Background: an optimization exercise with open tools, aiming at small area. Do not read the settings as production practice.
Where RTL was checked, it was by simulation tests only, not by an equivalence proof against the original.
Not every run is shown, and edits may drop behaviour that the tests do not exercise.
No functional check of the RTL was part of runs 5 to 9.

==> design/flow/design.v <==
`timescale 1ns / 10ps
module sap1_top (
    input wire clk,   
    input wire btnC,   
    input wire btnR,   
    input wire btnL,   
    input wire [15:0] sw,   
    output wire sclk,   
    output wire mosi,   
    output wire cs_n,   
    output wire [6:0] seg,   
    output wire [3:0] an,   
    output wire [15:0] led   
);
  wire sap1_clk;
  wire [15:0] sw_stable;
  wire sys_reset;
  wire [3:0] opcode;
  wire halt;
  wire [7:0] bus;
  wire [3:0] pc_out, mar_out, operand;
  wire [7:0] ir_out, a_out, b_out;
  wire [15:0] acc_out, acc_reg_out;
  wire hlt, pc_inc, pc_en, mar_load, mem_en, ir_load, ir_en;
  wire a_load, a_en, b_load, alu_sub, alu_en, acc_load, acc_reg_load, acc_reg_en, sng_en;
  wire [2:0] state;
  wire overflow, underflow;
  wire [7:0] pc_bus_out, ir_bus_out, a_bus_out, alu_bus_out, ram_bus_out;
  assign halt = hlt;
  wire bus_conflict = (pc_en + ir_en + a_en + alu_en + mem_en + acc_reg_en) > 1;
  reg [9:0] reset_sync;
  always @(posedge clk) begin
    reset_sync <= {reset_sync[8:0], btnC};
  end
  assign sys_reset = |reset_sync;
  reg sap1_clk_d;
  always @(posedge clk) begin
    if (sys_reset) sap1_clk_d <= 0;
    else sap1_clk_d <= sap1_clk;
  end
  wire sap1_pe = sap1_clk & ~sap1_clk_d;
  wire sap1_ne = ~sap1_clk & sap1_clk_d;
  localparam [2:0] IDLE = 3'd0, SELECT_PROG = 3'd1, INPUT_A = 3'd2, INPUT_B = 3'd3, WRITE_RAM = 3'd4, EXECUTE = 3'd5, WRITE_WAIT = 3'd6;
  reg [2:0] input_state;
  reg [2:0] selected_prog;
  reg [7:0] input_A, input_B;
  reg [3:0] write_addr;
  reg write_en;
  reg [3:0] song_number;
  reg write_done_internal;
  wire write_done = write_done_internal;
  reg [2:0] write_counter;
  reg write_busy;
  reg [15:0] btnR_shift, btnL_shift;
  reg btnR_stable, btnL_stable;
  reg btnR_rising_fast_reg, btnL_rising_fast_reg;
  always @(posedge clk) begin
    if (sys_reset) begin
      btnR_shift <= 16'h0000;
      btnR_stable <= 0;
      btnR_rising_fast_reg <= 0;
      btnL_shift <= 16'h0000;
      btnL_stable <= 0;
      btnL_rising_fast_reg <= 0;
    end else begin
      btnR_shift <= {btnR_shift[14:0], btnR};
      if (btnR_shift == 16'hFFFF) btnR_stable <= 1;
      else if (btnR_shift == 16'h0000) btnR_stable <= 0;
      btnR_rising_fast_reg <= btnR_stable & ~btnR_rising_fast_reg;
      btnL_shift <= {btnL_shift[14:0], btnL};
      if (btnL_shift == 16'hFFFF) btnL_stable <= 1;
      else if (btnL_shift == 16'h0000) btnL_stable <= 0;
      btnL_rising_fast_reg <= btnL_stable & ~btnL_rising_fast_reg;
    end
  end
  wire btnR_rising_fast = btnR_stable & ~btnR_rising_fast_reg;
  wire btnL_rising_fast = btnL_stable & ~btnL_rising_fast_reg;
  reg btnR_latched, btnL_latched;
  reg [1:0] btnR_sync, btnL_sync;
  always @(posedge clk) begin
    if (sys_reset) begin
      btnR_latched <= 0;
      btnL_latched <= 0;
    end else begin
      if (btnR_rising_fast) btnR_latched <= 1;
      else if (btnR_sync[1]) btnR_latched <= 0;
      if (btnL_rising_fast) btnL_latched <= 1;
      else if (btnL_sync[1]) btnL_latched <= 0;
    end
  end
  always @(posedge clk) begin
    if (sys_reset) begin
      btnR_sync <= 2'b00;
      btnL_sync <= 2'b00;
    end else if (sap1_pe) begin
      btnR_sync <= {btnR_sync[0], btnR_latched};
      btnL_sync <= {btnL_sync[0], btnL_latched};
    end
  end
  wire btnR_rising = btnR_sync[1] & ~btnR_sync[0];
  wire btnL_rising = btnL_sync[1] & ~btnL_sync[0];
  always @(posedge clk) begin
    if (sys_reset) begin
      input_state <= IDLE;
      selected_prog <= 0;
      input_A <= 0;
      input_B <= 0;
      write_addr <= 0;
      write_en <= 0;
      song_number <= 0;
      write_done_internal <= 0;
      write_counter <= 0;
      write_busy <= 0;
    end else if (sap1_pe) begin
      case (input_state)
        IDLE: begin
          if (btnR_rising) begin
            input_state <= SELECT_PROG;
          end
        end
        SELECT_PROG: begin
          if (btnR_rising) begin
            if (sw_stable[13]) begin
              selected_prog <= 3'b100;
              song_number <= sw_stable[5:2];
              input_state <= WRITE_RAM;
              write_busy <= 1;
              write_counter <= 0;
              write_en <= 1;
              write_addr <= 0;
            end else begin
              selected_prog <= (sw_stable[15:14] == 2'b10) ? 3'b010 : 3'b001;
              input_state <= INPUT_A;
            end
          end
          if (btnL_rising) input_state <= IDLE;
        end
        INPUT_A: begin
          if (btnR_rising) begin
            input_A <= sw_stable[7:0];
            input_state <= INPUT_B;
          end
          if (btnL_rising) input_state <= SELECT_PROG;
        end
        INPUT_B: begin
          if (btnR_rising) begin
            input_B <= sw_stable[7:0];
            input_state <= WRITE_RAM;
            write_busy <= 1;
            write_counter <= 0;
            write_en <= 1;
            write_addr <= 0;
          end
          if (btnL_rising) input_state <= INPUT_A;
        end
        WRITE_RAM: begin
          if (write_busy) begin
            if (selected_prog == 3'b100) begin  
              if (write_counter == 0) begin
                write_addr <= 0;
                write_en <= 1;
                input_state <= WRITE_WAIT;
                write_counter <= 1;
              end else if (write_counter == 1) begin
                write_addr <= 1;
                write_en <= 1;
                input_state <= WRITE_WAIT;
                write_counter <= 2;
              end else begin
                write_en <= 0;
                write_busy <= 0;
                write_done_internal <= 1;
                input_state <= EXECUTE;
                write_counter <= 0;
              end
            end else begin  
              if (write_counter == 0) begin
                write_addr <= 0;
                write_en <= 1;
                input_state <= WRITE_WAIT;
                write_counter <= 1;
              end else if (write_counter == 1) begin
                write_addr <= 1;
                write_en <= 1;
                input_state <= WRITE_WAIT;
                write_counter <= 2;
              end else if (write_counter == 2) begin
                write_addr <= 2;
                write_en <= 1;
                input_state <= WRITE_WAIT;
                write_counter <= 3;
              end else if (write_counter == 3) begin
                write_addr <= 3;
                write_en <= 1;
                input_state <= WRITE_WAIT;
                write_counter <= 4;
              end else if (write_counter == 4) begin
                write_addr <= 4;
                write_en <= 1;
                input_state <= WRITE_WAIT;
                write_counter <= 5;
              end else if (write_counter == 5) begin
                write_addr <= 14;
                write_en <= 1;
                input_state <= WRITE_WAIT;
                write_counter <= 6;
              end else if (write_counter == 6) begin
                write_addr <= 15;
                write_en <= 1;
                input_state <= WRITE_WAIT;
                write_counter <= 7;
              end else begin
                write_en <= 0;
                write_busy <= 0;
                write_done_internal <= 1;
                input_state <= EXECUTE;
                write_counter <= 0;
              end
            end
          end
        end
        WRITE_WAIT: begin
          write_en <= 0;
          input_state <= WRITE_RAM;
        end
        EXECUTE: begin
          if (halt) begin
          end else if (btnL_rising) begin
            input_state <= IDLE;
            write_done_internal <= 0;
            write_en <= 0;
            write_busy <= 0;
            write_counter <= 0;
          end
        end
        default: begin
          input_state <= IDLE;
          write_done_internal <= 0;
          write_en <= 0;
          write_busy <= 0;
          write_counter <= 0;
        end
      endcase
    end
  end
  reg [2:0] spi_clk_sync;
  reg clk_prev;
  reg [1:0] spi_delay;
  wire spi_sending;
  always @(posedge clk) begin
    if (sys_reset) begin
      spi_clk_sync <= 3'b000;
      clk_prev <= 0;
      spi_delay <= 2'b00;
    end else begin
      spi_clk_sync <= {spi_clk_sync[1:0], sap1_clk};
      clk_prev <= spi_clk_sync[2];
      spi_delay <= {spi_delay[0], spi_clk_sync[2] && !clk_prev};
    end
  end
  wire spi_start = spi_delay[1] && (input_state == EXECUTE) && !halt && !spi_sending;
  reg [39:0] spi_data_latched;
  always @(posedge clk) begin
    if (sys_reset) begin
      spi_data_latched <= 40'b0;
    end else if (spi_delay[1]) begin
      spi_data_latched <= {
        a_out,                            
        b_out,                            
        acc_out[7:0],                     
        sng_en, overflow, underflow, 1'b0, pc_out[3:0],   
        1'b0, operand[3:0], state[2:0]    
      };
    end
  end
  assign bus = mem_en ? ram_bus_out :
               pc_en ? pc_bus_out :
               ir_en ? ir_bus_out :
               a_en ? a_bus_out :
               alu_en ? alu_bus_out : 8'b0;
  assign led = {
    bus_conflict,
    ir_load,
    opcode[1:0],
    write_done,
    btnR_rising,
    acc_load,
    a_load,
    b_load,
    write_en,
    halt,
    sap1_clk,
    input_state[1:0]
  };
  program_counter pc_inst (
      .clk(clk),
      .ce(sap1_pe),
      .reset(sys_reset),
      .hlt(halt),
      .pc_inc(pc_inc),
      .pc_en(pc_en),
      .pc_out(pc_out),
      .pc_bus_out(pc_bus_out)
  );
  mar mar_inst (
      .clk(clk),
      .ce(sap1_pe),
      .reset(sys_reset),
      .mar_load(mar_load),
      .bus(bus[3:0]),
      .mar_out(mar_out)
  );
  ram ram_inst (
      .clk(clk),
      .ce(sap1_pe),
      .reset(sys_reset),
      .write_en(write_en),
      .write_addr(write_addr),
      .selected_prog(selected_prog),
      .input_A(input_A),
      .input_B(input_B),
      .song_number(song_number),
      .addr(mar_out),
      .mem_en(mem_en),
      .ram_bus_out(ram_bus_out)
  );
  instruction_reg ir_inst (
      .clk(clk),
      .ce(sap1_pe),
      .reset(sys_reset),
      .ir_load(ir_load),
      .ir_en(ir_en),
      .bus(bus),
      .opcode(opcode),
      .operand(operand),
      .ir_out(ir_out),
      .ir_bus_out(ir_bus_out)
  );
  controller controller_inst (
      .clk(clk),
      .ce(sap1_ne),
      .rst(sys_reset),
      .opcode(opcode),
      .operand(operand),
      .execute(input_state == EXECUTE),
      .out({
        sng_en,         
        hlt,            
        pc_inc,         
        pc_en,          
        mar_load,       
        mem_en,         
        ir_load,        
        ir_en,          
        a_load,         
        a_en,           
        b_load,         
        alu_sub,        
        alu_en,         
        acc_load,       
        acc_reg_load,   
        acc_reg_en      
      }),
      .state(state)
  );
  reg_a reg_a_inst (
      .clk(clk),
      .ce(sap1_pe),
      .reset(sys_reset),
      .a_load(a_load),
      .a_en(a_en),
      .bus(bus),
      .a_out(a_out),
      .a_bus_out(a_bus_out)
  );
  reg_b reg_b_inst (
      .clk(clk),
      .ce(sap1_pe),
      .reset(sys_reset),
      .b_load(b_load),
      .bus(bus),
      .b_out(b_out)
  );
  ALU alu_inst (
      .clk(clk),
      .ce(sap1_pe),
      .reset(sys_reset),
      .a(a_out),
      .b(b_out),
      .sub(alu_sub),
      .en(alu_en),
      .load(acc_load),
      .acc_out(acc_out),
      .overflow(overflow),
      .underflow(underflow),
      .alu_bus_out(alu_bus_out)
  );
  acc_register acc_reg_inst (
      .clk(clk),
      .ce(sap1_pe),
      .reset(sys_reset),
      .acc_reg_load(acc_reg_load),
      .acc_reg_en(acc_reg_en),
      .acc_in(acc_out),
      .acc_reg_out(acc_reg_out)
  );
  spi_master spi_inst (
      .clk(clk),
      .reset(sys_reset),
      .start(spi_start),
      .data_in(spi_data_latched),
      .sclk(sclk),
      .mosi(mosi),
      .cs_n(cs_n),
      .sending(spi_sending)
  );
  clk_divider clk_div_inst (
      .clk(clk),
      .clk_reset(sys_reset),
      .btnL(btnL_rising),
      .halt(halt),
      .sap1_clk(sap1_clk)
  );
  switch_debouncer sw_debounce_inst (
      .clk(clk),
      .reset(sys_reset),
      .sw(sw),
      .sw_stable(sw_stable)
  );
  seven_segment_display seg_display_inst (
      .clk(clk),
      .reset(sys_reset),
      .halt(halt),
      .opcode(opcode),
      .input_state(input_state),
      .overflow(overflow),
      .underflow(underflow),
      .acc_out(acc_out[15:0]),   
      .seg(seg),
      .an(an)
  );
endmodule
module controller (
    input wire clk,
    input wire ce,
    input wire rst,
    input wire [3:0] opcode,
    input wire [3:0] operand,
    input wire execute,
    output wire [15:0] out,
    output reg [2:0] state
);
    localparam SIG_SNG_EN      = 15;
    localparam SIG_HLT         = 14;
    localparam SIG_PC_INC      = 13;
    localparam SIG_PC_EN       = 12;
    localparam SIG_MEM_LOAD    = 11;
    localparam SIG_MEM_EN      = 10;
    localparam SIG_IR_LOAD     = 9;
    localparam SIG_IR_EN       = 8;
    localparam SIG_A_LOAD      = 7;
    localparam SIG_A_EN        = 6;
    localparam SIG_B_LOAD      = 5;
    localparam SIG_ADDER_SUB   = 4;
    localparam SIG_ADDER_EN    = 3;
    localparam SIG_ACC_LOAD    = 2;
    localparam SIG_ACC_REG_LOAD = 1;
    localparam SIG_ACC_REG_EN   = 0;
    localparam OP_LDA = 4'h0;   
    localparam OP_ADD = 4'h1;   
    localparam OP_SUB = 4'h2;   
    localparam OP_SNG = 4'h3;   
    localparam OP_OUT = 4'hE;   
    localparam OP_HLT = 4'hF;   
    reg [15:0] ctrl_word;
    always @(posedge clk) begin
        if (rst) begin
            state <= 0;
        end else if (ce && execute && !ctrl_word[SIG_HLT]) begin   
            if (state == 5) state <= 0;
            else state <= state + 1;
        end
    end
    always @(*) begin
        ctrl_word = 16'b0;
        if (execute) begin
            case (state)
                0: begin
                    ctrl_word[SIG_PC_EN] = 1;
                    ctrl_word[SIG_MEM_LOAD] = 1;
                end
                1: begin
                    ctrl_word[SIG_PC_INC] = 1;
                end
                2: begin
                    ctrl_word[SIG_MEM_EN] = 1;
                    ctrl_word[SIG_IR_LOAD] = 1;
                end
                3: begin
                    case (opcode)
                        OP_LDA: begin
                            ctrl_word[SIG_IR_EN] = 1;
                            ctrl_word[SIG_MEM_LOAD] = 1;
                        end
                        OP_ADD: begin
                            ctrl_word[SIG_IR_EN] = 1;
                            ctrl_word[SIG_MEM_LOAD] = 1;
                        end
                        OP_SUB: begin
                            ctrl_word[SIG_IR_EN] = 1;
                            ctrl_word[SIG_MEM_LOAD] = 1;
                        end
                        OP_SNG: begin
                            ctrl_word[SIG_SNG_EN] = 1;
                        end
                        OP_OUT: begin
                            ctrl_word[SIG_ADDER_EN] = 1;   
                        end
                        OP_HLT: begin
                            ctrl_word[SIG_HLT] = 1;
                        end
                    endcase
                end
                4: begin
                    case (opcode)
                        OP_LDA: begin
                            ctrl_word[SIG_MEM_EN] = 1;
                            ctrl_word[SIG_A_LOAD] = 1;
                        end
                        OP_ADD: begin
                            ctrl_word[SIG_MEM_EN] = 1;
                            ctrl_word[SIG_B_LOAD] = 1;
                        end
                        OP_SUB: begin
                            ctrl_word[SIG_MEM_EN] = 1;
                            ctrl_word[SIG_B_LOAD] = 1;
                        end
                    endcase
                end
                5: begin
                    case (opcode)
                        OP_ADD: begin
                            ctrl_word[SIG_ADDER_EN] = 1;
                            ctrl_word[SIG_ACC_LOAD] = 1;
                        end
                        OP_SUB: begin
                            ctrl_word[SIG_ADDER_SUB] = 1;
                            ctrl_word[SIG_ADDER_EN] = 1;
                            ctrl_word[SIG_ACC_LOAD] = 1;
                        end
                    endcase
                end
            endcase
        end
    end
    assign out = ctrl_word;
endmodule
module acc_register (
    input wire clk,
    input wire ce,
    input wire reset,
    input wire acc_reg_load,
    input wire acc_reg_en,
    input wire [15:0] acc_in,   
    output reg [15:0] acc_reg_out   
);
    always @(posedge clk) begin
        if (reset) begin
            acc_reg_out <= 16'h0000;
        end else if (ce && acc_reg_load) begin
            acc_reg_out <= acc_in;
        end
    end
endmodule
module clk_divider (
    input wire clk,
    input wire clk_reset,
    input wire btnL,
    input wire halt,
    output reg sap1_clk
);
    reg [3:0] clk_counter;
    reg sap1_clk_raw;
    always @(posedge clk) begin
        if (clk_reset) begin
            clk_counter <= 0;
            sap1_clk_raw <= 0;
            sap1_clk <= 0;
        end else if (!halt) begin
            clk_counter <= clk_counter + 1;
            if (clk_counter == 4'd15) begin
                clk_counter <= 0;
                sap1_clk_raw <= ~sap1_clk_raw;
                sap1_clk <= sap1_clk_raw;
            end
        end
    end
endmodule
module switch_debouncer (
    input wire clk,
    input wire reset,
    input wire [15:0] sw,
    output reg [15:0] sw_stable
);
    reg [4:0] debounce_counter[15:0];
    reg [15:0] sw_sync, sw_prev;
    integer i;
    always @(posedge clk) begin
        if (reset) begin
            for (i = 0; i < 16; i = i + 1) begin
                debounce_counter[i] <= 0;
                sw_sync[i] <= 0;
                sw_prev[i] <= 0;
                sw_stable[i] <= 0;
            end
        end else begin
            for (i = 0; i < 16; i = i + 1) begin
                sw_sync[i] <= sw[i];
                if (sw_sync[i] != sw_prev[i]) begin
                    debounce_counter[i] <= 0;
                end else if (debounce_counter[i] < 5'd20) begin
                    debounce_counter[i] <= debounce_counter[i] + 1;
                end else begin
                    sw_stable[i] <= sw_sync[i];
                end
                sw_prev[i] <= sw_sync[i];
            end
        end
    end
endmodule
module seven_segment_display (
    input wire clk,
    input wire reset,
    input wire halt,
    input wire [3:0] opcode,
    input wire [2:0] input_state,
    input wire overflow,
    input wire underflow,
    input wire [15:0] acc_out,   
    output reg [6:0] seg,
    output reg [3:0] an
);
    localparam [6:0] SEG_0 = 7'b0111111;
    localparam [6:0] SEG_1 = 7'b0000110;
    localparam [6:0] SEG_2 = 7'b1011011;
    localparam [6:0] SEG_3 = 7'b1001111;
    localparam [6:0] SEG_4 = 7'b1100110;
    localparam [6:0] SEG_5 = 7'b1101101;
    localparam [6:0] SEG_6 = 7'b1111101;
    localparam [6:0] SEG_7 = 7'b0000111;
    localparam [6:0] SEG_8 = 7'b1111111;
    localparam [6:0] SEG_9 = 7'b1101111;
    localparam [6:0] SEG_A = 7'b1110111;
    localparam [6:0] SEG_B = 7'b1111100;
    localparam [6:0] SEG_C = 7'b0111001;
    localparam [6:0] SEG_D = 7'b1011110;
    localparam [6:0] SEG_E = 7'b1111001;
    localparam [6:0] SEG_F = 7'b1110001;
    localparam [6:0] SEG_I = 7'b0110000;
    localparam [6:0] SEG_L = 7'b0111000;
    localparam [6:0] SEG_S = 7'b1101101;
    localparam [6:0] SEG_X = 7'b1110110;
    localparam [6:0] SEG_O = 7'b0111111;
    localparam [6:0] SEG_U = 7'b0111110;
    localparam [6:0] SEG_N = 7'b1010100;
    localparam [6:0] SEG_R = 7'b1010000;
    localparam [6:0] SEG_MINUS = 7'b1000000;
    localparam [6:0] SEG_OFF = 7'b0000000;
    localparam [2:0] IDLE = 3'd0, SELECT_PROG = 3'd1, INPUT_A = 3'd2, INPUT_B = 3'd3, EXECUTE = 3'd5;
    reg [3:0] seg_counter;
    reg [1:0] digit_select;
    reg [6:0] digit0, digit1, digit2, digit3;
    always @(posedge clk) begin
        if (reset) begin
            seg_counter <= 0;
            digit_select <= 0;
        end else begin
            seg_counter <= seg_counter + 1;
            if (seg_counter == 0) begin
                digit_select <= digit_select + 1;
            end
        end
    end
    function [6:0] digit_to_7seg;
        input [3:0] digit;
        begin
            case (digit)
                4'h0: digit_to_7seg = SEG_0;
                4'h1: digit_to_7seg = SEG_1;
                4'h2: digit_to_7seg = SEG_2;
                4'h3: digit_to_7seg = SEG_3;
                4'h4: digit_to_7seg = SEG_4;
                4'h5: digit_to_7seg = SEG_5;
                4'h6: digit_to_7seg = SEG_6;
                4'h7: digit_to_7seg = SEG_7;
                4'h8: digit_to_7seg = SEG_8;
                4'h9: digit_to_7seg = SEG_9;
                4'hA: digit_to_7seg = SEG_A;
                4'hB: digit_to_7seg = SEG_B;
                4'hC: digit_to_7seg = SEG_C;
                4'hD: digit_to_7seg = SEG_D;
                4'hE: digit_to_7seg = SEG_E;
                4'hF: digit_to_7seg = SEG_F;
                default: digit_to_7seg = SEG_OFF;
            endcase
        end
    endfunction
    wire [15:0] q_1000 = acc_out / 1000;
    wire [15:0] q_100 = acc_out / 100;
    wire [15:0] q_10 = acc_out / 10;
    wire [15:0] r_100_10 = (acc_out / 100) % 10;
    wire [15:0] r_10_10 = (acc_out / 10) % 10;
    wire [15:0] r_10 = acc_out % 10;
    wire [3:0] dig_1000 = q_1000[3:0];
    wire [3:0] dig_q100 = q_100[3:0];
    wire [3:0] dig_q10 = q_10[3:0];
    wire [3:0] dig_r100 = r_100_10[3:0];
    wire [3:0] dig_r10 = r_10_10[3:0];
    wire [3:0] dig_r1 = r_10[3:0];
    wire [3:0] dig_low = acc_out[3:0];
    always @(*) begin
        if (reset) begin
            digit0 = SEG_OFF;
            digit1 = SEG_OFF;
            digit2 = SEG_OFF;
            digit3 = SEG_OFF;
        end else if (halt && (overflow || underflow)) begin
            if (overflow) begin
                digit3 = SEG_O;       
                digit2 = SEG_F;       
                digit1 = SEG_L;       
                digit0 = SEG_O;       
            end else begin
                digit3 = SEG_MINUS;   
                digit2 = digit_to_7seg(dig_q100);           
                digit1 = digit_to_7seg(dig_r10);     
                digit0 = digit_to_7seg(dig_r1);            
            end
        end else if (halt) begin
            if (acc_out >= 1000) begin
                digit3 = digit_to_7seg(dig_1000);
                digit2 = digit_to_7seg(dig_r100);
                digit1 = digit_to_7seg(dig_r10);
                digit0 = digit_to_7seg(dig_r1);
            end else if (acc_out >= 100) begin
                digit3 = SEG_OFF;
                digit2 = digit_to_7seg(dig_q100);
                digit1 = digit_to_7seg(dig_r10);
                digit0 = digit_to_7seg(dig_r1);
            end else if (acc_out >= 10) begin
                digit3 = SEG_OFF;
                digit2 = SEG_OFF;
                digit1 = digit_to_7seg(dig_q10);
                digit0 = digit_to_7seg(dig_r1);
            end else begin
                digit3 = SEG_OFF;
                digit2 = SEG_OFF;
                digit1 = SEG_OFF;
                digit0 = digit_to_7seg(dig_low);
            end
        end else begin
            case (input_state)
                IDLE: begin
                    digit3 = SEG_I;
                    digit2 = SEG_D;
                    digit1 = SEG_L;
                    digit0 = SEG_E;
                end
                SELECT_PROG: begin
                    digit3 = SEG_S;
                    digit2 = SEG_E;
                    digit1 = SEG_L;
                    digit0 = SEG_OFF;
                end
                INPUT_A: begin
                    digit3 = SEG_OFF;
                    digit2 = SEG_OFF;
                    digit1 = SEG_OFF;
                    digit0 = SEG_A;
                end
                INPUT_B: begin
                    digit3 = SEG_OFF;
                    digit2 = SEG_OFF;
                    digit1 = SEG_OFF;
                    digit0 = SEG_B;
                end
                EXECUTE: begin
                    digit3 = SEG_E;
                    digit2 = SEG_X;
                    digit1 = SEG_E;
                    digit0 = SEG_C;
                end
                default: begin
                    digit0 = SEG_OFF;
                    digit1 = SEG_OFF;
                    digit2 = SEG_OFF;
                    digit3 = SEG_OFF;
                end
            endcase
        end
    end
    always @(posedge clk) begin
        case (digit_select)
            2'b00: begin
                an <= 4'b1110;
                seg <= ~digit0;
            end
            2'b01: begin
                an <= 4'b1101;
                seg <= ~digit1;
            end
            2'b10: begin
                an <= 4'b1011;
                seg <= ~digit2;
            end
            2'b11: begin
                an <= 4'b0111;
                seg <= ~digit3;
            end
            default: begin
                an <= 4'b1111;
                seg <= ~SEG_OFF;
            end
        endcase
    end
endmodule
module program_counter (
    input wire clk,
    input wire ce,
    input wire reset,
    input wire hlt,
    input wire pc_inc,
    input wire pc_en,
    output reg [3:0] pc_out,
    output wire [7:0] pc_bus_out
);
    always @(posedge clk) begin
        if (reset) begin
            pc_out <= 0;
        end else if (ce && !hlt && pc_inc) begin
            pc_out <= pc_out + 1;
            if (pc_out >= 4'd15) begin
                pc_out <= 4'd15;   
            end
        end
    end
    assign pc_bus_out = pc_en ? {4'b0, pc_out} : 8'b0;
endmodule
module mar (
    input wire clk,
    input wire ce,
    input wire reset,
    input wire mar_load,
    input wire [3:0] bus,
    output reg [3:0] mar_out
);
    always @(posedge clk) begin
        if (reset) mar_out <= 0;
        else if (ce && mar_load) mar_out <= bus;
    end
endmodule
module ram (
    input wire clk,
    input wire ce,
    input wire reset,
    input wire write_en,
    input wire [3:0] write_addr,
    input wire [2:0] selected_prog,
    input wire [7:0] input_A,
    input wire [7:0] input_B,
    input wire [3:0] song_number,
    input wire [3:0] addr,
    input wire mem_en,
    output reg [7:0] ram_bus_out
);
    reg [7:0] mem[0:15];
    integer i;
    always @(posedge clk) begin
        if (reset) begin
            for (i = 0; i < 16; i = i + 1) mem[i] <= 8'h00;
        end else if (ce && write_en) begin
            if (selected_prog == 3'b100) begin  
                case (write_addr)
                    0: mem[0] <= {4'h3, song_number};
                    1: mem[1] <= 8'hF0;
                endcase
            end else begin  
                case (write_addr)
                    0: mem[0] <= 8'h0F;  
                    1: mem[1] <= (selected_prog == 3'b001) ? 8'h1E : 8'h2E;  
                    2: mem[2] <= 8'hE0;  
                    3: mem[3] <= 8'h30;  
                    4: mem[4] <= 8'hF0;  
                    14: mem[14] <= input_B;   
                    15: mem[15] <= input_A;   
                endcase
            end
        end
    end
    always @(*) begin
        ram_bus_out = mem_en ? mem[addr] : 8'b0;
    end
endmodule
module instruction_reg (
    input wire clk,
    input wire ce,
    input wire reset,
    input wire ir_load,
    input wire ir_en,
    input wire [7:0] bus,
    output reg [3:0] opcode,
    output reg [3:0] operand,
    output wire [7:0] ir_out,
    output wire [7:0] ir_bus_out
);
    always @(posedge clk) begin
        if (reset) begin
            opcode <= 0;
            operand <= 0;
        end else if (ce && ir_load) begin
            opcode <= bus[7:4];
            operand <= bus[3:0];
        end
    end
    assign ir_out = {opcode, operand};
    assign ir_bus_out = ir_en ? ir_out : 8'b0;
endmodule
module reg_a (
    input wire clk,
    input wire ce,
    input wire reset,
    input wire a_load,
    input wire a_en,
    input wire [7:0] bus,
    output reg [7:0] a_out,
    output wire [7:0] a_bus_out
);
    always @(posedge clk) begin
        if (reset) a_out <= 0;
        else if (ce && a_load) a_out <= bus;
    end
    assign a_bus_out = a_en ? a_out : 8'b0;
endmodule
module reg_b (
    input wire clk,
    input wire ce,
    input wire reset,
    input wire b_load,
    input wire [7:0] bus,
    output reg [7:0] b_out
);
    always @(posedge clk) begin
        if (reset) b_out <= 0;
        else if (ce && b_load) b_out <= bus;
    end
endmodule
module ALU (
    input wire clk,
    input wire ce,
    input wire reset,
    input wire [7:0] a,
    input wire [7:0] b,
    input wire sub,
    input wire en,
    input wire load,
    output reg [15:0] acc_out,   
    output reg overflow,
    output reg underflow,
    output wire [7:0] alu_bus_out
);
    wire [15:0] sum = a + b;   
    wire signed [15:0] signed_diff = $signed({8'b0, a}) - $signed({8'b0, b});
    wire diff_underflow = (sub && signed_diff < 0);
    wire sum_overflow = (sum > 9999);   
    always @(posedge clk) begin
        if (reset) begin
            acc_out <= 0;
            overflow <= 0;
            underflow <= 0;
        end else if (ce && load) begin
            if (sub) begin
                if (diff_underflow) begin
                    acc_out <= (-signed_diff);   
                    underflow <= 1;
                    overflow <= 0;
                end else begin
                    acc_out <= signed_diff;
                    underflow <= 0;
                    overflow <= 0;
                end
            end else begin   
                if (sum_overflow) begin
                    acc_out <= 16'h270F;   
                    overflow <= 1;
                    underflow <= 0;
                end else begin
                    acc_out <= sum;   
                    overflow <= 0;
                    underflow <= 0;
                end
            end
        end
    end
    assign alu_bus_out = en ? acc_out[7:0] : 8'b0;
endmodule
module spi_master (
    input wire clk,
    input wire reset,
    input wire start,
    input wire [39:0] data_in,
    output reg mosi,
    output reg sclk,
    output reg cs_n,
    output reg sending
);
    parameter CLK_DIV = 2;
    reg clk_count;
    reg [39:0] shift_reg;
    reg [5:0] bit_count;
    always @(posedge clk) begin
        if (reset) begin
            mosi <= 0;
            sclk <= 0;
            cs_n <= 1;
            clk_count <= 0;
            shift_reg <= 0;
            bit_count <= 0;
            sending <= 0;
        end else if (!sending) begin
            if (start) begin
                shift_reg <= data_in;
                bit_count <= 6'd40;
                sending <= 1;
                cs_n <= 0;
                clk_count <= 0;
            end
        end else begin
            if (clk_count < CLK_DIV - 1) begin
                clk_count <= clk_count + 1;
            end else begin
                clk_count <= 0;
                sclk <= ~sclk;
                if (!sclk) begin
                    mosi <= shift_reg[39];
                    shift_reg <= {shift_reg[38:0], 1'b0};
                    bit_count <= bit_count - 1;
                    if (bit_count == 0) begin
                        sending <= 0;
                        cs_n <= 1;
                    end
                end
            end
        end
    end
endmodule
==> design/flow/run.sh <==
#!/bin/bash
# synth_recipe.tcl (not shown) runs the flow's synth.tcl, then flattens the netlist and writes it again
# the make line also repeats each setting of config.mk as NAME=value (left out here)
make -C /OpenROAD-flow-scripts/flow DESIGN_CONFIG=/design/flow/config.mk WORK_HOME=/design/flow/orfs CLKGATE_MAP_FILE= SYNTH_SCRIPT=/design/flow/synth_recipe.tcl finish
==> design/flow/config.mk <==
export PLATFORM = sky130hd
export DESIGN_NAME = sap1_top
export DESIGN_NICKNAME = sap1_top
export VERILOG_FILES = /design/flow/design.v
export SDC_FILE = /design/flow/constraint.sdc
export NUM_CORES = 4
export LEC_CHECK = 0
export CAP_MARGIN = 20
export CORE_MARGIN = 2
export CORE_UTILIZATION = 40
export SLEW_MARGIN = 20
==> design/flow/constraint.sdc <==
create_clock -name core_clock -period 15.0 [get_ports {clk}]
set_input_delay 3.0000 -clock core_clock [delete_from_list [all_inputs] [get_ports {clk}]]
set_output_delay 3.0000 -clock core_clock [all_outputs]
set_load 0.01 [all_outputs]
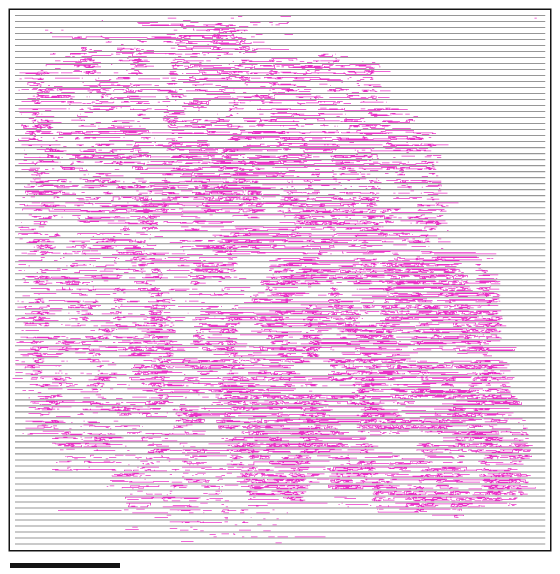
run_1/layer_met1.png
Scale bar: 50 um. Supply wires on this layer in grey.
main direction	horizontal
nets with wire on the layer	2747
wire length on this layer	28.3 mm

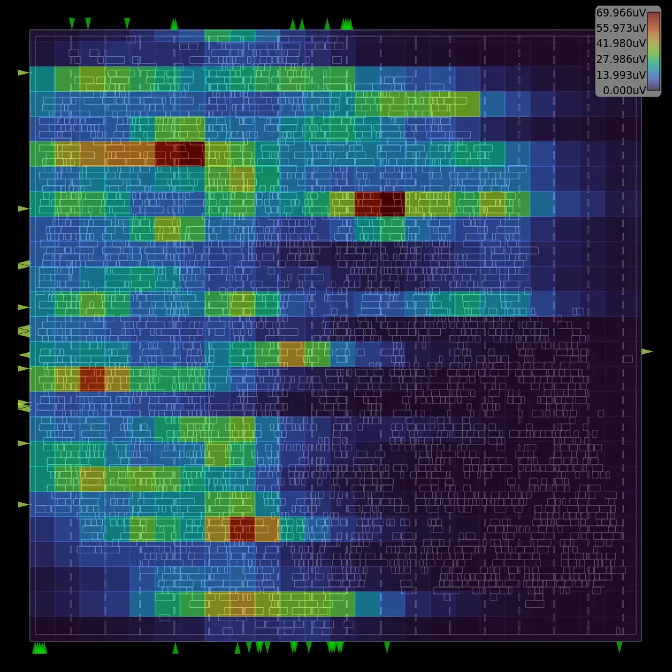
run_1/ir_drop.png

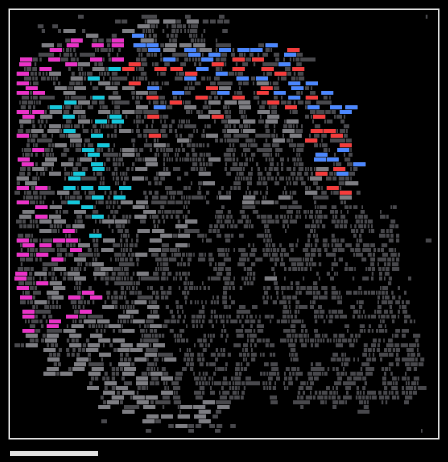
run_1/flops_by_reg.png
Scale bar: 50 um.
netlist name	colour	flops
spi_inst.shift_reg	blue	40
ram_inst.mem	cyan	28
sw_debounce_inst.debounce_counter	magenta	55
spi_data_latched	red	37

==> impl_metrics.yaml, run 1 <==
outcome:
  status: "timing/DRC/antenna clean"
min_path:
  min_from: "reset_sync[8]"
  worstHoldPathType: "flip-flop to flip-flop"
  hold_depth: 0
  whs_endpoint: "reset_sync[9]"
setup_path:
  cp-startpoint: "alu_inst.acc_out[14]"
  startpoint_type: "flip-flop"
  crit_fanout: 74
  worst-path-stages: 30
  slowest_stage: "buf_4"
  endpoint_kind: "flip-flop"
  worstPathRequired_ps: 15450
  worstRegToRegCells: 30
  rrSetupSlack_ps: 4930
  cp-endpoint: "seg_display_inst.seg[0]"
  crit_buf_inv: 4
  crit_top_cell: "ha_1"
finish:
  largest_reg_flops: 55
  seq_share: 0.298
  clock_area_frac: 0.0515
  layout.nonclk_buf_frac: 0.0234
  multi_input_area_mm2: 0.0144
  largest_class: "multi-input combinational cells"
  fillers: 5711
  multi_input_area_share: 0.574
  seqCellArea_mm2: 0.00751
  n_antenna_cell: 0
  mostFrequentLayoutCells: "423 x nor2_1, 372 x dfxtp_1, 193 x nand2_1"
  n_all_buffers: 63
  area_growth_pct: 8.80
  fin_util: 0.438
  clkbuf_count: 58
  final_cells: 3577
  layout-drive-gt1-share: 0.0651
  nFlopsAndLatches: 375
  num-nonclk-inverters: 101
drt:
  via_per_inst: 5.76
  met3_length_um: 3090
  wl_per_cell_um: 17.1
  drtAntennaViolNets: 0
  m1WireLength_um: 28300
  post-route-drc-count: 0
  vias: 20600
  top_layer: "met4"
  drtIter0Drc: 1446
  wl_met2_um: 28100
  drt-total-wl_um: 61100
floorplanning:
  io_pins: 50
  row_count: 88
  n_tap_cell: 765
  core_mm2: 0.0575
  die_w_um: 245
  initial_core_util: 0.403
synthesis:
  yosys.area.top_type_share: 0.324
  synth_edf_count: 0
  synth_top_family_by_area: "simple AND/OR/NAND/NOR gates"
  ys_seq_area_frac: 0.324
  synth-xor-area-share: 0.0335
  synth.most_common_cell: "nor2_1"
  synth_compound_area_frac: 0.224
  synth_warnings: 16
  synth_cell_types: 123
  synth-simple-area-share: 0.225
  synthTopCellsByArea: "dfxtp_1 32%, mux2i_1 7.0%, nor2_1 6.9%, ha_1 5.7%, a21oi_1 3.9%"
  async_flop_share: 0
  ys_dominant_reg_cell: "dfxtp_1"
  avgSynthCellArea_um2: 8.10
  synth_seq_cells: 375
  netlist_instances: 2856
placed_design:
  dp.cells: 3506
  io_buffer_count: 42
  preCtsSetupSlack_ps: 5110
  routabilityCongestion: 0.898
  placed_area_mm2: 0.0239
  hpwl_um: 43800
global_routing:
  use_met2: 0.332
  grt_antenna_before_repair: 0
  grtUsageTotal: 0.200
  globalRouteMet1Util: 0.266
  grt.overflow.total: 0
  grt.met3_usage: 0.0285
  grt_pass1_vias: 19600
  busiest_layer: "met2"
  grt_pass1_wl_um: 100000
clock_network:
  cts_buffer_depth: 3
  clockRootBuffer: "clkbuf_16"
  cts-resized-gates: 0
  cts_setup_buffers: 0
  clock_latency_ps: 570
  hold_buffers: 0
  cts_tree: "yes"
  path_clk_slew_ps: 60
  htree_levels: 2
  cts.sinks: 375
timing:
  finalHoldViolCount: 0
  report.final.slew_viol_count: 0
  hold_slack_ps: 353
  finalCritPeriodShare: 0.671
  fin_ws_ps: 4930
  tightest_slew_ps: 969
  fmax_ghz: 0.0993
  clock_skew_ps: 24.5
  rsz0062_at_grt: "no"
  finalCriticalPeriod_ps: 10070
  final-setup-viol-count: 0
  setup_tns_ps: 0
run_1/cell_density.png
Scale bar: 50 um. 24 x 24 tiles, from black (low) to pale yellow (high), 0 to 100% covered.
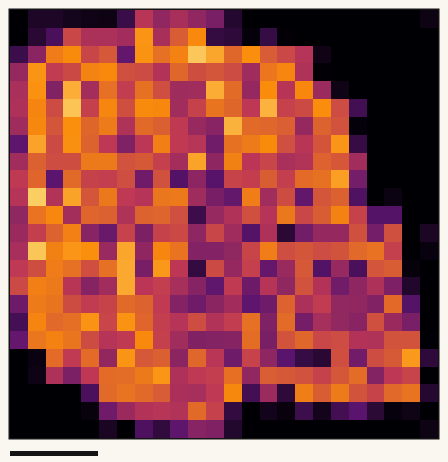

## Run 2: files that changed since run 1, shown whole
==> design/flow/design.v <==
`timescale 1ns / 10ps
module sap1_top (
    input  wire        clk,
    input  wire        btnC,
    input  wire        btnR,
    input  wire        btnL,
    input  wire [15:0] sw,
    output wire        sclk,
    output wire        mosi,
    output wire        cs_n,
    output reg  [6:0]  seg,
    output wire [3:0]  an,
    output wire [15:0] led
);
  localparam [2:0] IDLE = 3'd0, SELECT_PROG = 3'd1, INPUT_A = 3'd2, INPUT_B = 3'd3,
                   WRITE_RAM = 3'd4, EXECUTE = 3'd5, WRITE_WAIT = 3'd6;
  reg [3:0] rcnt;
  always @(posedge clk)
    if (btnC) rcnt <= 4'd10;
    else if (rcnt != 4'd0) rcnt <= rcnt - 4'd1;
  wire rst = (rcnt != 4'd0);
  reg [5:0] q;
  reg       run;
  always @(posedge clk)
    if (rst) begin
      q   <= 6'd0;
      run <= 1'b0;
    end else begin
      q <= q + 6'd1;
      if (q[4:0] == 5'd31) run <= 1'b1;
    end
  wire       halt;
  wire       tick     = run & ~halt;
  wire       pe       = tick & (q[4:0] == 5'd0);
  wire       ne       = tick & (q[4:0] == 5'd16);
  wire       spi_evt  = tick & (q[4:0] == 5'd5);
  wire       sap1_clk = tick & ~q[4];
  reg       rl, ll;
  reg [3:0] rr, lr;
  reg       rs, ls, rf, lf, rlat, llat;
  reg [1:0] rsy, lsy;
  always @(posedge clk)
    if (rst) begin
      rl <= 1'b0; rr <= 4'd15; rs <= 1'b0; rf <= 1'b0; rlat <= 1'b0; rsy <= 2'b00;
      ll <= 1'b0; lr <= 4'd15; ls <= 1'b0; lf <= 1'b0; llat <= 1'b0; lsy <= 2'b00;
    end else begin
      rl <= btnR;
      rr <= (btnR != rl) ? 4'd0 : ((rr == 4'd15) ? 4'd15 : rr + 4'd1);
      if (rr == 4'd15) rs <= rl;
      rf <= rs & ~rf;
      if (rs & ~rf) rlat <= 1'b1;
      else if (rsy[1]) rlat <= 1'b0;
      if (pe) rsy <= {rsy[0], rlat};
      ll <= btnL;
      lr <= (btnL != ll) ? 4'd0 : ((lr == 4'd15) ? 4'd15 : lr + 4'd1);
      if (lr == 4'd15) ls <= ll;
      lf <= ls & ~lf;
      if (ls & ~lf) llat <= 1'b1;
      else if (lsy[1]) llat <= 1'b0;
      if (pe) lsy <= {lsy[0], llat};
    end
  wire bR = rsy[1] & ~rsy[0];
  wire bL = lsy[1] & ~lsy[0];
  wire [15:0] sst;
  genvar gi;
  generate
    for (gi = 0; gi < 16; gi = gi + 1) begin : g_sw
      if (gi < 8 || gi > 12) begin : g_used
        reg       sy, st;
        reg [4:0] c;
        always @(posedge clk)
          if (rst) begin
            sy <= 1'b0;
            c  <= 5'd1;
            st <= 1'b0;
          end else begin
            sy <= sw[gi];
            c  <= (sw[gi] != sy) ? 5'd0 : ((c == 5'd21) ? 5'd21 : c + 5'd1);
            if (c == 5'd21) st <= sy;
          end
        assign sst[gi] = st;
      end else begin : g_unused
        assign sst[gi] = 1'b0;
      end
    end
  endgenerate
  reg [2:0] ist;
  reg [2:0] wc;
  reg       wen;
  reg       psng, psub;
  reg [3:0] song;
  reg [7:0] inA, inB, m15;
  wire      ex = (ist == EXECUTE);
  always @(posedge clk)
    if (rst) begin
      ist <= IDLE; wc <= 3'd0; wen <= 1'b0; psng <= 1'b0; psub <= 1'b0;
      song <= 4'd0; inA <= 8'd0; inB <= 8'd0; m15 <= 8'd0;
    end else if (pe) begin
      case (ist)
        IDLE: if (bR) ist <= SELECT_PROG;
        SELECT_PROG: begin
          if (bR) begin
            if (sst[13]) begin
              psng <= 1'b1;
              song <= sst[5:2];
              ist  <= WRITE_RAM;
              wen  <= 1'b1;
              wc   <= 3'd0;
            end else begin
              psng <= 1'b0;
              psub <= (sst[15:14] == 2'b10);
              ist  <= INPUT_A;
            end
          end
          if (bL) ist <= IDLE;
        end
        INPUT_A: begin
          if (bR) begin
            inA <= sst[7:0];
            ist <= INPUT_B;
          end
          if (bL) ist <= SELECT_PROG;
        end
        INPUT_B: begin
          if (bR) begin
            ist <= WRITE_RAM;
            wen <= 1'b1;
            wc  <= 3'd0;
            if (!bL) begin
              inB <= sst[7:0];
              m15 <= inA;
            end
          end
          if (bL) ist <= INPUT_A;
        end
        WRITE_RAM: begin
          if (wc == (psng ? 3'd2 : 3'd7)) begin
            wen <= 1'b0;
            ist <= EXECUTE;
            wc  <= 3'd0;
          end else begin
            wen <= 1'b1;
            ist <= WRITE_WAIT;
            wc  <= wc + 3'd1;
          end
        end
        WRITE_WAIT: begin
          wen <= 1'b0;
          ist <= WRITE_RAM;
        end
        EXECUTE: begin
          if (!halt && bL) begin
            ist <= IDLE;
            wen <= 1'b0;
            wc  <= 3'd0;
          end
        end
        default: begin
          ist <= IDLE;
          wen <= 1'b0;
          wc  <= 3'd0;
        end
      endcase
    end
  reg [2:0] cst;    
  reg [2:0] pc;
  reg [2:0] opc;    
  reg [3:0] opr;
  reg [7:0] ra, rb;
  reg [8:0] acc;
  reg       udf;
  wire op_lda = ~opc[2] & (opc[1:0] == 2'd0);
  wire op_add = ~opc[2] & (opc[1:0] == 2'd1);
  wire op_sub = ~opc[2] & (opc[1:0] == 2'd2);
  wire op_sng = ~opc[2] & (opc[1:0] == 2'd3);
  wire op_hlt =  opc[2] & (opc[1:0] == 2'd3);
  wire op_as  = op_add | op_sub;
  assign halt = ex & (cst == 3'd3) & op_hlt;
  wire ir_load  = ex & (cst == 3'd2);
  wire a_load   = ex & (cst == 3'd4) & op_lda;
  wire b_load   = ex & (cst == 3'd4) & op_as;
  wire acc_load = ex & (cst == 3'd5) & op_as;
  wire sng_en   = ex & (cst == 3'd3) & op_sng;
  reg [7:0] ins;
  always @(*) begin
    case (pc)
      3'd1:    ins = psng ? {4'h3, song} : 8'h0F;
      3'd2:    ins = psng ? 8'hF0 : (psub ? 8'h2E : 8'h1E);
      3'd3:    ins = 8'hE0;
      3'd4:    ins = 8'h30;
      default: ins = 8'hF0;
    endcase
  end
  wire [8:0] sum = {1'b0, ra} + {1'b0, rb};
  wire [8:0] dif = {1'b0, ra} - {1'b0, rb};
  wire [7:0] mag = dif[8] ? (~dif[7:0] + 8'd1) : dif[7:0];
  always @(posedge clk)
    if (rst) cst <= 3'd0;
    else if (ne && ex) cst <= (cst == 3'd5) ? 3'd0 : cst + 3'd1;
  always @(posedge clk)
    if (rst) begin
      pc <= 3'd0; opc <= 3'd0; opr <= 4'd0; ra <= 8'd0; rb <= 8'd0;
      acc <= 9'd0; udf <= 1'b0;
    end else if (pe && ex) begin
      case (cst)
        3'd1: pc <= pc + 3'd1;
        3'd2: begin
          opc <= {ins[7], ins[5:4]};
          opr <= ins[3:0];
        end
        3'd4: begin
          if (op_lda) ra <= m15;
          if (op_as) rb <= inB;
        end
        3'd5: begin
          if (op_as) begin
            if (op_sub) begin
              acc <= {1'b0, mag};
              udf <= dif[8];
            end else begin
              acc <= sum;
              udf <= 1'b0;
            end
          end
        end
        default: ;
      endcase
    end
  reg [5:0]  bc;     
  reg        sck;
  reg [35:0] snap;
  wire       sending = ~&bc;
  wire [39:0] word = {snap[35:20], snap[19:12], snap[11], 1'b0, snap[10], 1'b0,
                      1'b0, snap[9:7], 1'b0, snap[6:0]};
  always @(posedge clk)
    if (rst) begin
      bc   <= 6'd63;
      sck  <= 1'b0;
      snap <= 36'd0;
    end else begin
      if (!sending) begin
        if (spi_evt && ex) bc <= 6'd40;
        if (q[4:2] == 3'b011)
          snap <= {ra, rb, acc[7:0], sng_en, udf, pc, opr, cst};
      end else if (q[0]) begin
        sck <= ~sck;
        if (!sck) bc <= bc - 6'd1;
      end
    end
  assign sclk = sck;
  assign cs_n = ~sending;
  assign mosi = (bc < 6'd40) ? word[bc] : 1'b0;
  localparam [6:0] SEG_I = 7'b0110000, SEG_D = 7'b1011110, SEG_L = 7'b0111000,
                   SEG_E = 7'b1111001, SEG_S = 7'b1101101, SEG_A = 7'b1110111,
                   SEG_B = 7'b1111100, SEG_X = 7'b1110110, SEG_C = 7'b0111001,
                   SEG_MINUS = 7'b1000000, SEG_OFF = 7'b0000000;
  function [6:0] seg7;
    input [3:0] d;
    begin
      case (d)
        4'h0: seg7 = 7'b0111111;
        4'h1: seg7 = 7'b0000110;
        4'h2: seg7 = 7'b1011011;
        4'h3: seg7 = 7'b1001111;
        4'h4: seg7 = 7'b1100110;
        4'h5: seg7 = 7'b1101101;
        4'h6: seg7 = 7'b1111101;
        4'h7: seg7 = 7'b0000111;
        4'h8: seg7 = 7'b1111111;
        default: seg7 = 7'b1101111;
      endcase
    end
  endfunction
  function [10:0] bcd9;
    input [8:0] b;
    reg [19:0] s;
    integer i;
    begin
      s = {11'd0, b};
      for (i = 0; i < 9; i = i + 1) begin
        if (s[12:9] >= 4'd5) s[12:9] = s[12:9] + 4'd3;
        if (s[16:13] >= 4'd5) s[16:13] = s[16:13] + 4'd3;
        s = s << 1;
      end
      bcd9 = s[19:9];
    end
  endfunction
  wire [10:0] bcd = bcd9(acc);
  wire [3:0]  d_h = {1'b0, bcd[10:8]};
  wire [3:0]  d_t = bcd[7:4];
  wire [3:0]  d_u = bcd[3:0];
  wire        ge100 = (d_h != 4'd0);
  wire        ge10  = ge100 | (d_t != 4'd0);
  wire [1:0] ds = q[5:4] + {1'b0, |q[3:0]};
  reg  [1:0] dsp;
  reg  [6:0] dig;
  always @(*) begin
    if (rst) dig = SEG_OFF;
    else if (halt) begin
      case (ds)
        2'd0: dig = seg7(d_u);
        2'd1: dig = (udf | ge10) ? seg7(d_t) : SEG_OFF;
        2'd2: dig = (udf | ge100) ? seg7(d_h) : SEG_OFF;
        default: dig = udf ? SEG_MINUS : SEG_OFF;
      endcase
    end else begin
      case (ist)
        IDLE:        dig = (ds == 2'd3) ? SEG_I : (ds == 2'd2) ? SEG_D : (ds == 2'd1) ? SEG_L : SEG_E;
        SELECT_PROG: dig = (ds == 2'd3) ? SEG_S : (ds == 2'd2) ? SEG_E : (ds == 2'd1) ? SEG_L : SEG_OFF;
        INPUT_A:     dig = (ds == 2'd0) ? SEG_A : SEG_OFF;
        INPUT_B:     dig = (ds == 2'd0) ? SEG_B : SEG_OFF;
        EXECUTE:     dig = (ds == 2'd3) ? SEG_E : (ds == 2'd2) ? SEG_X : (ds == 2'd1) ? SEG_E : SEG_C;
        default:     dig = SEG_OFF;
      endcase
    end
  end
  always @(posedge clk) begin
    dsp <= ds;
    seg <= ~dig;
  end
  assign an = ~(4'b0001 << dsp);
  assign led = {2'b00, 1'b0, ir_load, opc[1:0], ex, bR, acc_load, a_load, b_load,
                wen, halt, sap1_clk, ist[1:0]};
endmodule
==> design/flow/config.mk <==
export PLATFORM = sky130hd
export DESIGN_NAME = sap1_top
export DESIGN_NICKNAME = sap1_top
export VERILOG_FILES = /design/flow/design.v
export SDC_FILE = /design/flow/constraint.sdc
export NUM_CORES = 4
export LEC_CHECK = 0
export ABC_AREA = 1
export CAP_MARGIN = 20
export CORE_MARGIN = 2
export CORE_UTILIZATION = 40
export CTS_BUF_LIST = sky130_fd_sc_hd__clkbuf_2 sky130_fd_sc_hd__clkbuf_4
export CTS_CLUSTER_SIZE = 30
export GPL_TIMING_DRIVEN = 0
export SLEW_MARGIN = 20
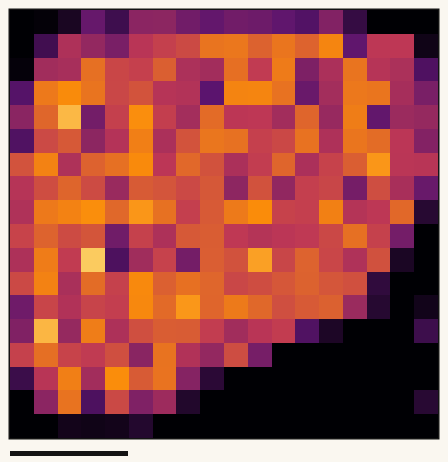
run_2/cell_density.png
Scale bar: 50 um. 18 x 18 tiles, from black (low) to pale yellow (high), 0 to 100% covered.
tiles over 75% full	3.1%
mean over tiles	42%
fullest tile	89%

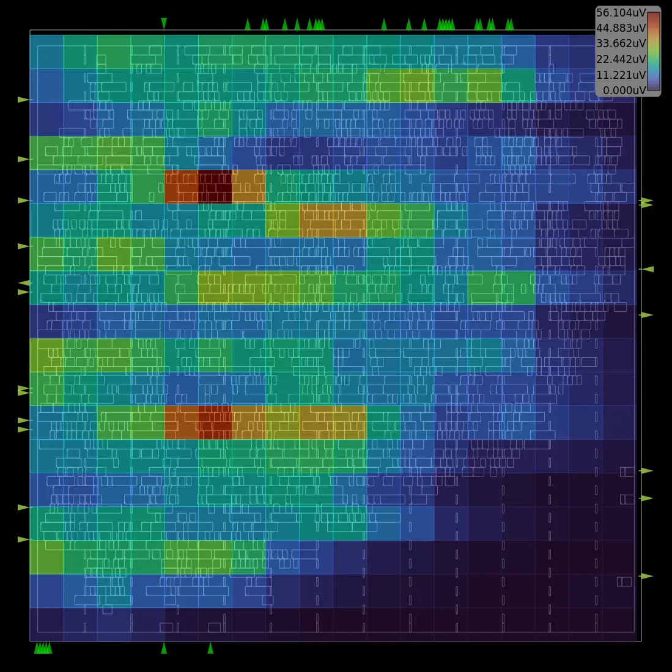
run_2/ir_drop.png

==> impl_metrics.yaml, run 2 <==
finish:
  layout.nonclk_buf_frac: 0.0496
  n_all_buffers: 103
  largest_class: "multi-input combinational cells"
  n_antenna_cell: 1
  seq_share: 0.332
  mostFrequentLayoutCells: "243 x inv_1, 236 x dfxtp_1, 232 x nand2_1"
  area_growth_pct: 12.9
  largest_reg_flops: 55
  multi_input_area_share: 0.467
  mostFrequentLayoutCell: "inv_1"
  num-nonclk-inverters: 251
  multi_input_area_mm2: 0.00665
  seqCellArea_mm2: 0.00472
  clkbuf_count: 90
  clock_area_frac: 0.0499
  fin_util: 0.462
  final_cells: 2260
  nFlopsAndLatches: 236
  layout-drive-gt1-share: 0.101
  fillers: 3124
clock_network:
  clockRootBuffer: "clkbuf_4"
  htree_levels: 2
  cts_setup_buffers: 0
  cts.sinks: 236
  path_clk_slew_ps: 70
  hold_buffers: 0
  cts_buffer_depth: 3
  cts-resized-gates: 0
  clock_latency_ps: 720
  cts_tree: "yes"
synthesis:
  synth_edf_count: 0
  async_flop_share: 0
  synth_top_family_by_area: "simple AND/OR/NAND/NOR gates"
  ys_dominant_reg_cell: "dfxtp_1"
  synth_area_mm2: 0.0126
  synth_cell_types: 54
  ys_seq_area_frac: 0.375
  synthTopCellsByCount: "243 x inv_1, 236 x dfxtp_1, 232 x nand2_1, 219 x nor2_1, 173 x o21ai_0"
  synthTopCellsByArea: "dfxtp_1 37%, ha_1 8.7%, inv_1 7.2%, nand2_1 6.9%, o21ai_0 6.9%"
  synth.most_common_cell: "inv_1"
  synthMuxAreaShare: 0
  synth-xor-area-share: 0.0317
  synth-simple-area-share: 0.238
  avgSynthCellArea_um2: 7.32
  synth_seq_cells: 236
  synth_warnings: 1
  yosys.area.top_type_share: 0.375
  netlist_instances: 1723
  synth_compound_area_frac: 0.167
placed_design:
  io_buffer_count: 41
  routabilityCongestion: 0.885
  hpwl_um: 22900
  placed_area_mm2: 0.0135
  preCtsSetupSlack_ps: 8710
  dp.cells: 2162
timing:
  hold_slack_ps: 417
  fin_ws_ps: 7940
  setup_tns_ps: 0
  finalHoldViolCount: 0
  finalCriticalPeriod_ps: 7060
  clock_skew_ps: 43.8
  final-setup-viol-count: 0
  fmax_ghz: 0.142
  rsz0062_at_grt: "no"
  report.final.slew_viol_count: 0
  tightest_slew_ps: 930
  finalCritPeriodShare: 0.471
  relSlewSlack: 0.376
drt:
  via_per_inst: 4.99
  wl_per_cell_um: 13.5
  met3_length_um: 1520
  wl_met2_um: 14100
  post-route-drc-count: 0
  drt-total-wl_um: 30500
  m1WireLength_um: 14400
  vias: 11300
  drtAntennaViolNets: 0
  top_layer: "met4"
  drtIter0Drc: 594
  firstDrtPassIters: 5
global_routing:
  grt_antenna_before_repair: 1
  grtUsageTotal: 0.185
  grt.met3_usage: 0.0351
  use_met2: 0.317
  grt_max_degree: 17
  grt_pass1_wl_um: 50500
  grt_pass1_vias: 10600
  globalRouteMet1Util: 0.240
  grt.overflow.total: 0
  busiest_layer: "met2"
setup_path:
  worstRegToRegCells: 44
  endpoint_kind: "primary output"
  crit_fanout: 10
  crit_chain: "clkbuf_1 -> inv_1 -> nor2_1 -> inv_1 -> nor2_1 -> inv_1 -> nor4_1 -> buf_2 -> buf_4 -> clkdlybuf4s50_1"
  rrSetupSlack_ps: 9260
  worst-path-stages: 10
  cp-startpoint: "ist[0]"
  cp-endpoint: "led[3]"
  startpoint_type: "flip-flop"
  r2r-start: "acc[7]"
  worstPathRequired_ps: 12000
  crit_top_cell: "inv_1"
  slowest_stage: "nor4_1"
  crit_buf_inv: 7
floorplanning:
  core_mm2: 0.0308
  n_tap_cell: 396
  io_pins: 50
  die_w_um: 182
  row_count: 64
  dieArea_mm2: 0.0329
  initial_core_util: 0.409
outcome:
  status: "timing/DRC/antenna clean"
min_path:
  hold_depth: 1
  min_from: "rf"
  worstHoldPathType: "flip-flop to flip-flop"
  whs_endpoint: "rf"
run:
  cap_viol_max_count: 0
run_2/layer_met1.png
Scale bar: 50 um. Supply wires on this layer in grey.
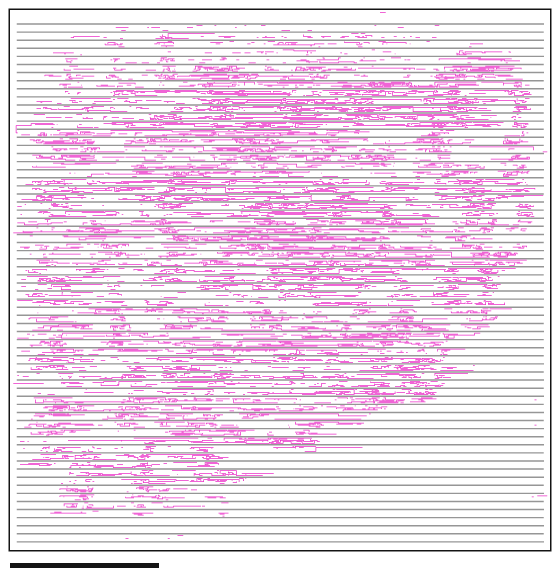

==> run 3: changes to the inputs <==
--- a/design/flow/config.mk
+++ b/design/flow/config.mk
@@ -11,5 +11,3 @@
 export CORE_UTILIZATION = 40
-export CTS_BUF_LIST = sky130_fd_sc_hd__clkbuf_2 sky130_fd_sc_hd__clkbuf_4
-export CTS_CLUSTER_SIZE = 30
-export GPL_TIMING_DRIVEN = 0
+export CTS_BUF_LIST = sky130_fd_sc_hd__clkbuf_4
 export SLEW_MARGIN = 20
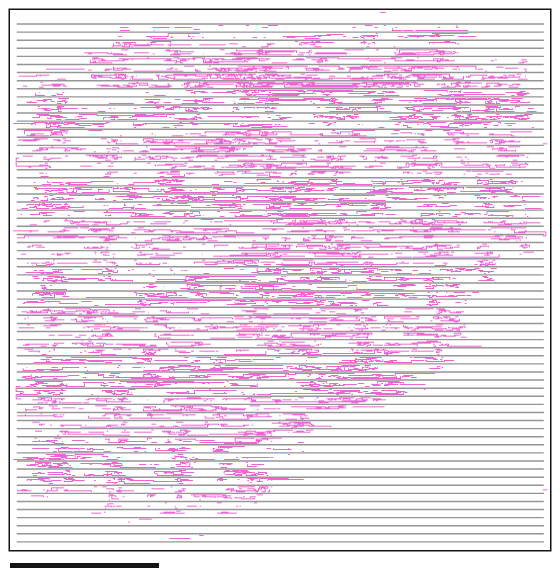
run_3/layer_met1.png
Scale bar: 50 um. Supply wires on this layer in grey.
share of all routed wire	48%
nets with wire on the layer	1772

==> impl_metrics.yaml, run 3 <==
drt:
  firstDrtPassIters: 6
  via_per_inst: 4.92
  top_layer: "met4"
  met3_length_um: 1140
  wl_met2_um: 12600
  drtAntennaViolNets: 0
  wl_per_cell_um: 12.5
  drt-total-wl_um: 27600
  m1WireLength_um: 13200
  post-route-drc-count: 0
  drtIter0Drc: 523
global_routing:
  use_met2: 0.284
  grtUsageTotal: 0.170
  grt_pass1_wl_um: 47300
  grt_antenna_before_repair: 1
  grt_max_degree: 77
  globalRouteMet1Util: 0.215
  busiest_layer: "met2"
  grt_pass1_vias: 10400
  grt.met3_usage: 0.0351
  grt.overflow.total: 0
finish:
  n_antenna_cell: 1
  n_all_buffers: 49
  multi_input_area_share: 0.476
  mostFrequentLayoutCells: "243 x inv_1, 236 x dfxtp_1, 232 x nand2_1"
  nFlopsAndLatches: 236
  area_growth_pct: 11.5
  fillers: 3116
  mostFrequentLayoutCell: "inv_1"
  layout.nonclk_buf_frac: 0.0335
  fin_util: 0.456
  clkbuf_count: 86
  num-nonclk-inverters: 251
  clock_area_frac: 0.0523
  final_area_mm2: 0.0141
  multi_input_area_mm2: 0.00668
  seqCellArea_mm2: 0.00472
  layout-drive-gt1-share: 0.102
  largest_reg_flops: 55
  seq_share: 0.336
  final_nets: 1892
  largest_class: "multi-input combinational cells"
synthesis:
  synth_cell_types: 54
  yosysTopAreaCell: "dfxtp_1"
  yosys.area.top_type_share: 0.375
  ys_seq_area_frac: 0.375
  async_flop_share: 0
  synth-xor-area-share: 0.0317
  synth-simple-area-share: 0.238
  ys_dominant_reg_cell: "dfxtp_1"
  synth_area_mm2: 0.0126
  synthMuxAreaShare: 0
  avgSynthCellArea_um2: 7.32
  synth_seq_cells: 236
  synth_top_family_by_area: "simple AND/OR/NAND/NOR gates"
  synth.most_common_cell: "inv_1"
  synthTopCellsByCount: "243 x inv_1, 236 x dfxtp_1, 232 x nand2_1, 219 x nor2_1, 173 x o21ai_0"
  synth_warnings: 1
  synth_compound_area_frac: 0.167
  netlist_instances: 1723
  synth_edf_count: 0
  synthTopCellsByArea: "dfxtp_1 37%, ha_1 8.7%, inv_1 7.2%, nand2_1 6.9%, o21ai_0 6.9%"
clock_network:
  cts_buffer_depth: 3
  clockRootBuffer: "clkbuf_4"
  cts-resized-gates: 0
  clock_latency_ps: 660
  htree_levels: 3
  hold_buffers: 0
  cts_setup_buffers: 0
  cts_tree: "yes"
  cts.sinks: 236
  path_clk_slew_ps: 60
setup_path:
  crit_buf_inv: 2
  worstRegToRegCells: 47
  crit_fanout: 21
  max_stage_delay_ps: 780
  crit_chain: "clkinv_1 -> a21oi_1 -> o21ai_0 -> a221oi_1 -> a211o_1 -> nand2_1 -> a22oi_1 -> clkdlybuf4s50_1"
  rrSetupSlack_ps: 9440
  r2r-start: "acc[7]"
  endpoint_kind: "primary output"
  cp-startpoint: "bc[0]"
  startpoint_type: "flip-flop"
  slowest_stage: "dfxtp_1"
  worstPathRequired_ps: 12000
  worst-path-stages: 8
  cp-endpoint: "mosi"
timing:
  report.final.slew_viol_count: 0
  rsz0062_at_grt: "no"
  setup_tns_ps: 0
  finalHoldViolCount: 0
  hold_slack_ps: 412
  clock_skew_ps: 60.6
  finalCriticalPeriod_ps: 6850
  relSlewSlack: 0.370
  tightest_slew_ps: 942
  final-setup-viol-count: 0
  fin_ws_ps: 8150
  finalCritPeriodShare: 0.457
  fmax_ghz: 0.146
floorplanning:
  io_pins: 50
  dieArea_mm2: 0.0329
  die_w_um: 182
  n_tap_cell: 396
  initial_core_util: 0.409
  core_mm2: 0.0308
  row_count: 64
placed_design:
  dp.cells: 2108
  hpwl_um: 19700
  placed_area_mm2: 0.0133
  routabilityCongestion: 0.843
  preCtsSetupSlack_ps: 8850
  io_buffer_count: 41
min_path:
  worstHoldPathType: "flip-flop to flip-flop"
  min_from: "lf"
  hold_depth: 1
  whs_endpoint: "lf"
outcome:
  status: "timing/DRC/antenna clean"
run:
  cap_viol_max_count: 0
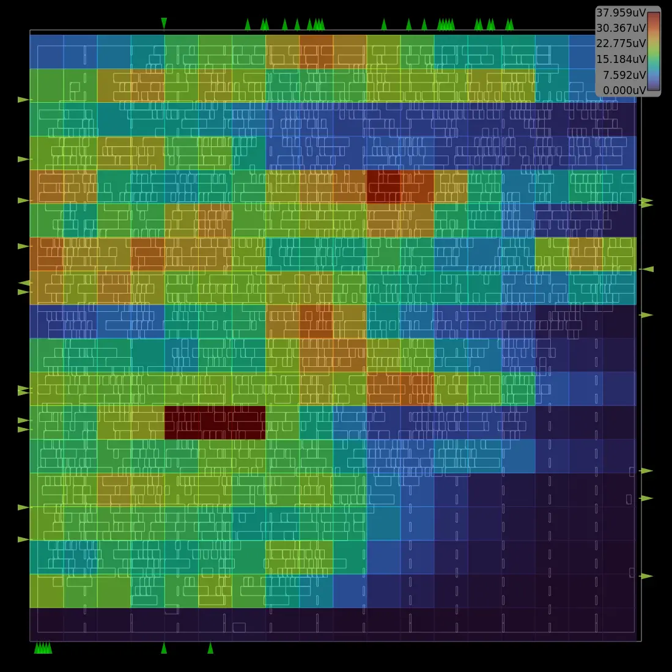
run_3/ir_drop.png

run_3/cell_density.png
Scale bar: 50 um. 18 x 18 tiles, from black (low) to pale yellow (high), 0 to 100% covered.
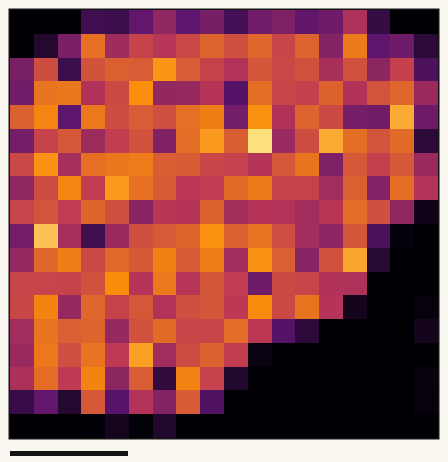

==> run 4: changes to the inputs <==
--- a/design/flow/config.mk
+++ b/design/flow/config.mk
@@ -7,3 +7,2 @@
 export LEC_CHECK = 0
-export ABC_AREA = 1
 export CAP_MARGIN = 20
@@ -11,3 +10,2 @@
 export CORE_UTILIZATION = 40
-export CTS_BUF_LIST = sky130_fd_sc_hd__clkbuf_4
 export SLEW_MARGIN = 20
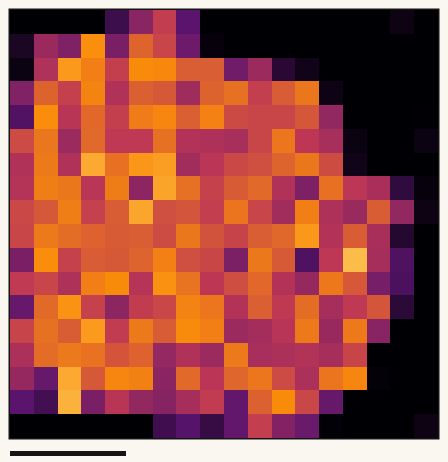
run_4/cell_density.png
Scale bar: 50 um. 18 x 18 tiles, from black (low) to pale yellow (high), 0 to 100% covered.
emptiest ninth of the die	upper right
tiles over 75% full	4.9%
fullest tile	85%

==> impl_metrics.yaml, run 4 <==
outcome:
  status: "timing/DRC/antenna clean"
timing:
  relSlewSlack: 0.441
  hold_slack_ps: 450
  finalHoldViolCount: 0
  finalCriticalPeriod_ps: 7980
  final-setup-viol-count: 0
  rsz0062_at_grt: "no"
  tightest_slew_ps: 833
  clock_skew_ps: 9.94
  finalCritPeriodShare: 0.532
  setup_tns_ps: 0
  fmax_ghz: 0.125
  report.final.slew_viol_count: 0
  fin_ws_ps: 7020
setup_path:
  critPathTopFamily: "compound AO/OA/AOI/OAI gates"
  endpoint_kind: "flip-flop"
  worst-path-stages: 34
  max_stage_delay_ps: 580
  cp-endpoint: "seg[0]"
  cp-startpoint: "acc[7]"
  r2r-start: "acc[7]"
  rrSetupSlack_ps: 7020
  startpoint_type: "flip-flop"
  crit_top_cell: "ha_1"
  crit_type: "flip-flop to flip-flop"
  slowest_stage: "dfxtp_1"
  crit_fanout: 11
  worstRegToRegCells: 34
  crit_buf_inv: 4
  worstPathRequired_ps: 15410
drt:
  drtIter0Drc: 553
  top_layer: "met4"
  firstDrtPassIters: 5
  vias: 10100
  met3_length_um: 916
  post-route-drc-count: 0
  wl_met2_um: 12700
  drtAntennaViolNets: 0
  via_per_inst: 5.10
  wl_per_cell_um: 13.7
  m1WireLength_um: 13200
  drt-total-wl_um: 27200
finish:
  area_growth_pct: 11.7
  largest_register: "g_sw.g_used.c"
  largest_reg_flops: 55
  multi_input_area_share: 0.524
  final_area_mm2: 0.0145
  fillers: 3165
  mostFrequentLayoutCell: "dfxtp_1"
  num-nonclk-inverters: 76
  clock_area_frac: 0.0599
  n_all_buffers: 51
  nFlopsAndLatches: 236
  fin_util: 0.450
  final_nets: 1636
  seq_share: 0.325
  final_cells: 1984
  mostFrequentLayoutCells: "236 x dfxtp_1, 178 x nand2_1, 171 x nor2_1"
  num-multi-input-gates: 1135
  layout.nonclk_buf_frac: 0.0334
  largest_class: "multi-input combinational cells"
  clkbuf_count: 37
  seqCellArea_mm2: 0.00472
  n_antenna_cell: 0
  multi_input_area_mm2: 0.00761
  layout-drive-gt1-share: 0.0739
synthesis:
  synth_top_family_by_area: "simple AND/OR/NAND/NOR gates"
  yosysTopAreaCell: "dfxtp_1"
  synth_area_mm2: 0.0130
  synth_seq_cells: 236
  synthTopCellsByCount: "236 x dfxtp_1, 179 x nand2_1, 171 x nor2_1, 124 x a21oi_1, 88 x ha_1"
  ys_dominant_reg_cell: "dfxtp_1"
  synth_cell_types: 101
  netlist_instances: 1531
  synth_warnings: 1
  synthTopCellsByArea: "dfxtp_1 36%, ha_1 8.5%, nand2_1 5.2%, nor2_1 4.9%, mux2i_1 4.9%"
  synthAdderAreaFrac: 0.0877
  synth.most_common_cell: "dfxtp_1"
  async_flop_share: 0
  yosys.area.top_type_share: 0.363
  synth_compound_area_frac: 0.165
  avgSynthCellArea_um2: 8.50
  synth_edf_count: 0
  synth-simple-area-share: 0.202
  ys_seq_area_frac: 0.363
  synthMuxAreaShare: 0.0697
  synth-xor-area-share: 0.0585
min_path:
  hold_depth: 2
  min_from: "snap[26]"
  whs_endpoint: "snap[26]"
  worstHoldPathType: "flip-flop to flip-flop"
clock_network:
  htree_levels: 1
  cts_buffer_depth: 3
  cts_tree: "yes"
  hold_buffers: 0
  cts-resized-gates: 0
  cts.sinks: 236
  clockRootBuffer: "clkbuf_16"
  clock_latency_ps: 520
  cts_setup_buffers: 0
  path_clk_slew_ps: 60
floorplanning:
  n_tap_cell: 442
  initial_core_util: 0.403
  die_w_um: 184
  dieArea_mm2: 0.0340
  core_mm2: 0.0323
  io_pins: 50
  row_count: 66
global_routing:
  grt_pass1_vias: 9386
  use_met2: 0.274
  grt.met3_usage: 0.0229
  grt_antenna_before_repair: 0
  grt.overflow.total: 0
  grt_max_degree: 63
  grt_pass1_wl_um: 45300
  globalRouteMet1Util: 0.209
  busiest_layer: "met2"
  grtUsageTotal: 0.158
placed_design:
  routabilityCongestion: 0.835
  placed_area_mm2: 0.0137
  preCtsSetupSlack_ps: 7110
  dp.cells: 1940
  io_buffer_count: 41
  hpwl_um: 19300
run:
  cap_viol_max_count: 0
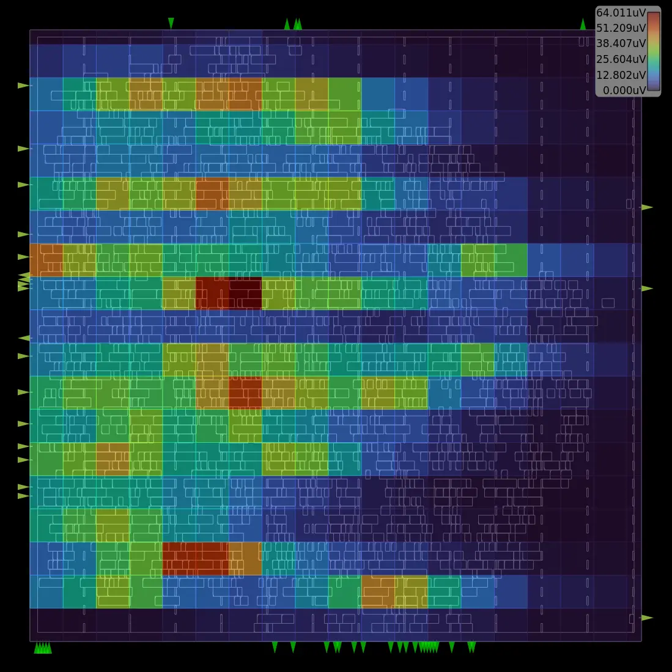
run_4/ir_drop.png

run_4/detail.png
Scale bar: 10 um. Region (72, 35) to (112, 75) um. Cells in grey, sequential cells in the stronger grey; small squares are vias.
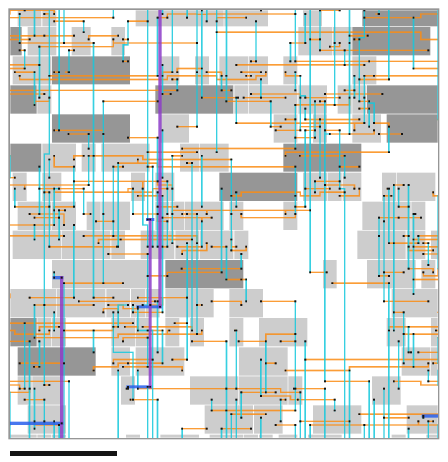

## Run 5: files that changed since run 4, shown whole
==> design/flow/design.v <==
`timescale 1ns / 10ps
module sap1_top (
    input  wire        clk,
    input  wire        btnC,
    input  wire        btnR,
    input  wire        btnL,
    input  wire [15:0] sw,
    output wire        sclk,
    output wire        mosi,
    output wire        cs_n,
    output reg  [6:0]  seg,
    output wire [3:0]  an,
    output wire [15:0] led
);
  localparam [2:0] IDLE = 3'd0, SELECT_PROG = 3'd1, INPUT_A = 3'd2, INPUT_B = 3'd3,
                   WRITE_RAM = 3'd4, EXECUTE = 3'd5, WRITE_WAIT = 3'd6;
  reg [3:0] rcnt;
  always @(posedge clk)
    if (btnC) rcnt <= 4'b0111;
    else rcnt <= {rcnt[2:0], rcnt[3] & rcnt[2]};
  wire rst = (rcnt != 4'd0);
  reg [5:0] q;
  reg       run;
  always @(posedge clk)
    if (rst) begin
      q   <= 6'd0;
      run <= 1'b0;
    end else begin
      q <= q + 6'd1;
      if (q[4:0] == 5'd31) run <= 1'b1;
    end
  wire       halt;
  wire       tick     = run & ~halt;
  wire       pe       = tick & (q[4:0] == 5'd0);
  wire       ne       = tick & (q[4:0] == 5'd16);
  wire       spi_evt  = tick & (q[4:0] == 5'd5);
  wire       sap1_clk = tick & ~q[4];
  reg       rl, ll;
  reg [3:0] rr, lr;
  reg       rs, ls, rf, lf, rlat, llat;
  reg [1:0] rsy, lsy;
  always @(posedge clk)
    if (rst) begin
      rl <= 1'b0; rr <= 4'd15; rs <= 1'b0; rf <= 1'b0; rlat <= 1'b0; rsy <= 2'b00;
      ll <= 1'b0; lr <= 4'd15; ls <= 1'b0; lf <= 1'b0; llat <= 1'b0; lsy <= 2'b00;
    end else begin
      rl <= btnR;
      rr <= (btnR != rl) ? 4'd0 : ((rr == 4'd15) ? 4'd15 : rr + 4'd1);
      if (rr == 4'd15) rs <= rl;
      rf <= rs & ~rf;
      if (rs & ~rf) rlat <= 1'b1;
      else if (rsy[1]) rlat <= 1'b0;
      if (pe) rsy <= {rsy[0], rlat};
      ll <= btnL;
      lr <= (btnL != ll) ? 4'd0 : ((lr == 4'd15) ? 4'd15 : lr + 4'd1);
      if (lr == 4'd15) ls <= ll;
      lf <= ls & ~lf;
      if (ls & ~lf) llat <= 1'b1;
      else if (lsy[1]) llat <= 1'b0;
      if (pe) lsy <= {lsy[0], llat};
    end
  wire bR = rsy[1] & ~rsy[0];
  wire bL = lsy[1] & ~lsy[0];
  wire [15:0] sst;
  genvar gi;
  generate
    for (gi = 0; gi < 16; gi = gi + 1) begin : g_sw
      if (gi < 8 || gi > 12) begin : g_used
        reg       sy, st;
        reg [4:0] c;
        wire      fb = (c[0] + c[2] + c[4]) == 2'd2;
        always @(posedge clk)
          if (rst) begin
            sy <= 1'b0;
            c  <= 5'b10110;
            st <= 1'b0;
          end else begin
            sy <= sw[gi];
            c  <= (sw[gi] != sy) ? 5'b01011 : {c[3:0], fb};
            if (c == 5'd0) st <= sy;
          end
        assign sst[gi] = st;
      end else begin : g_unused
        assign sst[gi] = 1'b0;
      end
    end
  endgenerate
  reg [2:0] ist;
  reg [2:0] wc;
  reg       wen;
  reg       psng, psub;
  reg [3:0] song;
  reg [7:0] inA, inB, m15;
  wire      ex = (ist == EXECUTE);
  wire      wr_last = (wc == (psng ? 3'd2 : 3'd7));
  always @(posedge clk)
    if (rst) begin
      ist <= IDLE;
      wen <= 1'b0;
    end else if (pe) begin
      case (ist)
        IDLE: if (bR) ist <= SELECT_PROG;
        SELECT_PROG: begin
          if (bR) begin
            if (sst[13]) begin
              ist  <= WRITE_RAM;
              wen  <= 1'b1;
            end else begin
              ist  <= INPUT_A;
            end
          end
          if (bL) ist <= IDLE;
        end
        INPUT_A: begin
          if (bR) ist <= INPUT_B;
          if (bL) ist <= SELECT_PROG;
        end
        INPUT_B: begin
          if (bR) begin
            ist <= WRITE_RAM;
            wen <= 1'b1;
          end
          if (bL) ist <= INPUT_A;
        end
        WRITE_RAM: begin
          if (wr_last) begin
            wen <= 1'b0;
            ist <= EXECUTE;
          end else begin
            wen <= 1'b1;
            ist <= WRITE_WAIT;
          end
        end
        WRITE_WAIT: begin
          wen <= 1'b0;
          ist <= WRITE_RAM;
        end
        EXECUTE: begin
          if (!halt && bL) begin
            ist <= IDLE;
            wen <= 1'b0;
          end
        end
        default: begin
          ist <= IDLE;
          wen <= 1'b0;
        end
      endcase
    end
  always @(posedge clk)
    if (pe) begin
      if (ist == SELECT_PROG && bR) begin
        psng <= sst[13];
        if (sst[13]) song <= sst[5:2];
        else psub <= (sst[15:14] == 2'b10);
      end
      if (ist == INPUT_A && bR) inA <= sst[7:0];
      if (ist == INPUT_B && bR && !bL) begin
        inB <= sst[7:0];
        m15 <= inA;
      end
      if (ist == WRITE_RAM) wc <= wc + 3'd1;
      else if (ist != WRITE_WAIT) wc <= 3'd0;
    end
  reg [2:0] cst;    
  reg [2:0] pc;
  reg [2:0] opc;    
  reg [3:0] opr;
  reg [7:0] ra, rb;
  reg [8:0] acc;
  reg       udf;
  wire op_lda = ~opc[2] & (opc[1:0] == 2'd0);
  wire op_add = ~opc[2] & (opc[1:0] == 2'd1);
  wire op_sub = ~opc[2] & (opc[1:0] == 2'd2);
  wire op_sng = ~opc[2] & (opc[1:0] == 2'd3);
  wire op_hlt =  opc[2] & (opc[1:0] == 2'd3);
  wire op_as  = op_add | op_sub;
  assign halt = ex & (cst == 3'd3) & op_hlt;
  wire ir_load  = ex & (cst == 3'd2);
  wire a_load   = ex & (cst == 3'd4) & op_lda;
  wire b_load   = ex & (cst == 3'd4) & op_as;
  wire acc_load = ex & (cst == 3'd5) & op_as;
  wire sng_en   = ex & (cst == 3'd3) & op_sng;
  reg [7:0] ins;
  always @(*) begin
    case (pc)
      3'd1:    ins = psng ? {4'h3, song} : 8'h0F;
      3'd2:    ins = psng ? 8'hF0 : (psub ? 8'h2E : 8'h1E);
      3'd3:    ins = 8'hE0;
      3'd4:    ins = 8'h30;
      default: ins = 8'hF0;
    endcase
  end
  wire [7:0] bx  = rb ^ {8{op_sub}};
  wire [8:0] sum = {1'b0, ra} + {1'b0, bx} + {8'd0, op_sub};
  wire       neg = op_sub & ~sum[8];
  wire [7:0] mag = neg ? (~sum[7:0] + 8'd1) : sum[7:0];
  always @(posedge clk)
    if (rst) cst <= 3'd0;
    else if (ne && ex) cst <= (cst == 3'd5) ? 3'd0 : cst + 3'd1;
  always @(posedge clk)
    if (rst) begin
      pc <= 3'd0; opc <= 3'd0; opr <= 4'd0; ra <= 8'd0; rb <= 8'd0;
      acc <= 9'd0; udf <= 1'b0;
    end else if (pe && ex) begin
      case (cst)
        3'd1: pc <= pc + 3'd1;
        3'd2: begin
          opc <= {ins[7], ins[5:4]};
          opr <= ins[3:0];
        end
        3'd4: begin
          if (op_lda) ra <= m15;
          if (op_as) rb <= inB;
        end
        3'd5: begin
          if (op_as) begin
            acc <= {~op_sub & sum[8], mag};
            udf <= neg;
          end
        end
        default: ;
      endcase
    end
  reg [5:0]  bc;     
  reg        sck;
  reg [35:0] snap;
  wire       sending = ~&bc;
  wire [39:0] word = {snap[35:20], snap[19:12], snap[11], 1'b0, snap[10], 1'b0,
                      1'b0, snap[9:7], 1'b0, snap[6:0]};
  always @(posedge clk)
    if (!sending && q[4:2] == 3'b011)
      snap <= {ra, rb, acc[7:0], sng_en, udf, pc, opr, cst};
  always @(posedge clk)
    if (rst) begin
      bc   <= 6'd63;
      sck  <= 1'b0;
    end else begin
      if (!sending) begin
        if (spi_evt && ex) bc <= 6'd40;
      end else if (q[0]) begin
        sck <= ~sck;
        if (!sck) bc <= bc - 6'd1;
      end
    end
  assign sclk = sck;
  assign cs_n = ~sending;
  assign mosi = (bc < 6'd40) ? word[bc] : 1'b0;
  localparam [6:0] SEG_I = 7'b0110000, SEG_D = 7'b1011110, SEG_L = 7'b0111000,
                   SEG_E = 7'b1111001, SEG_S = 7'b1101101, SEG_A = 7'b1110111,
                   SEG_B = 7'b1111100, SEG_X = 7'b1110110, SEG_C = 7'b0111001,
                   SEG_MINUS = 7'b1000000, SEG_OFF = 7'b0000000;
  function [6:0] seg7;
    input [3:0] d;
    begin
      case (d)
        4'h0: seg7 = 7'b0111111;
        4'h1: seg7 = 7'b0000110;
        4'h2: seg7 = 7'b1011011;
        4'h3: seg7 = 7'b1001111;
        4'h4: seg7 = 7'b1100110;
        4'h5: seg7 = 7'b1101101;
        4'h6: seg7 = 7'b1111101;
        4'h7: seg7 = 7'b0000111;
        4'h8: seg7 = 7'b1111111;
        default: seg7 = 7'b1101111;
      endcase
    end
  endfunction
  function [3:0] add3;
    input [3:0] d;
    begin
      case (d)
        4'd5: add3 = 4'd8;
        4'd6: add3 = 4'd9;
        4'd7: add3 = 4'd10;
        4'd8: add3 = 4'd11;
        4'd9: add3 = 4'd12;
        default: add3 = d;
      endcase
    end
  endfunction
  function [10:0] bcd9;
    input [8:0] b;
    reg [19:0] s;
    integer i;
    begin
      s = {11'd0, b};
      for (i = 0; i < 9; i = i + 1) begin
        s[12:9] = add3(s[12:9]);
        s[16:13] = add3(s[16:13]);
        s = s << 1;
      end
      bcd9 = s[19:9];
    end
  endfunction
  wire [10:0] bcd = bcd9(acc);
  wire        ge100 = (bcd[10:8] != 3'd0);
  wire        ge10  = ge100 | (bcd[7:4] != 4'd0);
  wire [1:0] ds = q[5:4] + {1'b0, |q[3:0]};
  reg  [1:0] dsp;
  wire [3:0] nib = ds[1] ? {1'b0, bcd[10:8]} : ds[0] ? bcd[7:4] : bcd[3:0];
  wire [6:0] num = seg7(nib);
  wire       shown = (ds == 2'd0) | ((ds == 2'd1) & (udf | ge10)) | ((ds == 2'd2) & (udf | ge100));
  reg  [6:0] txt;
  always @(*) begin
    case (ist)
      IDLE:        txt = (ds == 2'd3) ? SEG_I : (ds == 2'd2) ? SEG_D : (ds == 2'd1) ? SEG_L : SEG_E;
      SELECT_PROG: txt = (ds == 2'd3) ? SEG_S : (ds == 2'd2) ? SEG_E : (ds == 2'd1) ? SEG_L : SEG_OFF;
      INPUT_A:     txt = (ds == 2'd0) ? SEG_A : SEG_OFF;
      INPUT_B:     txt = (ds == 2'd0) ? SEG_B : SEG_OFF;
      EXECUTE:     txt = (ds == 2'd3) ? SEG_E : (ds == 2'd2) ? SEG_X : (ds == 2'd1) ? SEG_E : SEG_C;
      default:     txt = SEG_OFF;
    endcase
  end
  wire [6:0] dig = rst ? SEG_OFF :
                   ~halt ? txt :
                   shown ? num :
                   ((ds == 2'd3) & udf) ? SEG_MINUS : SEG_OFF;
  always @(posedge clk) begin
    dsp <= ds;
    seg <= ~dig;
  end
  assign an = ~(4'b0001 << dsp);
  assign led = {2'b00, 1'b0, ir_load, opc[1:0], ex, bR, acc_load, a_load, b_load,
                wen, halt, sap1_clk, ist[1:0]};
endmodule
==> design/flow/config.mk <==
export PLATFORM = sky130hd
export DESIGN_NAME = sap1_top
export DESIGN_NICKNAME = sap1_top
export VERILOG_FILES = /design/flow/design.v
export SDC_FILE = /design/flow/constraint.sdc
export NUM_CORES = 4
export LEC_CHECK = 0
export ABC_AREA = 1
export CAP_MARGIN = 20
export CORE_MARGIN = 2
export CORE_UTILIZATION = 40
export CTS_BUF_LIST = sky130_fd_sc_hd__clkbuf_8
export CTS_CLUSTER_DIAMETER = 60
export CTS_CLUSTER_SIZE = 12
export SLEW_MARGIN = 20
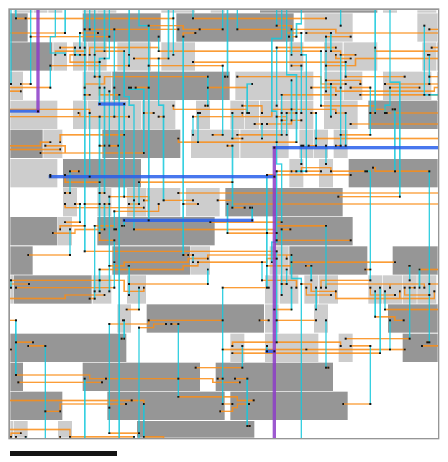
run_5/detail.png
Scale bar: 10 um. Region (65, 31) to (105, 71) um. Cells in grey, sequential cells in the stronger grey; small squares are vias.
layer	colour
metal 4	purple
metal 2	cyan
metal 1	orange
metal 3	blue
most frequent	nor2_1 (16), edfxtp_1 (13)
netlist names of flops here include	ra (6), snap (6), rb (4)
cells with their middle in the window	87
sequential cells in the window	24

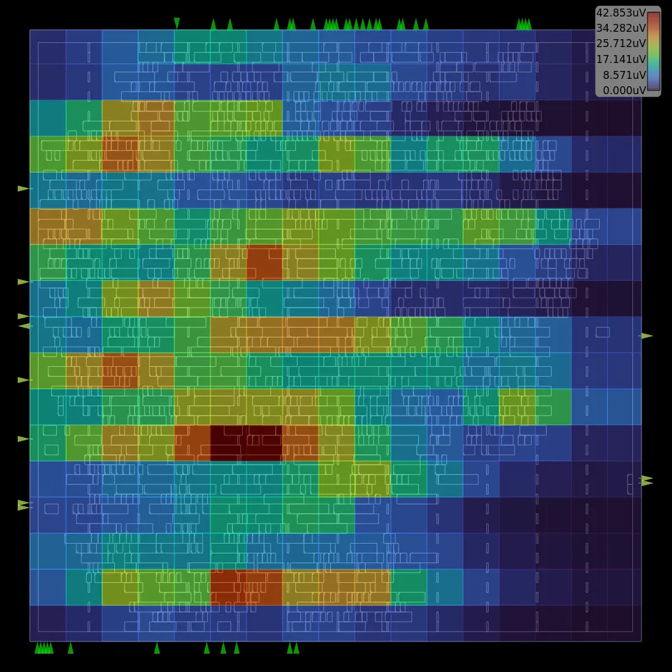
run_5/ir_drop.png

==> impl_metrics.yaml, run 5 <==
outcome:
  status: "timing/DRC/antenna clean"
placed_design:
  io_buffer_count: 41
  preCtsSetupSlack_ps: 8910
  placed_area_mm2: 0.0116
  hpwl_um: 15200
  routabilityCongestion: 0.841
floorplanning:
  initial_core_util: 0.407
  core_mm2: 0.0269
  row_count: 60
  n_tap_cell: 341
finish:
  seq_share: 0.450
  fin_util: 0.448
  clkbuf_count: 26
  largest_register: "g_sw.g_used.c"
  largest_class: "sequential cells"
  mostFrequentLayoutCell: "nand2_1"
  multi_input_area_share: 0.388
  seqCellArea_mm2: 0.00542
  final_nets: 1411
  num-multi-input-gates: 863
  final_area_mm2: 0.0120
  layout-drive-gt1-share: 0.0736
  nFlopsAndLatches: 236
  largest_reg_flops: 55
  num-nonclk-inverters: 171
  fillers: 2699
  mostFrequentLayoutCells: "241 x nand2_1, 172 x inv_1, 167 x dfxtp_1"
  n_antenna_cell: 0
min_path:
  worstHoldPathType: "flip-flop to flip-flop"
  whs_endpoint: "m15[4]"
  min_from: "inA[4]"
  hold_depth: 0
synthesis:
  synth_compound_area_frac: 0.118
  synth-simple-area-share: 0.221
  yosysTopAreaCell: "dfxtp_1"
  synth_seq_cells: 236
  avgSynthCellArea_um2: 8.32
  synth.most_common_cell: "nand2_1"
  synth_edf_count: 69
  synth_warnings: 1
  synth-xor-area-share: 0.0200
  netlist_instances: 1315
  ys_dominant_reg_cell: "dfxtp_1"
  synth_area_mm2: 0.0109
  async_flop_share: 0
  synthTopCellsByCount: "241 x nand2_1, 167 x dfxtp_1, 163 x nor2_1, 157 x inv_1, 98 x o21ai_0"
  synthMuxAreaShare: 0
clock_network:
  cts_buffer_depth: 3
  hold_buffers: 0
  cts.sinks: 236
  clock_latency_ps: 550
  cts_tree: "yes"
  clockRootBuffer: "clkbuf_8"
  cts-resized-gates: 0
setup_path:
  cp-endpoint: "mosi"
  r2r-start: "opc[1]"
  worstRegToRegCells: 17
  worst-path-stages: 9
  cp-startpoint: "bc[0]"
  startpoint_type: "flip-flop"
  worstPathRequired_ps: 12000
  critPathTopFamily: "buffers and inverters"
  crit_type: "flip-flop to primary output"
global_routing:
  grt_pass1_vias: 7800
  use_met2: 0.262
  grt.met3_usage: 0.0198
  grt.overflow.total: 0
  grtUsageTotal: 0.157
  busiest_layer: "met2"
  grt_max_degree: 91
  globalRouteMet1Util: 0.215
drt:
  drtAntennaViolNets: 0
  met3_length_um: 694
  wl_met2_um: 9920
  top_layer: "met4"
  m1WireLength_um: 10600
  drt-total-wl_um: 21700
  wl_per_cell_um: 12.8
  drtIter0Drc: 528
  vias: 8184
  post-route-drc-count: 0
  via_per_inst: 4.81
timing:
  rsz0062_at_grt: "no"
  setup_tns_ps: 0
  hold_slack_ps: 410
  tightest_slew_ps: 981
  finalCritPeriodShare: 0.447
  relSlewSlack: 0.341
  final-setup-viol-count: 0
  fmax_ghz: 0.149
  clock_skew_ps: 27.2
run_5/cell_density.png
Scale bar: 50 um. 17 x 17 tiles, from black (low) to pale yellow (high), 0 to 100% covered.
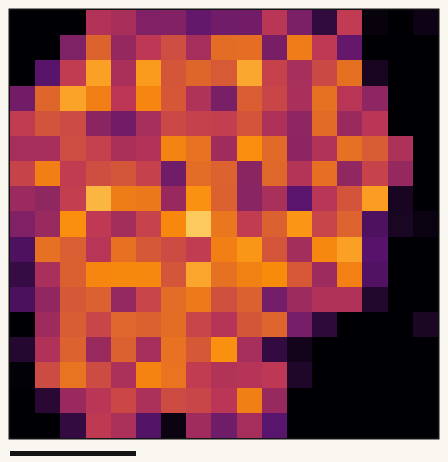

==> run 6: changes to the inputs <==
--- a/design/flow/config.mk
+++ b/design/flow/config.mk
@@ -11,5 +11,5 @@
 export CORE_UTILIZATION = 40
-export CTS_BUF_LIST = sky130_fd_sc_hd__clkbuf_8
-export CTS_CLUSTER_DIAMETER = 60
-export CTS_CLUSTER_SIZE = 12
+export CTS_BUF_LIST = sky130_fd_sc_hd__clkbuf_16
+export CTS_CLUSTER_DIAMETER = 80
+export CTS_CLUSTER_SIZE = 20
 export SLEW_MARGIN = 20
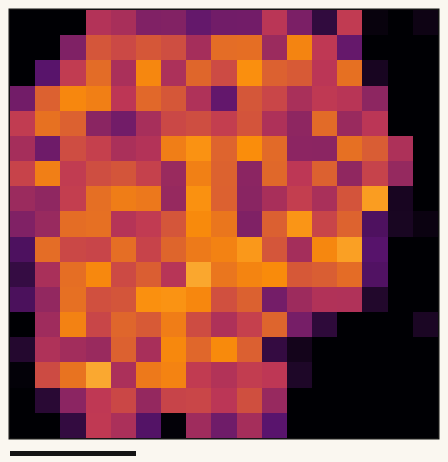
run_6/cell_density.png
Scale bar: 50 um. 17 x 17 tiles, from black (low) to pale yellow (high), 0 to 100% covered.
fullest tile	81%
emptiest ninth of the die	lower right
nearly empty tiles	19%

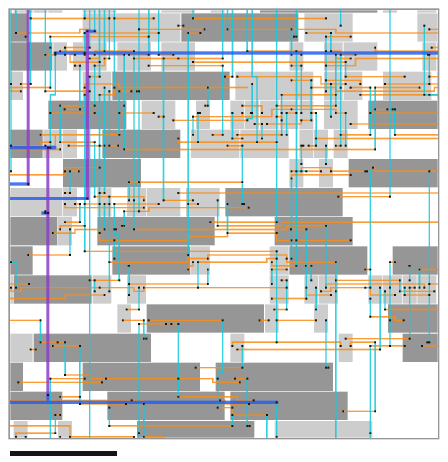
run_6/detail.png
Scale bar: 10 um. Region (65, 31) to (105, 71) um. Cells in grey, sequential cells in the stronger grey; small squares are vias.
layer	colour
metal 4	purple
metal 1	orange
metal 2	cyan
metal 3	blue
cells with their middle in the window	85
netlist names of flops here include	ra (6), snap (6), rb (4)
sequential cells in the window	24
most frequent	nor2_1 (16), edfxtp_1 (13)

==> impl_metrics.yaml, run 6 <==
finish:
  num-multi-input-gates: 863
  fillers: 2674
  n_antenna_cell: 0
  final_area_mm2: 0.0121
  mostFrequentLayoutCells: "241 x nand2_1, 167 x dfxtp_1, 164 x inv_1"
  num-nonclk-inverters: 171
  nFlopsAndLatches: 236
  seq_share: 0.448
  layout-drive-gt1-share: 0.0685
  area_growth_pct: 10.4
  largest_reg_flops: 55
  largest_class: "sequential cells"
  final_cells: 1684
  seqCellArea_mm2: 0.00542
  final_nets: 1403
  largest_register: "g_sw.g_used.c"
  layout.nonclk_buf_frac: 0.0371
  fin_util: 0.450
  clkbuf_count: 17
  multi_input_area_share: 0.386
  clock_area_frac: 0.0398
  mostFrequentLayoutCell: "nand2_1"
timing:
  finalCritPeriodShare: 0.445
  tightest_slew_ps: 1010
  clock_skew_ps: 25.4
  finalHoldViolCount: 0
  rsz0062_at_grt: "no"
  final-setup-viol-count: 0
  relSlewSlack: 0.322
  hold_slack_ps: 421
  fmax_ghz: 0.150
  setup_tns_ps: 0
drt:
  vias: 8148
  post-route-drc-count: 0
  drt-total-wl_um: 21700
  drtIter0Drc: 547
  drtAntennaViolNets: 0
  top_layer: "met4"
  wl_met2_um: 9920
  firstDrtPassIters: 5
  via_per_inst: 4.84
  met3_length_um: 656
  m1WireLength_um: 10700
  wl_per_cell_um: 12.9
synthesis:
  ys_dominant_reg_cell: "dfxtp_1"
  synth-xor-area-share: 0.0200
  synth_compound_area_frac: 0.118
  synthMuxAreaShare: 0
  netlist_instances: 1315
  synth_seq_cells: 236
  synth-simple-area-share: 0.221
  synth_warnings: 1
  synth_edf_count: 69
  synth_cell_types: 54
  avgSynthCellArea_um2: 8.32
  async_flop_share: 0
  synth.most_common_cell: "nand2_1"
  synthTopCellsByCount: "241 x nand2_1, 167 x dfxtp_1, 163 x nor2_1, 157 x inv_1, 98 x o21ai_0"
  synth_area_mm2: 0.0109
  yosysTopAreaCell: "dfxtp_1"
placed_design:
  preCtsSetupSlack_ps: 8910
  io_buffer_count: 41
  hpwl_um: 15200
  routabilityCongestion: 0.841
  dp.cells: 1657
  placed_area_mm2: 0.0116
global_routing:
  grtUsageTotal: 0.156
  use_met2: 0.260
  grt.overflow.total: 0
  grt.met3_usage: 0.0219
  globalRouteMet1Util: 0.216
  busiest_layer: "met2"
  grt_pass1_vias: 7702
  grt_max_degree: 91
floorplanning:
  n_tap_cell: 341
  initial_core_util: 0.407
  core_mm2: 0.0269
  die_w_um: 169
  row_count: 60
setup_path:
  max_stage_delay_ps: 800
  crit_chain: "clkinv_1 -> nor2_1 -> o21ai_0 -> a221oi_1 -> o21ai_0 -> nand2_1 -> nor2_1 -> a21oi_1 -> clkdlybuf4s50_1"
  cp-startpoint: "bc[0]"
  cp-endpoint: "mosi"
  worstRegToRegCells: 17
  r2r-start: "opc[1]"
  crit_type: "flip-flop to primary output"
  rrSetupSlack_ps: 11490
  worstPathRequired_ps: 12000
  crit_arrival_ps: 3680
  startpoint_type: "flip-flop"
  worst-path-stages: 9
  critPathTopFamily: "buffers and inverters"
clock_network:
  clockRootBuffer: "clkbuf_16"
  cts-resized-gates: 0
  htree_levels: 1
  cts_tree: "yes"
  numCtsBuffers: 16
  cts_setup_buffers: 0
  cts_buffer_depth: 3
  cts.sinks: 236
  hold_buffers: 0
  clock_latency_ps: 500
min_path:
  whs_endpoint: "m15[3]"
  hold_depth: 0
  worstHoldPathType: "flip-flop to flip-flop"
  min_from: "inA[3]"
outcome:
  status: "timing/DRC/antenna clean"
run_6/flops_by_reg.png
Scale bar: 50 um.
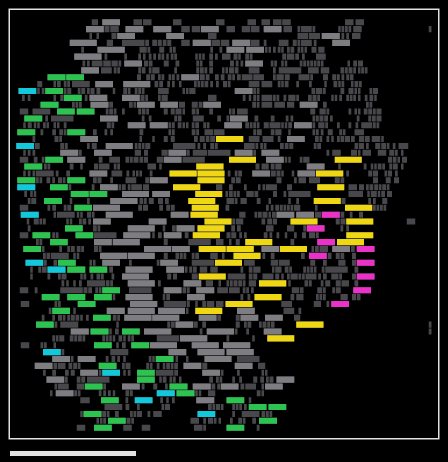

==> run 7: changes to the inputs <==
--- a/design/flow/design.v
+++ b/design/flow/design.v
@@ -37,2 +37,3 @@
   wire       sap1_clk = tick & ~q[4];
+  localparam [15:0] BT_FB = 16'd61583;
   reg       rl, ll;
@@ -47,3 +48,3 @@
       rl <= btnR;
-      rr <= (btnR != rl) ? 4'd0 : ((rr == 4'd15) ? 4'd15 : rr + 4'd1);
+      rr <= (btnR != rl) ? 4'b1110 : {rr[2:0], BT_FB[rr]};
       if (rr == 4'd15) rs <= rl;
@@ -54,3 +55,3 @@
       ll <= btnL;
-      lr <= (btnL != ll) ? 4'd0 : ((lr == 4'd15) ? 4'd15 : lr + 4'd1);
+      lr <= (btnL != ll) ? 4'b1110 : {lr[2:0], BT_FB[lr]};
       if (lr == 4'd15) ls <= ll;
@@ -63,2 +64,3 @@
   wire bL = lsy[1] & ~lsy[0];
+  localparam [15:0] SW_FB = 16'd35059;
   wire [15:0] sst;
@@ -70,3 +72,3 @@
         reg [4:0] c;
-        wire      fb = (c[0] + c[2] + c[4]) == 2'd2;
+        wire      fb = SW_FB[{c[4], c[3], c[2], c[0]}];
         always @(posedge clk)
@@ -74,3 +76,3 @@
             sy <= 1'b0;
-            c  <= 5'b10110;
+            c  <= 5'b00001;
             st <= 1'b0;
@@ -78,4 +80,4 @@
             sy <= sw[gi];
-            c  <= (sw[gi] != sy) ? 5'b01011 : {c[3:0], fb};
-            if (c == 5'd0) st <= sy;
+            c  <= (sw[gi] != sy) ? 5'b00000 : {c[3:0], fb};
+            if (&c) st <= sy;
           end
@@ -150,3 +152,6 @@
   always @(posedge clk)
-    if (pe) begin
+    if (cv) begin
+      inB      <= {cv_t[2:0], cv_u[3], cv_u[2:0], acc[8]};
+      m15[2:0] <= {cv_h[1:0], cv_t[3]};
+    end else if (pe) begin
       if (ist == SELECT_PROG && bR) begin
@@ -197,2 +202,8 @@
   wire [7:0] mag = neg ? (~sum[7:0] + 8'd1) : sum[7:0];
+  wire       pre_halt = ex & (cst == 3'd2) & op_hlt;
+  wire       cv  = pre_halt & ~q[4] & (q[3:0] != 4'd0) & (q[3:0] <= 4'd9);
+  wire       cv0 = (q[3:0] == 4'd1);
+  wire [3:0] cv_u = cv0 ? 4'd0 : add3(inB[3:0]);
+  wire [3:0] cv_t = cv0 ? 4'd0 : add3(inB[7:4]);
+  wire [2:0] cv_h = cv0 ? 3'd0 : m15[2:0];
   always @(posedge clk)
@@ -223,3 +234,3 @@
       endcase
-    end
+    end else if (cv) acc <= {acc[7:0], 1'b0};
   reg [5:0]  bc;     
@@ -282,17 +293,3 @@
   endfunction
-  function [10:0] bcd9;
-    input [8:0] b;
-    reg [19:0] s;
-    integer i;
-    begin
-      s = {11'd0, b};
-      for (i = 0; i < 9; i = i + 1) begin
-        s[12:9] = add3(s[12:9]);
-        s[16:13] = add3(s[16:13]);
-        s = s << 1;
-      end
-      bcd9 = s[19:9];
-    end
-  endfunction
-  wire [10:0] bcd = bcd9(acc);
+  wire [10:0] bcd = {m15[2:0], inB};
   wire        ge100 = (bcd[10:8] != 3'd0);
--- a/design/flow/config.mk
+++ b/design/flow/config.mk
@@ -11,5 +11,5 @@
 export CORE_UTILIZATION = 40
-export CTS_BUF_LIST = sky130_fd_sc_hd__clkbuf_16
-export CTS_CLUSTER_DIAMETER = 80
-export CTS_CLUSTER_SIZE = 20
+export CTS_BUF_LIST = sky130_fd_sc_hd__clkbuf_8
+export CTS_CLUSTER_DIAMETER = 60
+export CTS_CLUSTER_SIZE = 12
 export SLEW_MARGIN = 20
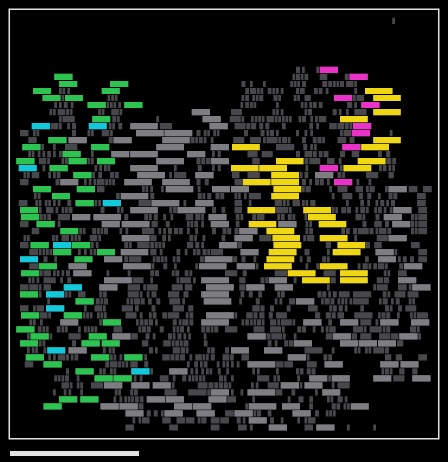
run_7/flops_by_reg.png
Scale bar: 50 um.
netlist name	colour	flops
acc	magenta	9
g_sw.g_used.c	green	55
g_sw.g_used.sy	cyan	11
snap	yellow	36

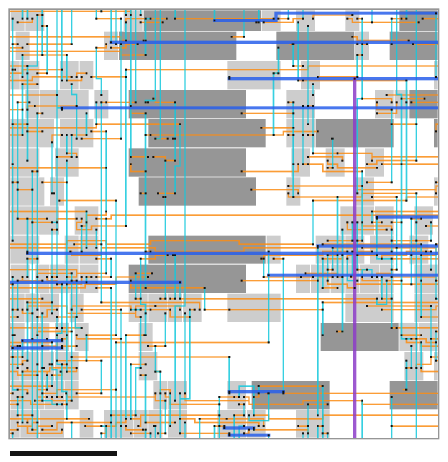
run_7/detail.png
Scale bar: 10 um. Region (63, 30) to (103, 70) um. Cells in grey, sequential cells in the stronger grey; small squares are vias.
layer	colour
metal 3	blue
metal 4	purple
metal 1	orange
metal 2	cyan
cells with their middle in the window	109
most frequent	o21ai_0 (17), inv_1 (12), nor2_1 (12)
netlist names of flops here include	song (4), inB (2), opr (2)
sequential cells in the window	13

==> impl_metrics.yaml, run 7 <==
synthesis:
  async_flop_share: 0
  synth_cell_types: 55
  synthAdderAreaFrac: 0.0448
  synth_seq_cells: 236
  synthTopCellsByArea: "dfxtp_1 32%, edfxtp_1 20%, nand2_1 6.5%, nor2_1 6.1%, inv_1 6.0%"
  avgSynthCellArea_um2: 8.52
  synth_edf_count: 69
  synth-xor-area-share: 0.0225
  netlist_instances: 1233
  synth_compound_area_frac: 0.138
  synthMuxAreaShare: 0
  synth-simple-area-share: 0.192
  synth_warnings: 1
  yosys.area.top_type_share: 0.318
  synth_area_mm2: 0.0105
  synth.most_common_cell: "nand2_1"
  ys_dominant_reg_cell: "dfxtp_1"
  synthTopCellsByCount: "181 x nand2_1, 172 x nor2_1, 167 x dfxtp_1, 167 x inv_1, 110 x o21ai_0"
  yosysTopAreaCell: "dfxtp_1"
finish:
  num-nonclk-inverters: 174
  largest_reg_flops: 55
  num-multi-input-gates: 782
  clock_area_frac: 0.0375
  final_cells: 1612
  seqCellArea_mm2: 0.00542
  largest_register: "g_sw.g_used.c"
  mostFrequentLayoutCells: "181 x nand2_1, 176 x inv_1, 172 x nor2_1"
  area_growth_pct: 10.2
  mostFrequentLayoutCell: "nand2_1"
  largest_class: "sequential cells"
  layout.nonclk_buf_frac: 0.0387
  final_nets: 1321
  seq_share: 0.468
  fillers: 2579
  layout-drive-gt1-share: 0.0556
  fin_util: 0.447
  nFlopsAndLatches: 236
  multi_input_area_share: 0.363
  clkbuf_count: 28
  n_antenna_cell: 0
  final_area_mm2: 0.0116
clock_network:
  cts_setup_buffers: 0
  clock_latency_ps: 540
  clockRootBuffer: "clkbuf_8"
  cts_tree: "yes"
  numCtsBuffers: 24
  hold_buffers: 0
  cts.sinks: 236
  cts-resized-gates: 0
  htree_levels: 1
  cts_buffer_depth: 3
timing:
  clock_skew_ps: 15.6
  tightest_slew_ps: 1020
  finalCriticalPeriod_ps: 6220
  rsz0062_at_grt: "no"
  setup_tns_ps: 0
  report.final.slew_viol_count: 0
  finalCritPeriodShare: 0.415
  final-setup-viol-count: 0
  relSlewSlack: 0.316
  finalHoldViolCount: 0
  hold_slack_ps: 424
  fmax_ghz: 0.161
placed_design:
  dp.cells: 1573
  io_buffer_count: 41
  routabilityCongestion: 0.877
  hpwl_um: 15700
  placed_area_mm2: 0.0111
  preCtsSetupSlack_ps: 9400
drt:
  vias: 7850
  firstDrtPassIters: 5
  m1WireLength_um: 10600
  wl_met2_um: 9810
  drtAntennaViolNets: 0
  via_per_inst: 4.87
  wl_per_cell_um: 13.6
  met3_length_um: 1040
  drt-total-wl_um: 21900
  post-route-drc-count: 0
  top_layer: "met4"
  drtIter0Drc: 620
global_routing:
  use_met2: 0.258
  busiest_layer: "met2"
  grt.met3_usage: 0.0260
  grtUsageTotal: 0.158
  grt_max_degree: 43
  grt_pass1_vias: 7410
  grt_antenna_before_repair: 0
  grt_pass1_wl_um: 36400
  grt.overflow.total: 0
  globalRouteMet1Util: 0.219
setup_path:
  crit_type: "flip-flop to primary output"
  startpoint_type: "flip-flop"
  cp-endpoint: "mosi"
  worstRegToRegCells: 13
  rrSetupSlack_ps: 11380
  r2r-start: "q[0]"
  critPathTopFamily: "buffers and inverters"
  crit_chain: "inv_1 -> nor3_1 -> o21ai_0 -> o21ai_0 -> nand2_1 -> nand4_1 -> nand3_1 -> o21ai_0 -> clkdlybuf4s50_1"
  cp-startpoint: "bc[0]"
  worst-path-stages: 9
  crit_arrival_ps: 3220
  timing.rr.end: "seg[5]"
  max_stage_delay_ps: 740
  worstPathRequired_ps: 12000
min_path:
  whs_endpoint: "m15[4]"
  worstHoldPathType: "flip-flop to flip-flop"
  hold_depth: 0
  min_from: "inA[4]"
floorplanning:
  row_count: 59
  n_tap_cell: 335
  die_h_um: 166
  die_w_um: 166
  initial_core_util: 0.405
  core_mm2: 0.0259
  dieArea_mm2: 0.0276
outcome:
  status: "timing/DRC/antenna clean"
run_7/cell_density.png
Scale bar: 50 um. 17 x 17 tiles, from black (low) to pale yellow (high), 0 to 100% covered.
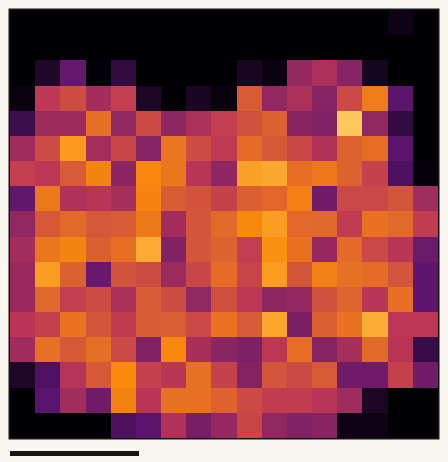

==> run 8: changes to the inputs <==
--- a/design/flow/config.mk
+++ b/design/flow/config.mk
@@ -7,3 +7,3 @@
 export LEC_CHECK = 0
-export ABC_AREA = 1
+export ABC_AREA = 0
 export CAP_MARGIN = 20
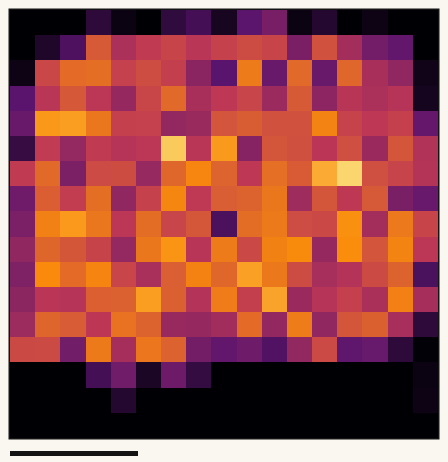
run_8/cell_density.png
Scale bar: 50 um. 17 x 17 tiles, from black (low) to pale yellow (high), 0 to 100% covered.
mean over tiles	40%
fullest tile	91%
emptiest ninth of the die	lower right
nearly empty tiles	18%
densest ninth of the die	centre

==> impl_metrics.yaml, run 8 <==
drt:
  m1WireLength_um: 10400
  top_layer: "met4"
  vias: 7426
  drt-total-wl_um: 22200
  post-route-drc-count: 0
  drtAntennaViolNets: 0
  wl_per_cell_um: 15.7
  met3_length_um: 1010
  wl_met2_um: 10200
global_routing:
  grtUsageTotal: 0.160
  grt_max_degree: 55
  grt_pass1_wl_um: 37000
  globalRouteMet1Util: 0.221
  use_met2: 0.266
synthesis:
  netlist_instances: 1057
  synth.most_common_cell: "dfxtp_1"
  synthTopCellsByCount: "167 x dfxtp_1, 118 x nor2_1, 69 x edfxtp_1, 60 x o21ai_0"
  yosysTopAreaCell: "dfxtp_1"
  synthMuxAreaShare: 0.0627
  synth-simple-area-share: 0.181
  avgSynthCellArea_um2: 10.0
  synth_seq_cells: 236
  synth-xor-area-share: 0.0330
  synth_compound_area_frac: 0.122
  synth_warnings: 1
  synth_cell_types: 72
  synthTopCellsByArea: "dfxtp_1 32%, edfxtp_1 20%, ha_1 4.2%, nor2_1 4.2%, mux2i_1 4.2%"
  yosys.area.top_type_share: 0.315
min_path:
  min_from: "inA[7]"
  hold_depth: 0
placed_design:
  placed_area_mm2: 0.0112
  io_buffer_count: 41
  dp.cells: 1375
  hpwl_um: 15800
  routabilityCongestion: 0.823
setup_path:
  cp-startpoint: "ist[2]"
  startpoint_type: "flip-flop"
  worstRegToRegCells: 13
  crit_arrival_ps: 3340
  r2r-start: "q[0]"
  worst-path-stages: 4
  worstPathRequired_ps: 12000
  cp-endpoint: "led[5]"
  crit_chain: "nand3b_4 -> or4_4 -> nor3b_1 -> clkdlybuf4s50_1"
finish:
  fin_util: 0.445
  final_area_mm2: 0.0116
  num-multi-input-gates: 716
  area_growth_pct: 9.21
  final_nets: 1123
  clkbuf_count: 24
  fillers: 2529
  layout-drive-gt1-share: 0.0631
  num-nonclk-inverters: 42
  nFlopsAndLatches: 236
  mostFrequentLayoutCells: "167 x dfxtp_1, 118 x nor2_1, 69 x edfxtp_1"
  n_antenna_cell: 0
  final_cells: 1413
  seqCellArea_mm2: 0.00542
floorplanning:
  initial_core_util: 0.407
  die_h_um: 167
  core_mm2: 0.0261
  die_w_um: 167
  dieArea_mm2: 0.0278
timing:
  fmax_ghz: 0.158
  finalCriticalPeriod_ps: 6340
  relSlewSlack: 0.276
  finalHoldViolCount: 0
  tightest_slew_ps: 1090
  finalCritPeriodShare: 0.423
  clock_skew_ps: 32.3
clock_network:
  htree_levels: 1
  cts_tree: "yes"
  cts_buffer_depth: 3
  cts.sinks: 236
  clock_latency_ps: 560
outcome:
  status: "timing/DRC/antenna clean"
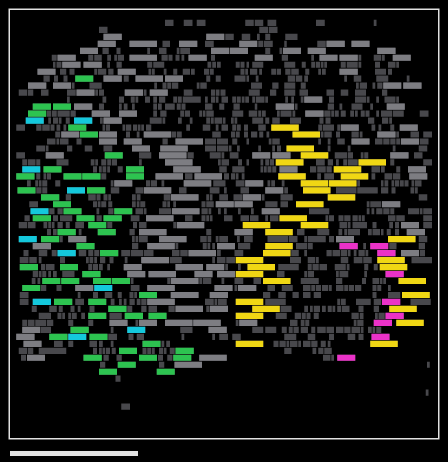
run_8/flops_by_reg.png
Scale bar: 50 um.
netlist name	colour	flops
acc	magenta	9
g_sw.g_used.c	green	55
g_sw.g_used.sy	cyan	11
snap	yellow	36

run_8/detail.png
Scale bar: 10 um. Region (63, 30) to (103, 70) um. Cells in grey, sequential cells in the stronger grey; small squares are vias.
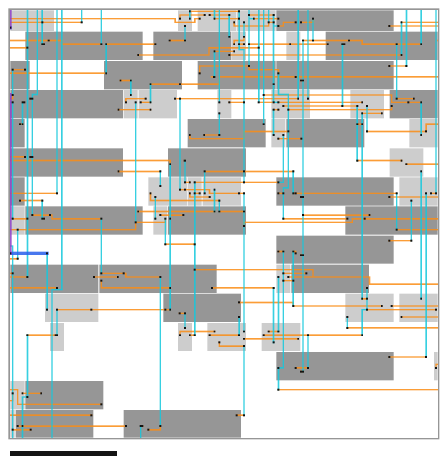

==> run 9: changes to the inputs <==
--- a/design/flow/design.v
+++ b/design/flow/design.v
@@ -25,3 +25,3 @@
     if (rst) begin
-      q   <= 6'd0;
+      q   <= 6'd15;
       run <= 1'b0;
@@ -29,3 +29,3 @@
       q <= q + 6'd1;
-      if (q[4:0] == 5'd31) run <= 1'b1;
+      if (q[4:0] == 5'd14) run <= 1'b1;
     end
@@ -33,6 +33,6 @@
   wire       tick     = run & ~halt;
-  wire       pe       = tick & (q[4:0] == 5'd0);
-  wire       ne       = tick & (q[4:0] == 5'd16);
-  wire       spi_evt  = tick & (q[4:0] == 5'd5);
-  wire       sap1_clk = tick & ~q[4];
+  wire       pe       = tick & (q[4:0] == 5'd15);
+  wire       ne       = tick & (q[4:0] == 5'd31);
+  wire       spi_evt  = tick & (q[4:0] == 5'd20);
+  wire       sap1_clk = tick & (q[4] ^ (q[3:0] == 4'd15));
   localparam [15:0] BT_FB = 16'd61583;
@@ -203,4 +203,4 @@
   wire       pre_halt = ex & (cst == 3'd2) & op_hlt;
-  wire       cv  = pre_halt & ~q[4] & (q[3:0] != 4'd0) & (q[3:0] <= 4'd9);
-  wire       cv0 = (q[3:0] == 4'd1);
+  wire       cv  = pre_halt & q[4] & (~q[3] | (q[2:0] == 3'd0));
+  wire       cv0 = (q[3:0] == 4'd0);
   wire [3:0] cv_u = cv0 ? 4'd0 : add3(inB[3:0]);
@@ -242,3 +242,3 @@
   always @(posedge clk)
-    if (!sending && q[4:2] == 3'b011)
+    if (!sending && q[4:2] == 3'b110)
       snap <= {ra, rb, acc[7:0], sng_en, udf, pc, opr, cst};
@@ -251,3 +251,3 @@
         if (spi_evt && ex) bc <= 6'd40;
-      end else if (q[0]) begin
+      end else if (!q[0]) begin
         sck <= ~sck;
@@ -296,3 +296,3 @@
   wire        ge10  = ge100 | (bcd[7:4] != 4'd0);
-  wire [1:0] ds = q[5:4] + {1'b0, |q[3:0]};
+  wire [1:0] ds = q[5:4];
   reg  [1:0] dsp;
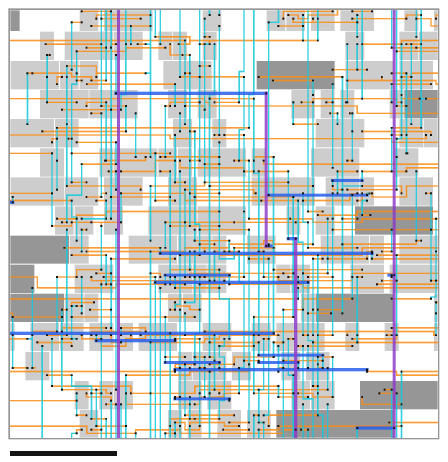
run_9/detail.png
Scale bar: 10 um. Region (63, 30) to (103, 70) um. Cells in grey, sequential cells in the stronger grey; small squares are vias.
layer	colour
metal 4	purple
metal 3	blue
metal 2	cyan
metal 1	orange
cells with their middle in the window	119
most frequent	ha_1 (17), nand2_1 (12), o21ai_0 (12)
sequential cells in the window	7
netlist names of flops here include	q (2)

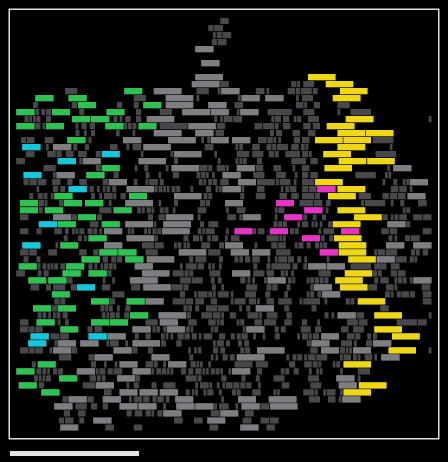
run_9/flops_by_reg.png
Scale bar: 50 um.
netlist name	colour	flops
snap	yellow	36
g_sw.g_used.c	green	55
acc	magenta	9
g_sw.g_used.sy	cyan	11

==> impl_metrics.yaml, run 9 <==
synthesis:
  synthTopCellsByArea: "dfxtp_1 32%, edfxtp_1 20%, nor2_1 4.2%, ha_1 4.0%, mux2i_1 3.5%"
  synth_edf_count: 69
  ys_seq_area_frac: 0.515
  synth_compound_area_frac: 0.121
  synthAdderAreaFrac: 0.0424
  synth_area_mm2: 0.0105
  synthMuxAreaShare: 0.0545
  netlist_instances: 1051
  avgSynthCellArea_um2: 10.0
  synth.most_common_cell: "dfxtp_1"
  ys_dominant_reg_cell: "dfxtp_1"
  synth_warnings: 1
  synthTopCellsByCount: "167 x dfxtp_1, 118 x nor2_1, 78 x nand2_1, 69 x edfxtp_1, 64 x o21ai_0"
  synth_top_family_by_area: "simple AND/OR/NAND/NOR gates"
  synth_cell_types: 82
  synth-xor-area-share: 0.0342
  yosys.area.top_type_share: 0.318
  synth-simple-area-share: 0.188
  synth_seq_cells: 236
  async_flop_share: 0
  yosysTopAreaCell: "dfxtp_1"
floorplanning:
  initial_core_util: 0.406
  n_tap_cell: 335
  row_count: 59
  die_w_um: 166
  die_h_um: 166
  dieArea_mm2: 0.0276
  io_pins: 50
  core_mm2: 0.0259
placed_design:
  preCtsSetupSlack_ps: 9150
  io_buffer_count: 41
  dp.cells: 1377
  hpwl_um: 15400
  placed_area_mm2: 0.0111
  routabilityCongestion: 0.853
finish:
  fin_util: 0.447
  layout-drive-gt1-share: 0.0774
  clock_area_frac: 0.0421
  num-nonclk-inverters: 44
  multi_input_area_share: 0.402
  largest_reg_flops: 55
  layout.nonclk_buf_frac: 0.0374
  seqCellArea_mm2: 0.00542
  mostFrequentLayoutCell: "dfxtp_1"
  largest_register: "g_sw.g_used.c"
  seq_share: 0.468
  mostFrequentLayoutCells: "167 x dfxtp_1, 118 x nor2_1, 78 x nand2_1"
  largest_class: "sequential cells"
  nFlopsAndLatches: 236
  n_all_buffers: 44
  fillers: 2452
  final_area_mm2: 0.0116
  multi_input_area_mm2: 0.00466
  clkbuf_count: 27
  final_cells: 1420
  area_growth_pct: 10.2
  final_nets: 1125
  num-multi-input-gates: 718
  n_antenna_cell: 0
clock_network:
  cts.sinks: 236
  clockRootBuffer: "clkbuf_8"
  clock_latency_ps: 550
  cts_tree: "yes"
  cts-resized-gates: 0
  hold_buffers: 0
  cts_buffer_depth: 3
  htree_levels: 1
  cts_setup_buffers: 0
  path_clk_slew_ps: 80
  numCtsBuffers: 26
setup_path:
  cp-endpoint: "mosi"
  crit_type: "flip-flop to primary output"
  rrSetupSlack_ps: 11320
  max_stage_delay_ps: 770
  worstPathRequired_ps: 12000
  r2r-start: "opc[1]"
  slowest_stage: "dfxtp_1"
  crit_arrival_ps: 3380
  worst-path-stages: 8
  endpoint_kind: "primary output"
  timing.rr.end: "acc[6]"
  critPathTopFamily: "flip-flops"
  crit_buf_inv: 1
  startpoint_type: "flip-flop"
  crit_chain: "mux4_2 -> nor2b_1 -> a311oi_1 -> nor3_1 -> a22oi_1 -> a2bb2oi_1 -> o21ai_0 -> clkdlybuf4s50_1"
  worstRegToRegCells: 10
  crit_fanout: 13
  cp-startpoint: "bc[0]"
global_routing:
  grt.met3_usage: 0.0284
  grt_pass1_vias: 6895
  busiest_layer: "met2"
  grt_antenna_before_repair: 0
  grt_pass1_wl_um: 35700
  grtUsageTotal: 0.156
  use_met2: 0.244
  grt_max_degree: 88
  grt.overflow.total: 0
  globalRouteMet1Util: 0.219
drt:
  drtAntennaViolNets: 0
  via_per_inst: 5.15
  top_layer: "met4"
  drtIter0Drc: 303
  wl_per_cell_um: 15.2
  m1WireLength_um: 10400
  firstDrtPassIters: 5
  wl_met2_um: 9640
  vias: 7308
  post-route-drc-count: 0
  drt-total-wl_um: 21600
  met3_length_um: 982
timing:
  fin_ws_ps: 8620
  finalCriticalPeriod_ps: 6380
  report.final.slew_viol_count: 0
  relSlewSlack: 0.337
  hold_slack_ps: 417
  final-setup-viol-count: 0
  finalHoldViolCount: 0
  fmax_ghz: 0.157
  setup_tns_ps: 0
  tightest_slew_ps: 994
  clock_skew_ps: 15.0
  rsz0062_at_grt: "no"
  finalCritPeriodShare: 0.425
min_path:
  whs_endpoint: "m15[3]"
  min_from: "inA[3]"
  worstHoldPathType: "flip-flop to flip-flop"
  hold_depth: 0
outcome:
  status: "timing/DRC/antenna clean"
run:
  cap_viol_max_count: 0

==> screenshots <==
Signal wires on met1.
Scale bar: 50 um. Supply wires on this layer in grey.
shot_01.png
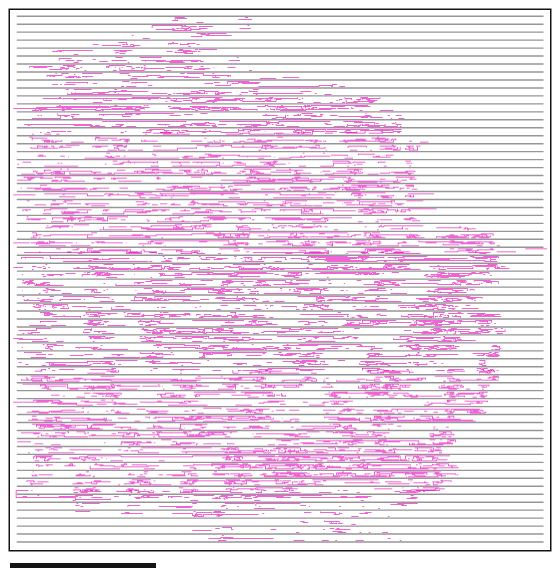
shot_02.png
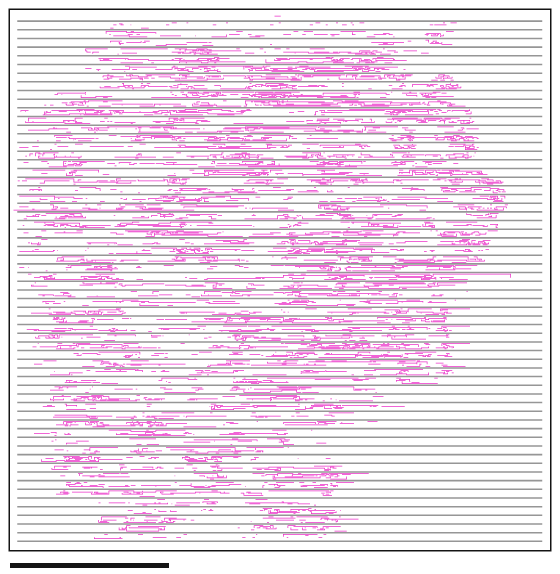
shot_03.png
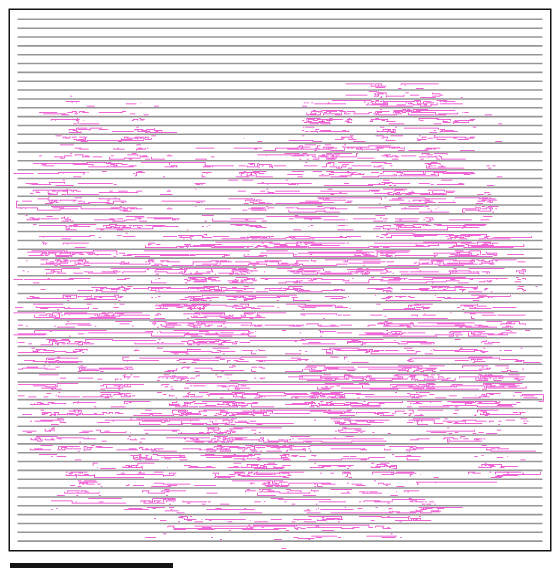
shot_04.png
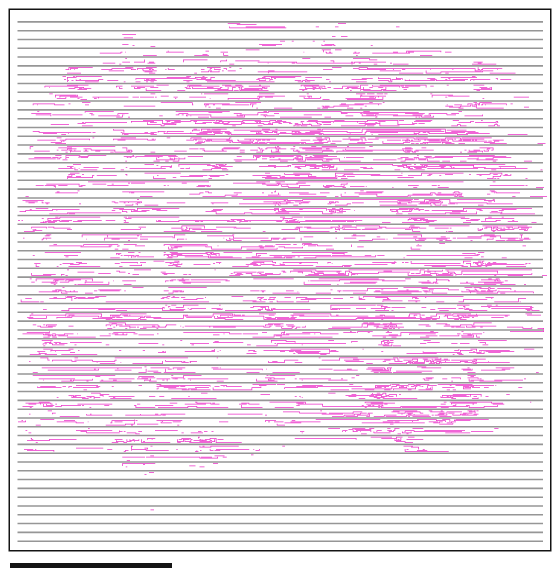
run 8: shot_04.png
run 6: shot_02.png
run 7: shot_03.png
run 4: shot_01.png
Of these, largest die: shot_01.png

Key to shot_04.png:
nets with wire on the layer	1043
longest straight run	51.1 um
main direction	horizontal
wire length on this layer	10400 um
share of all routed wire	47%

==> port drivers added, routing unchanged <==
No port has a modelled driver above. Below, the same layouts with a new extraction and two added sets of constraints.
Step 1 assumes that a clkbuf_16 drives the clock port and a buf_2 every other input.
Step 2 also shifts input and output timing later by t, the mid clock arrival at the registers, as if the neighbouring blocks saw the same clock.
Three values: ideal ports, drivers, drivers and shift; two values: the first two.
run	t (ns)	setup WS [ns]	latest minus earliest clock arrival (ns)
run 1	0.615	4.928 / 4.928 / 4.928	0.024 / 0.025
run 2	0.739	7.939 / 7.898 / 8.637	0.045 / 0.044
run 3	0.666	8.150 / 8.111 / 8.778	0.061 / 0.061
run 4	0.569	7.025 / 7.025 / 7.025	0.010 / 0.010
run 5	0.578	8.297 / 8.255 / 8.832	0.031 / 0.031
run 6	0.530	8.319 / 8.274 / 8.804	0.027 / 0.028
run 7	0.578	8.779 / 8.736 / 9.314	0.018 / 0.018
run 8	0.584	8.658 / 8.619 / 9.203	0.034 / 0.034
run 9	0.587	8.623 / 8.579 / 9.167	0.016 / 0.015
After both steps setup and hold are still met in every run listed.
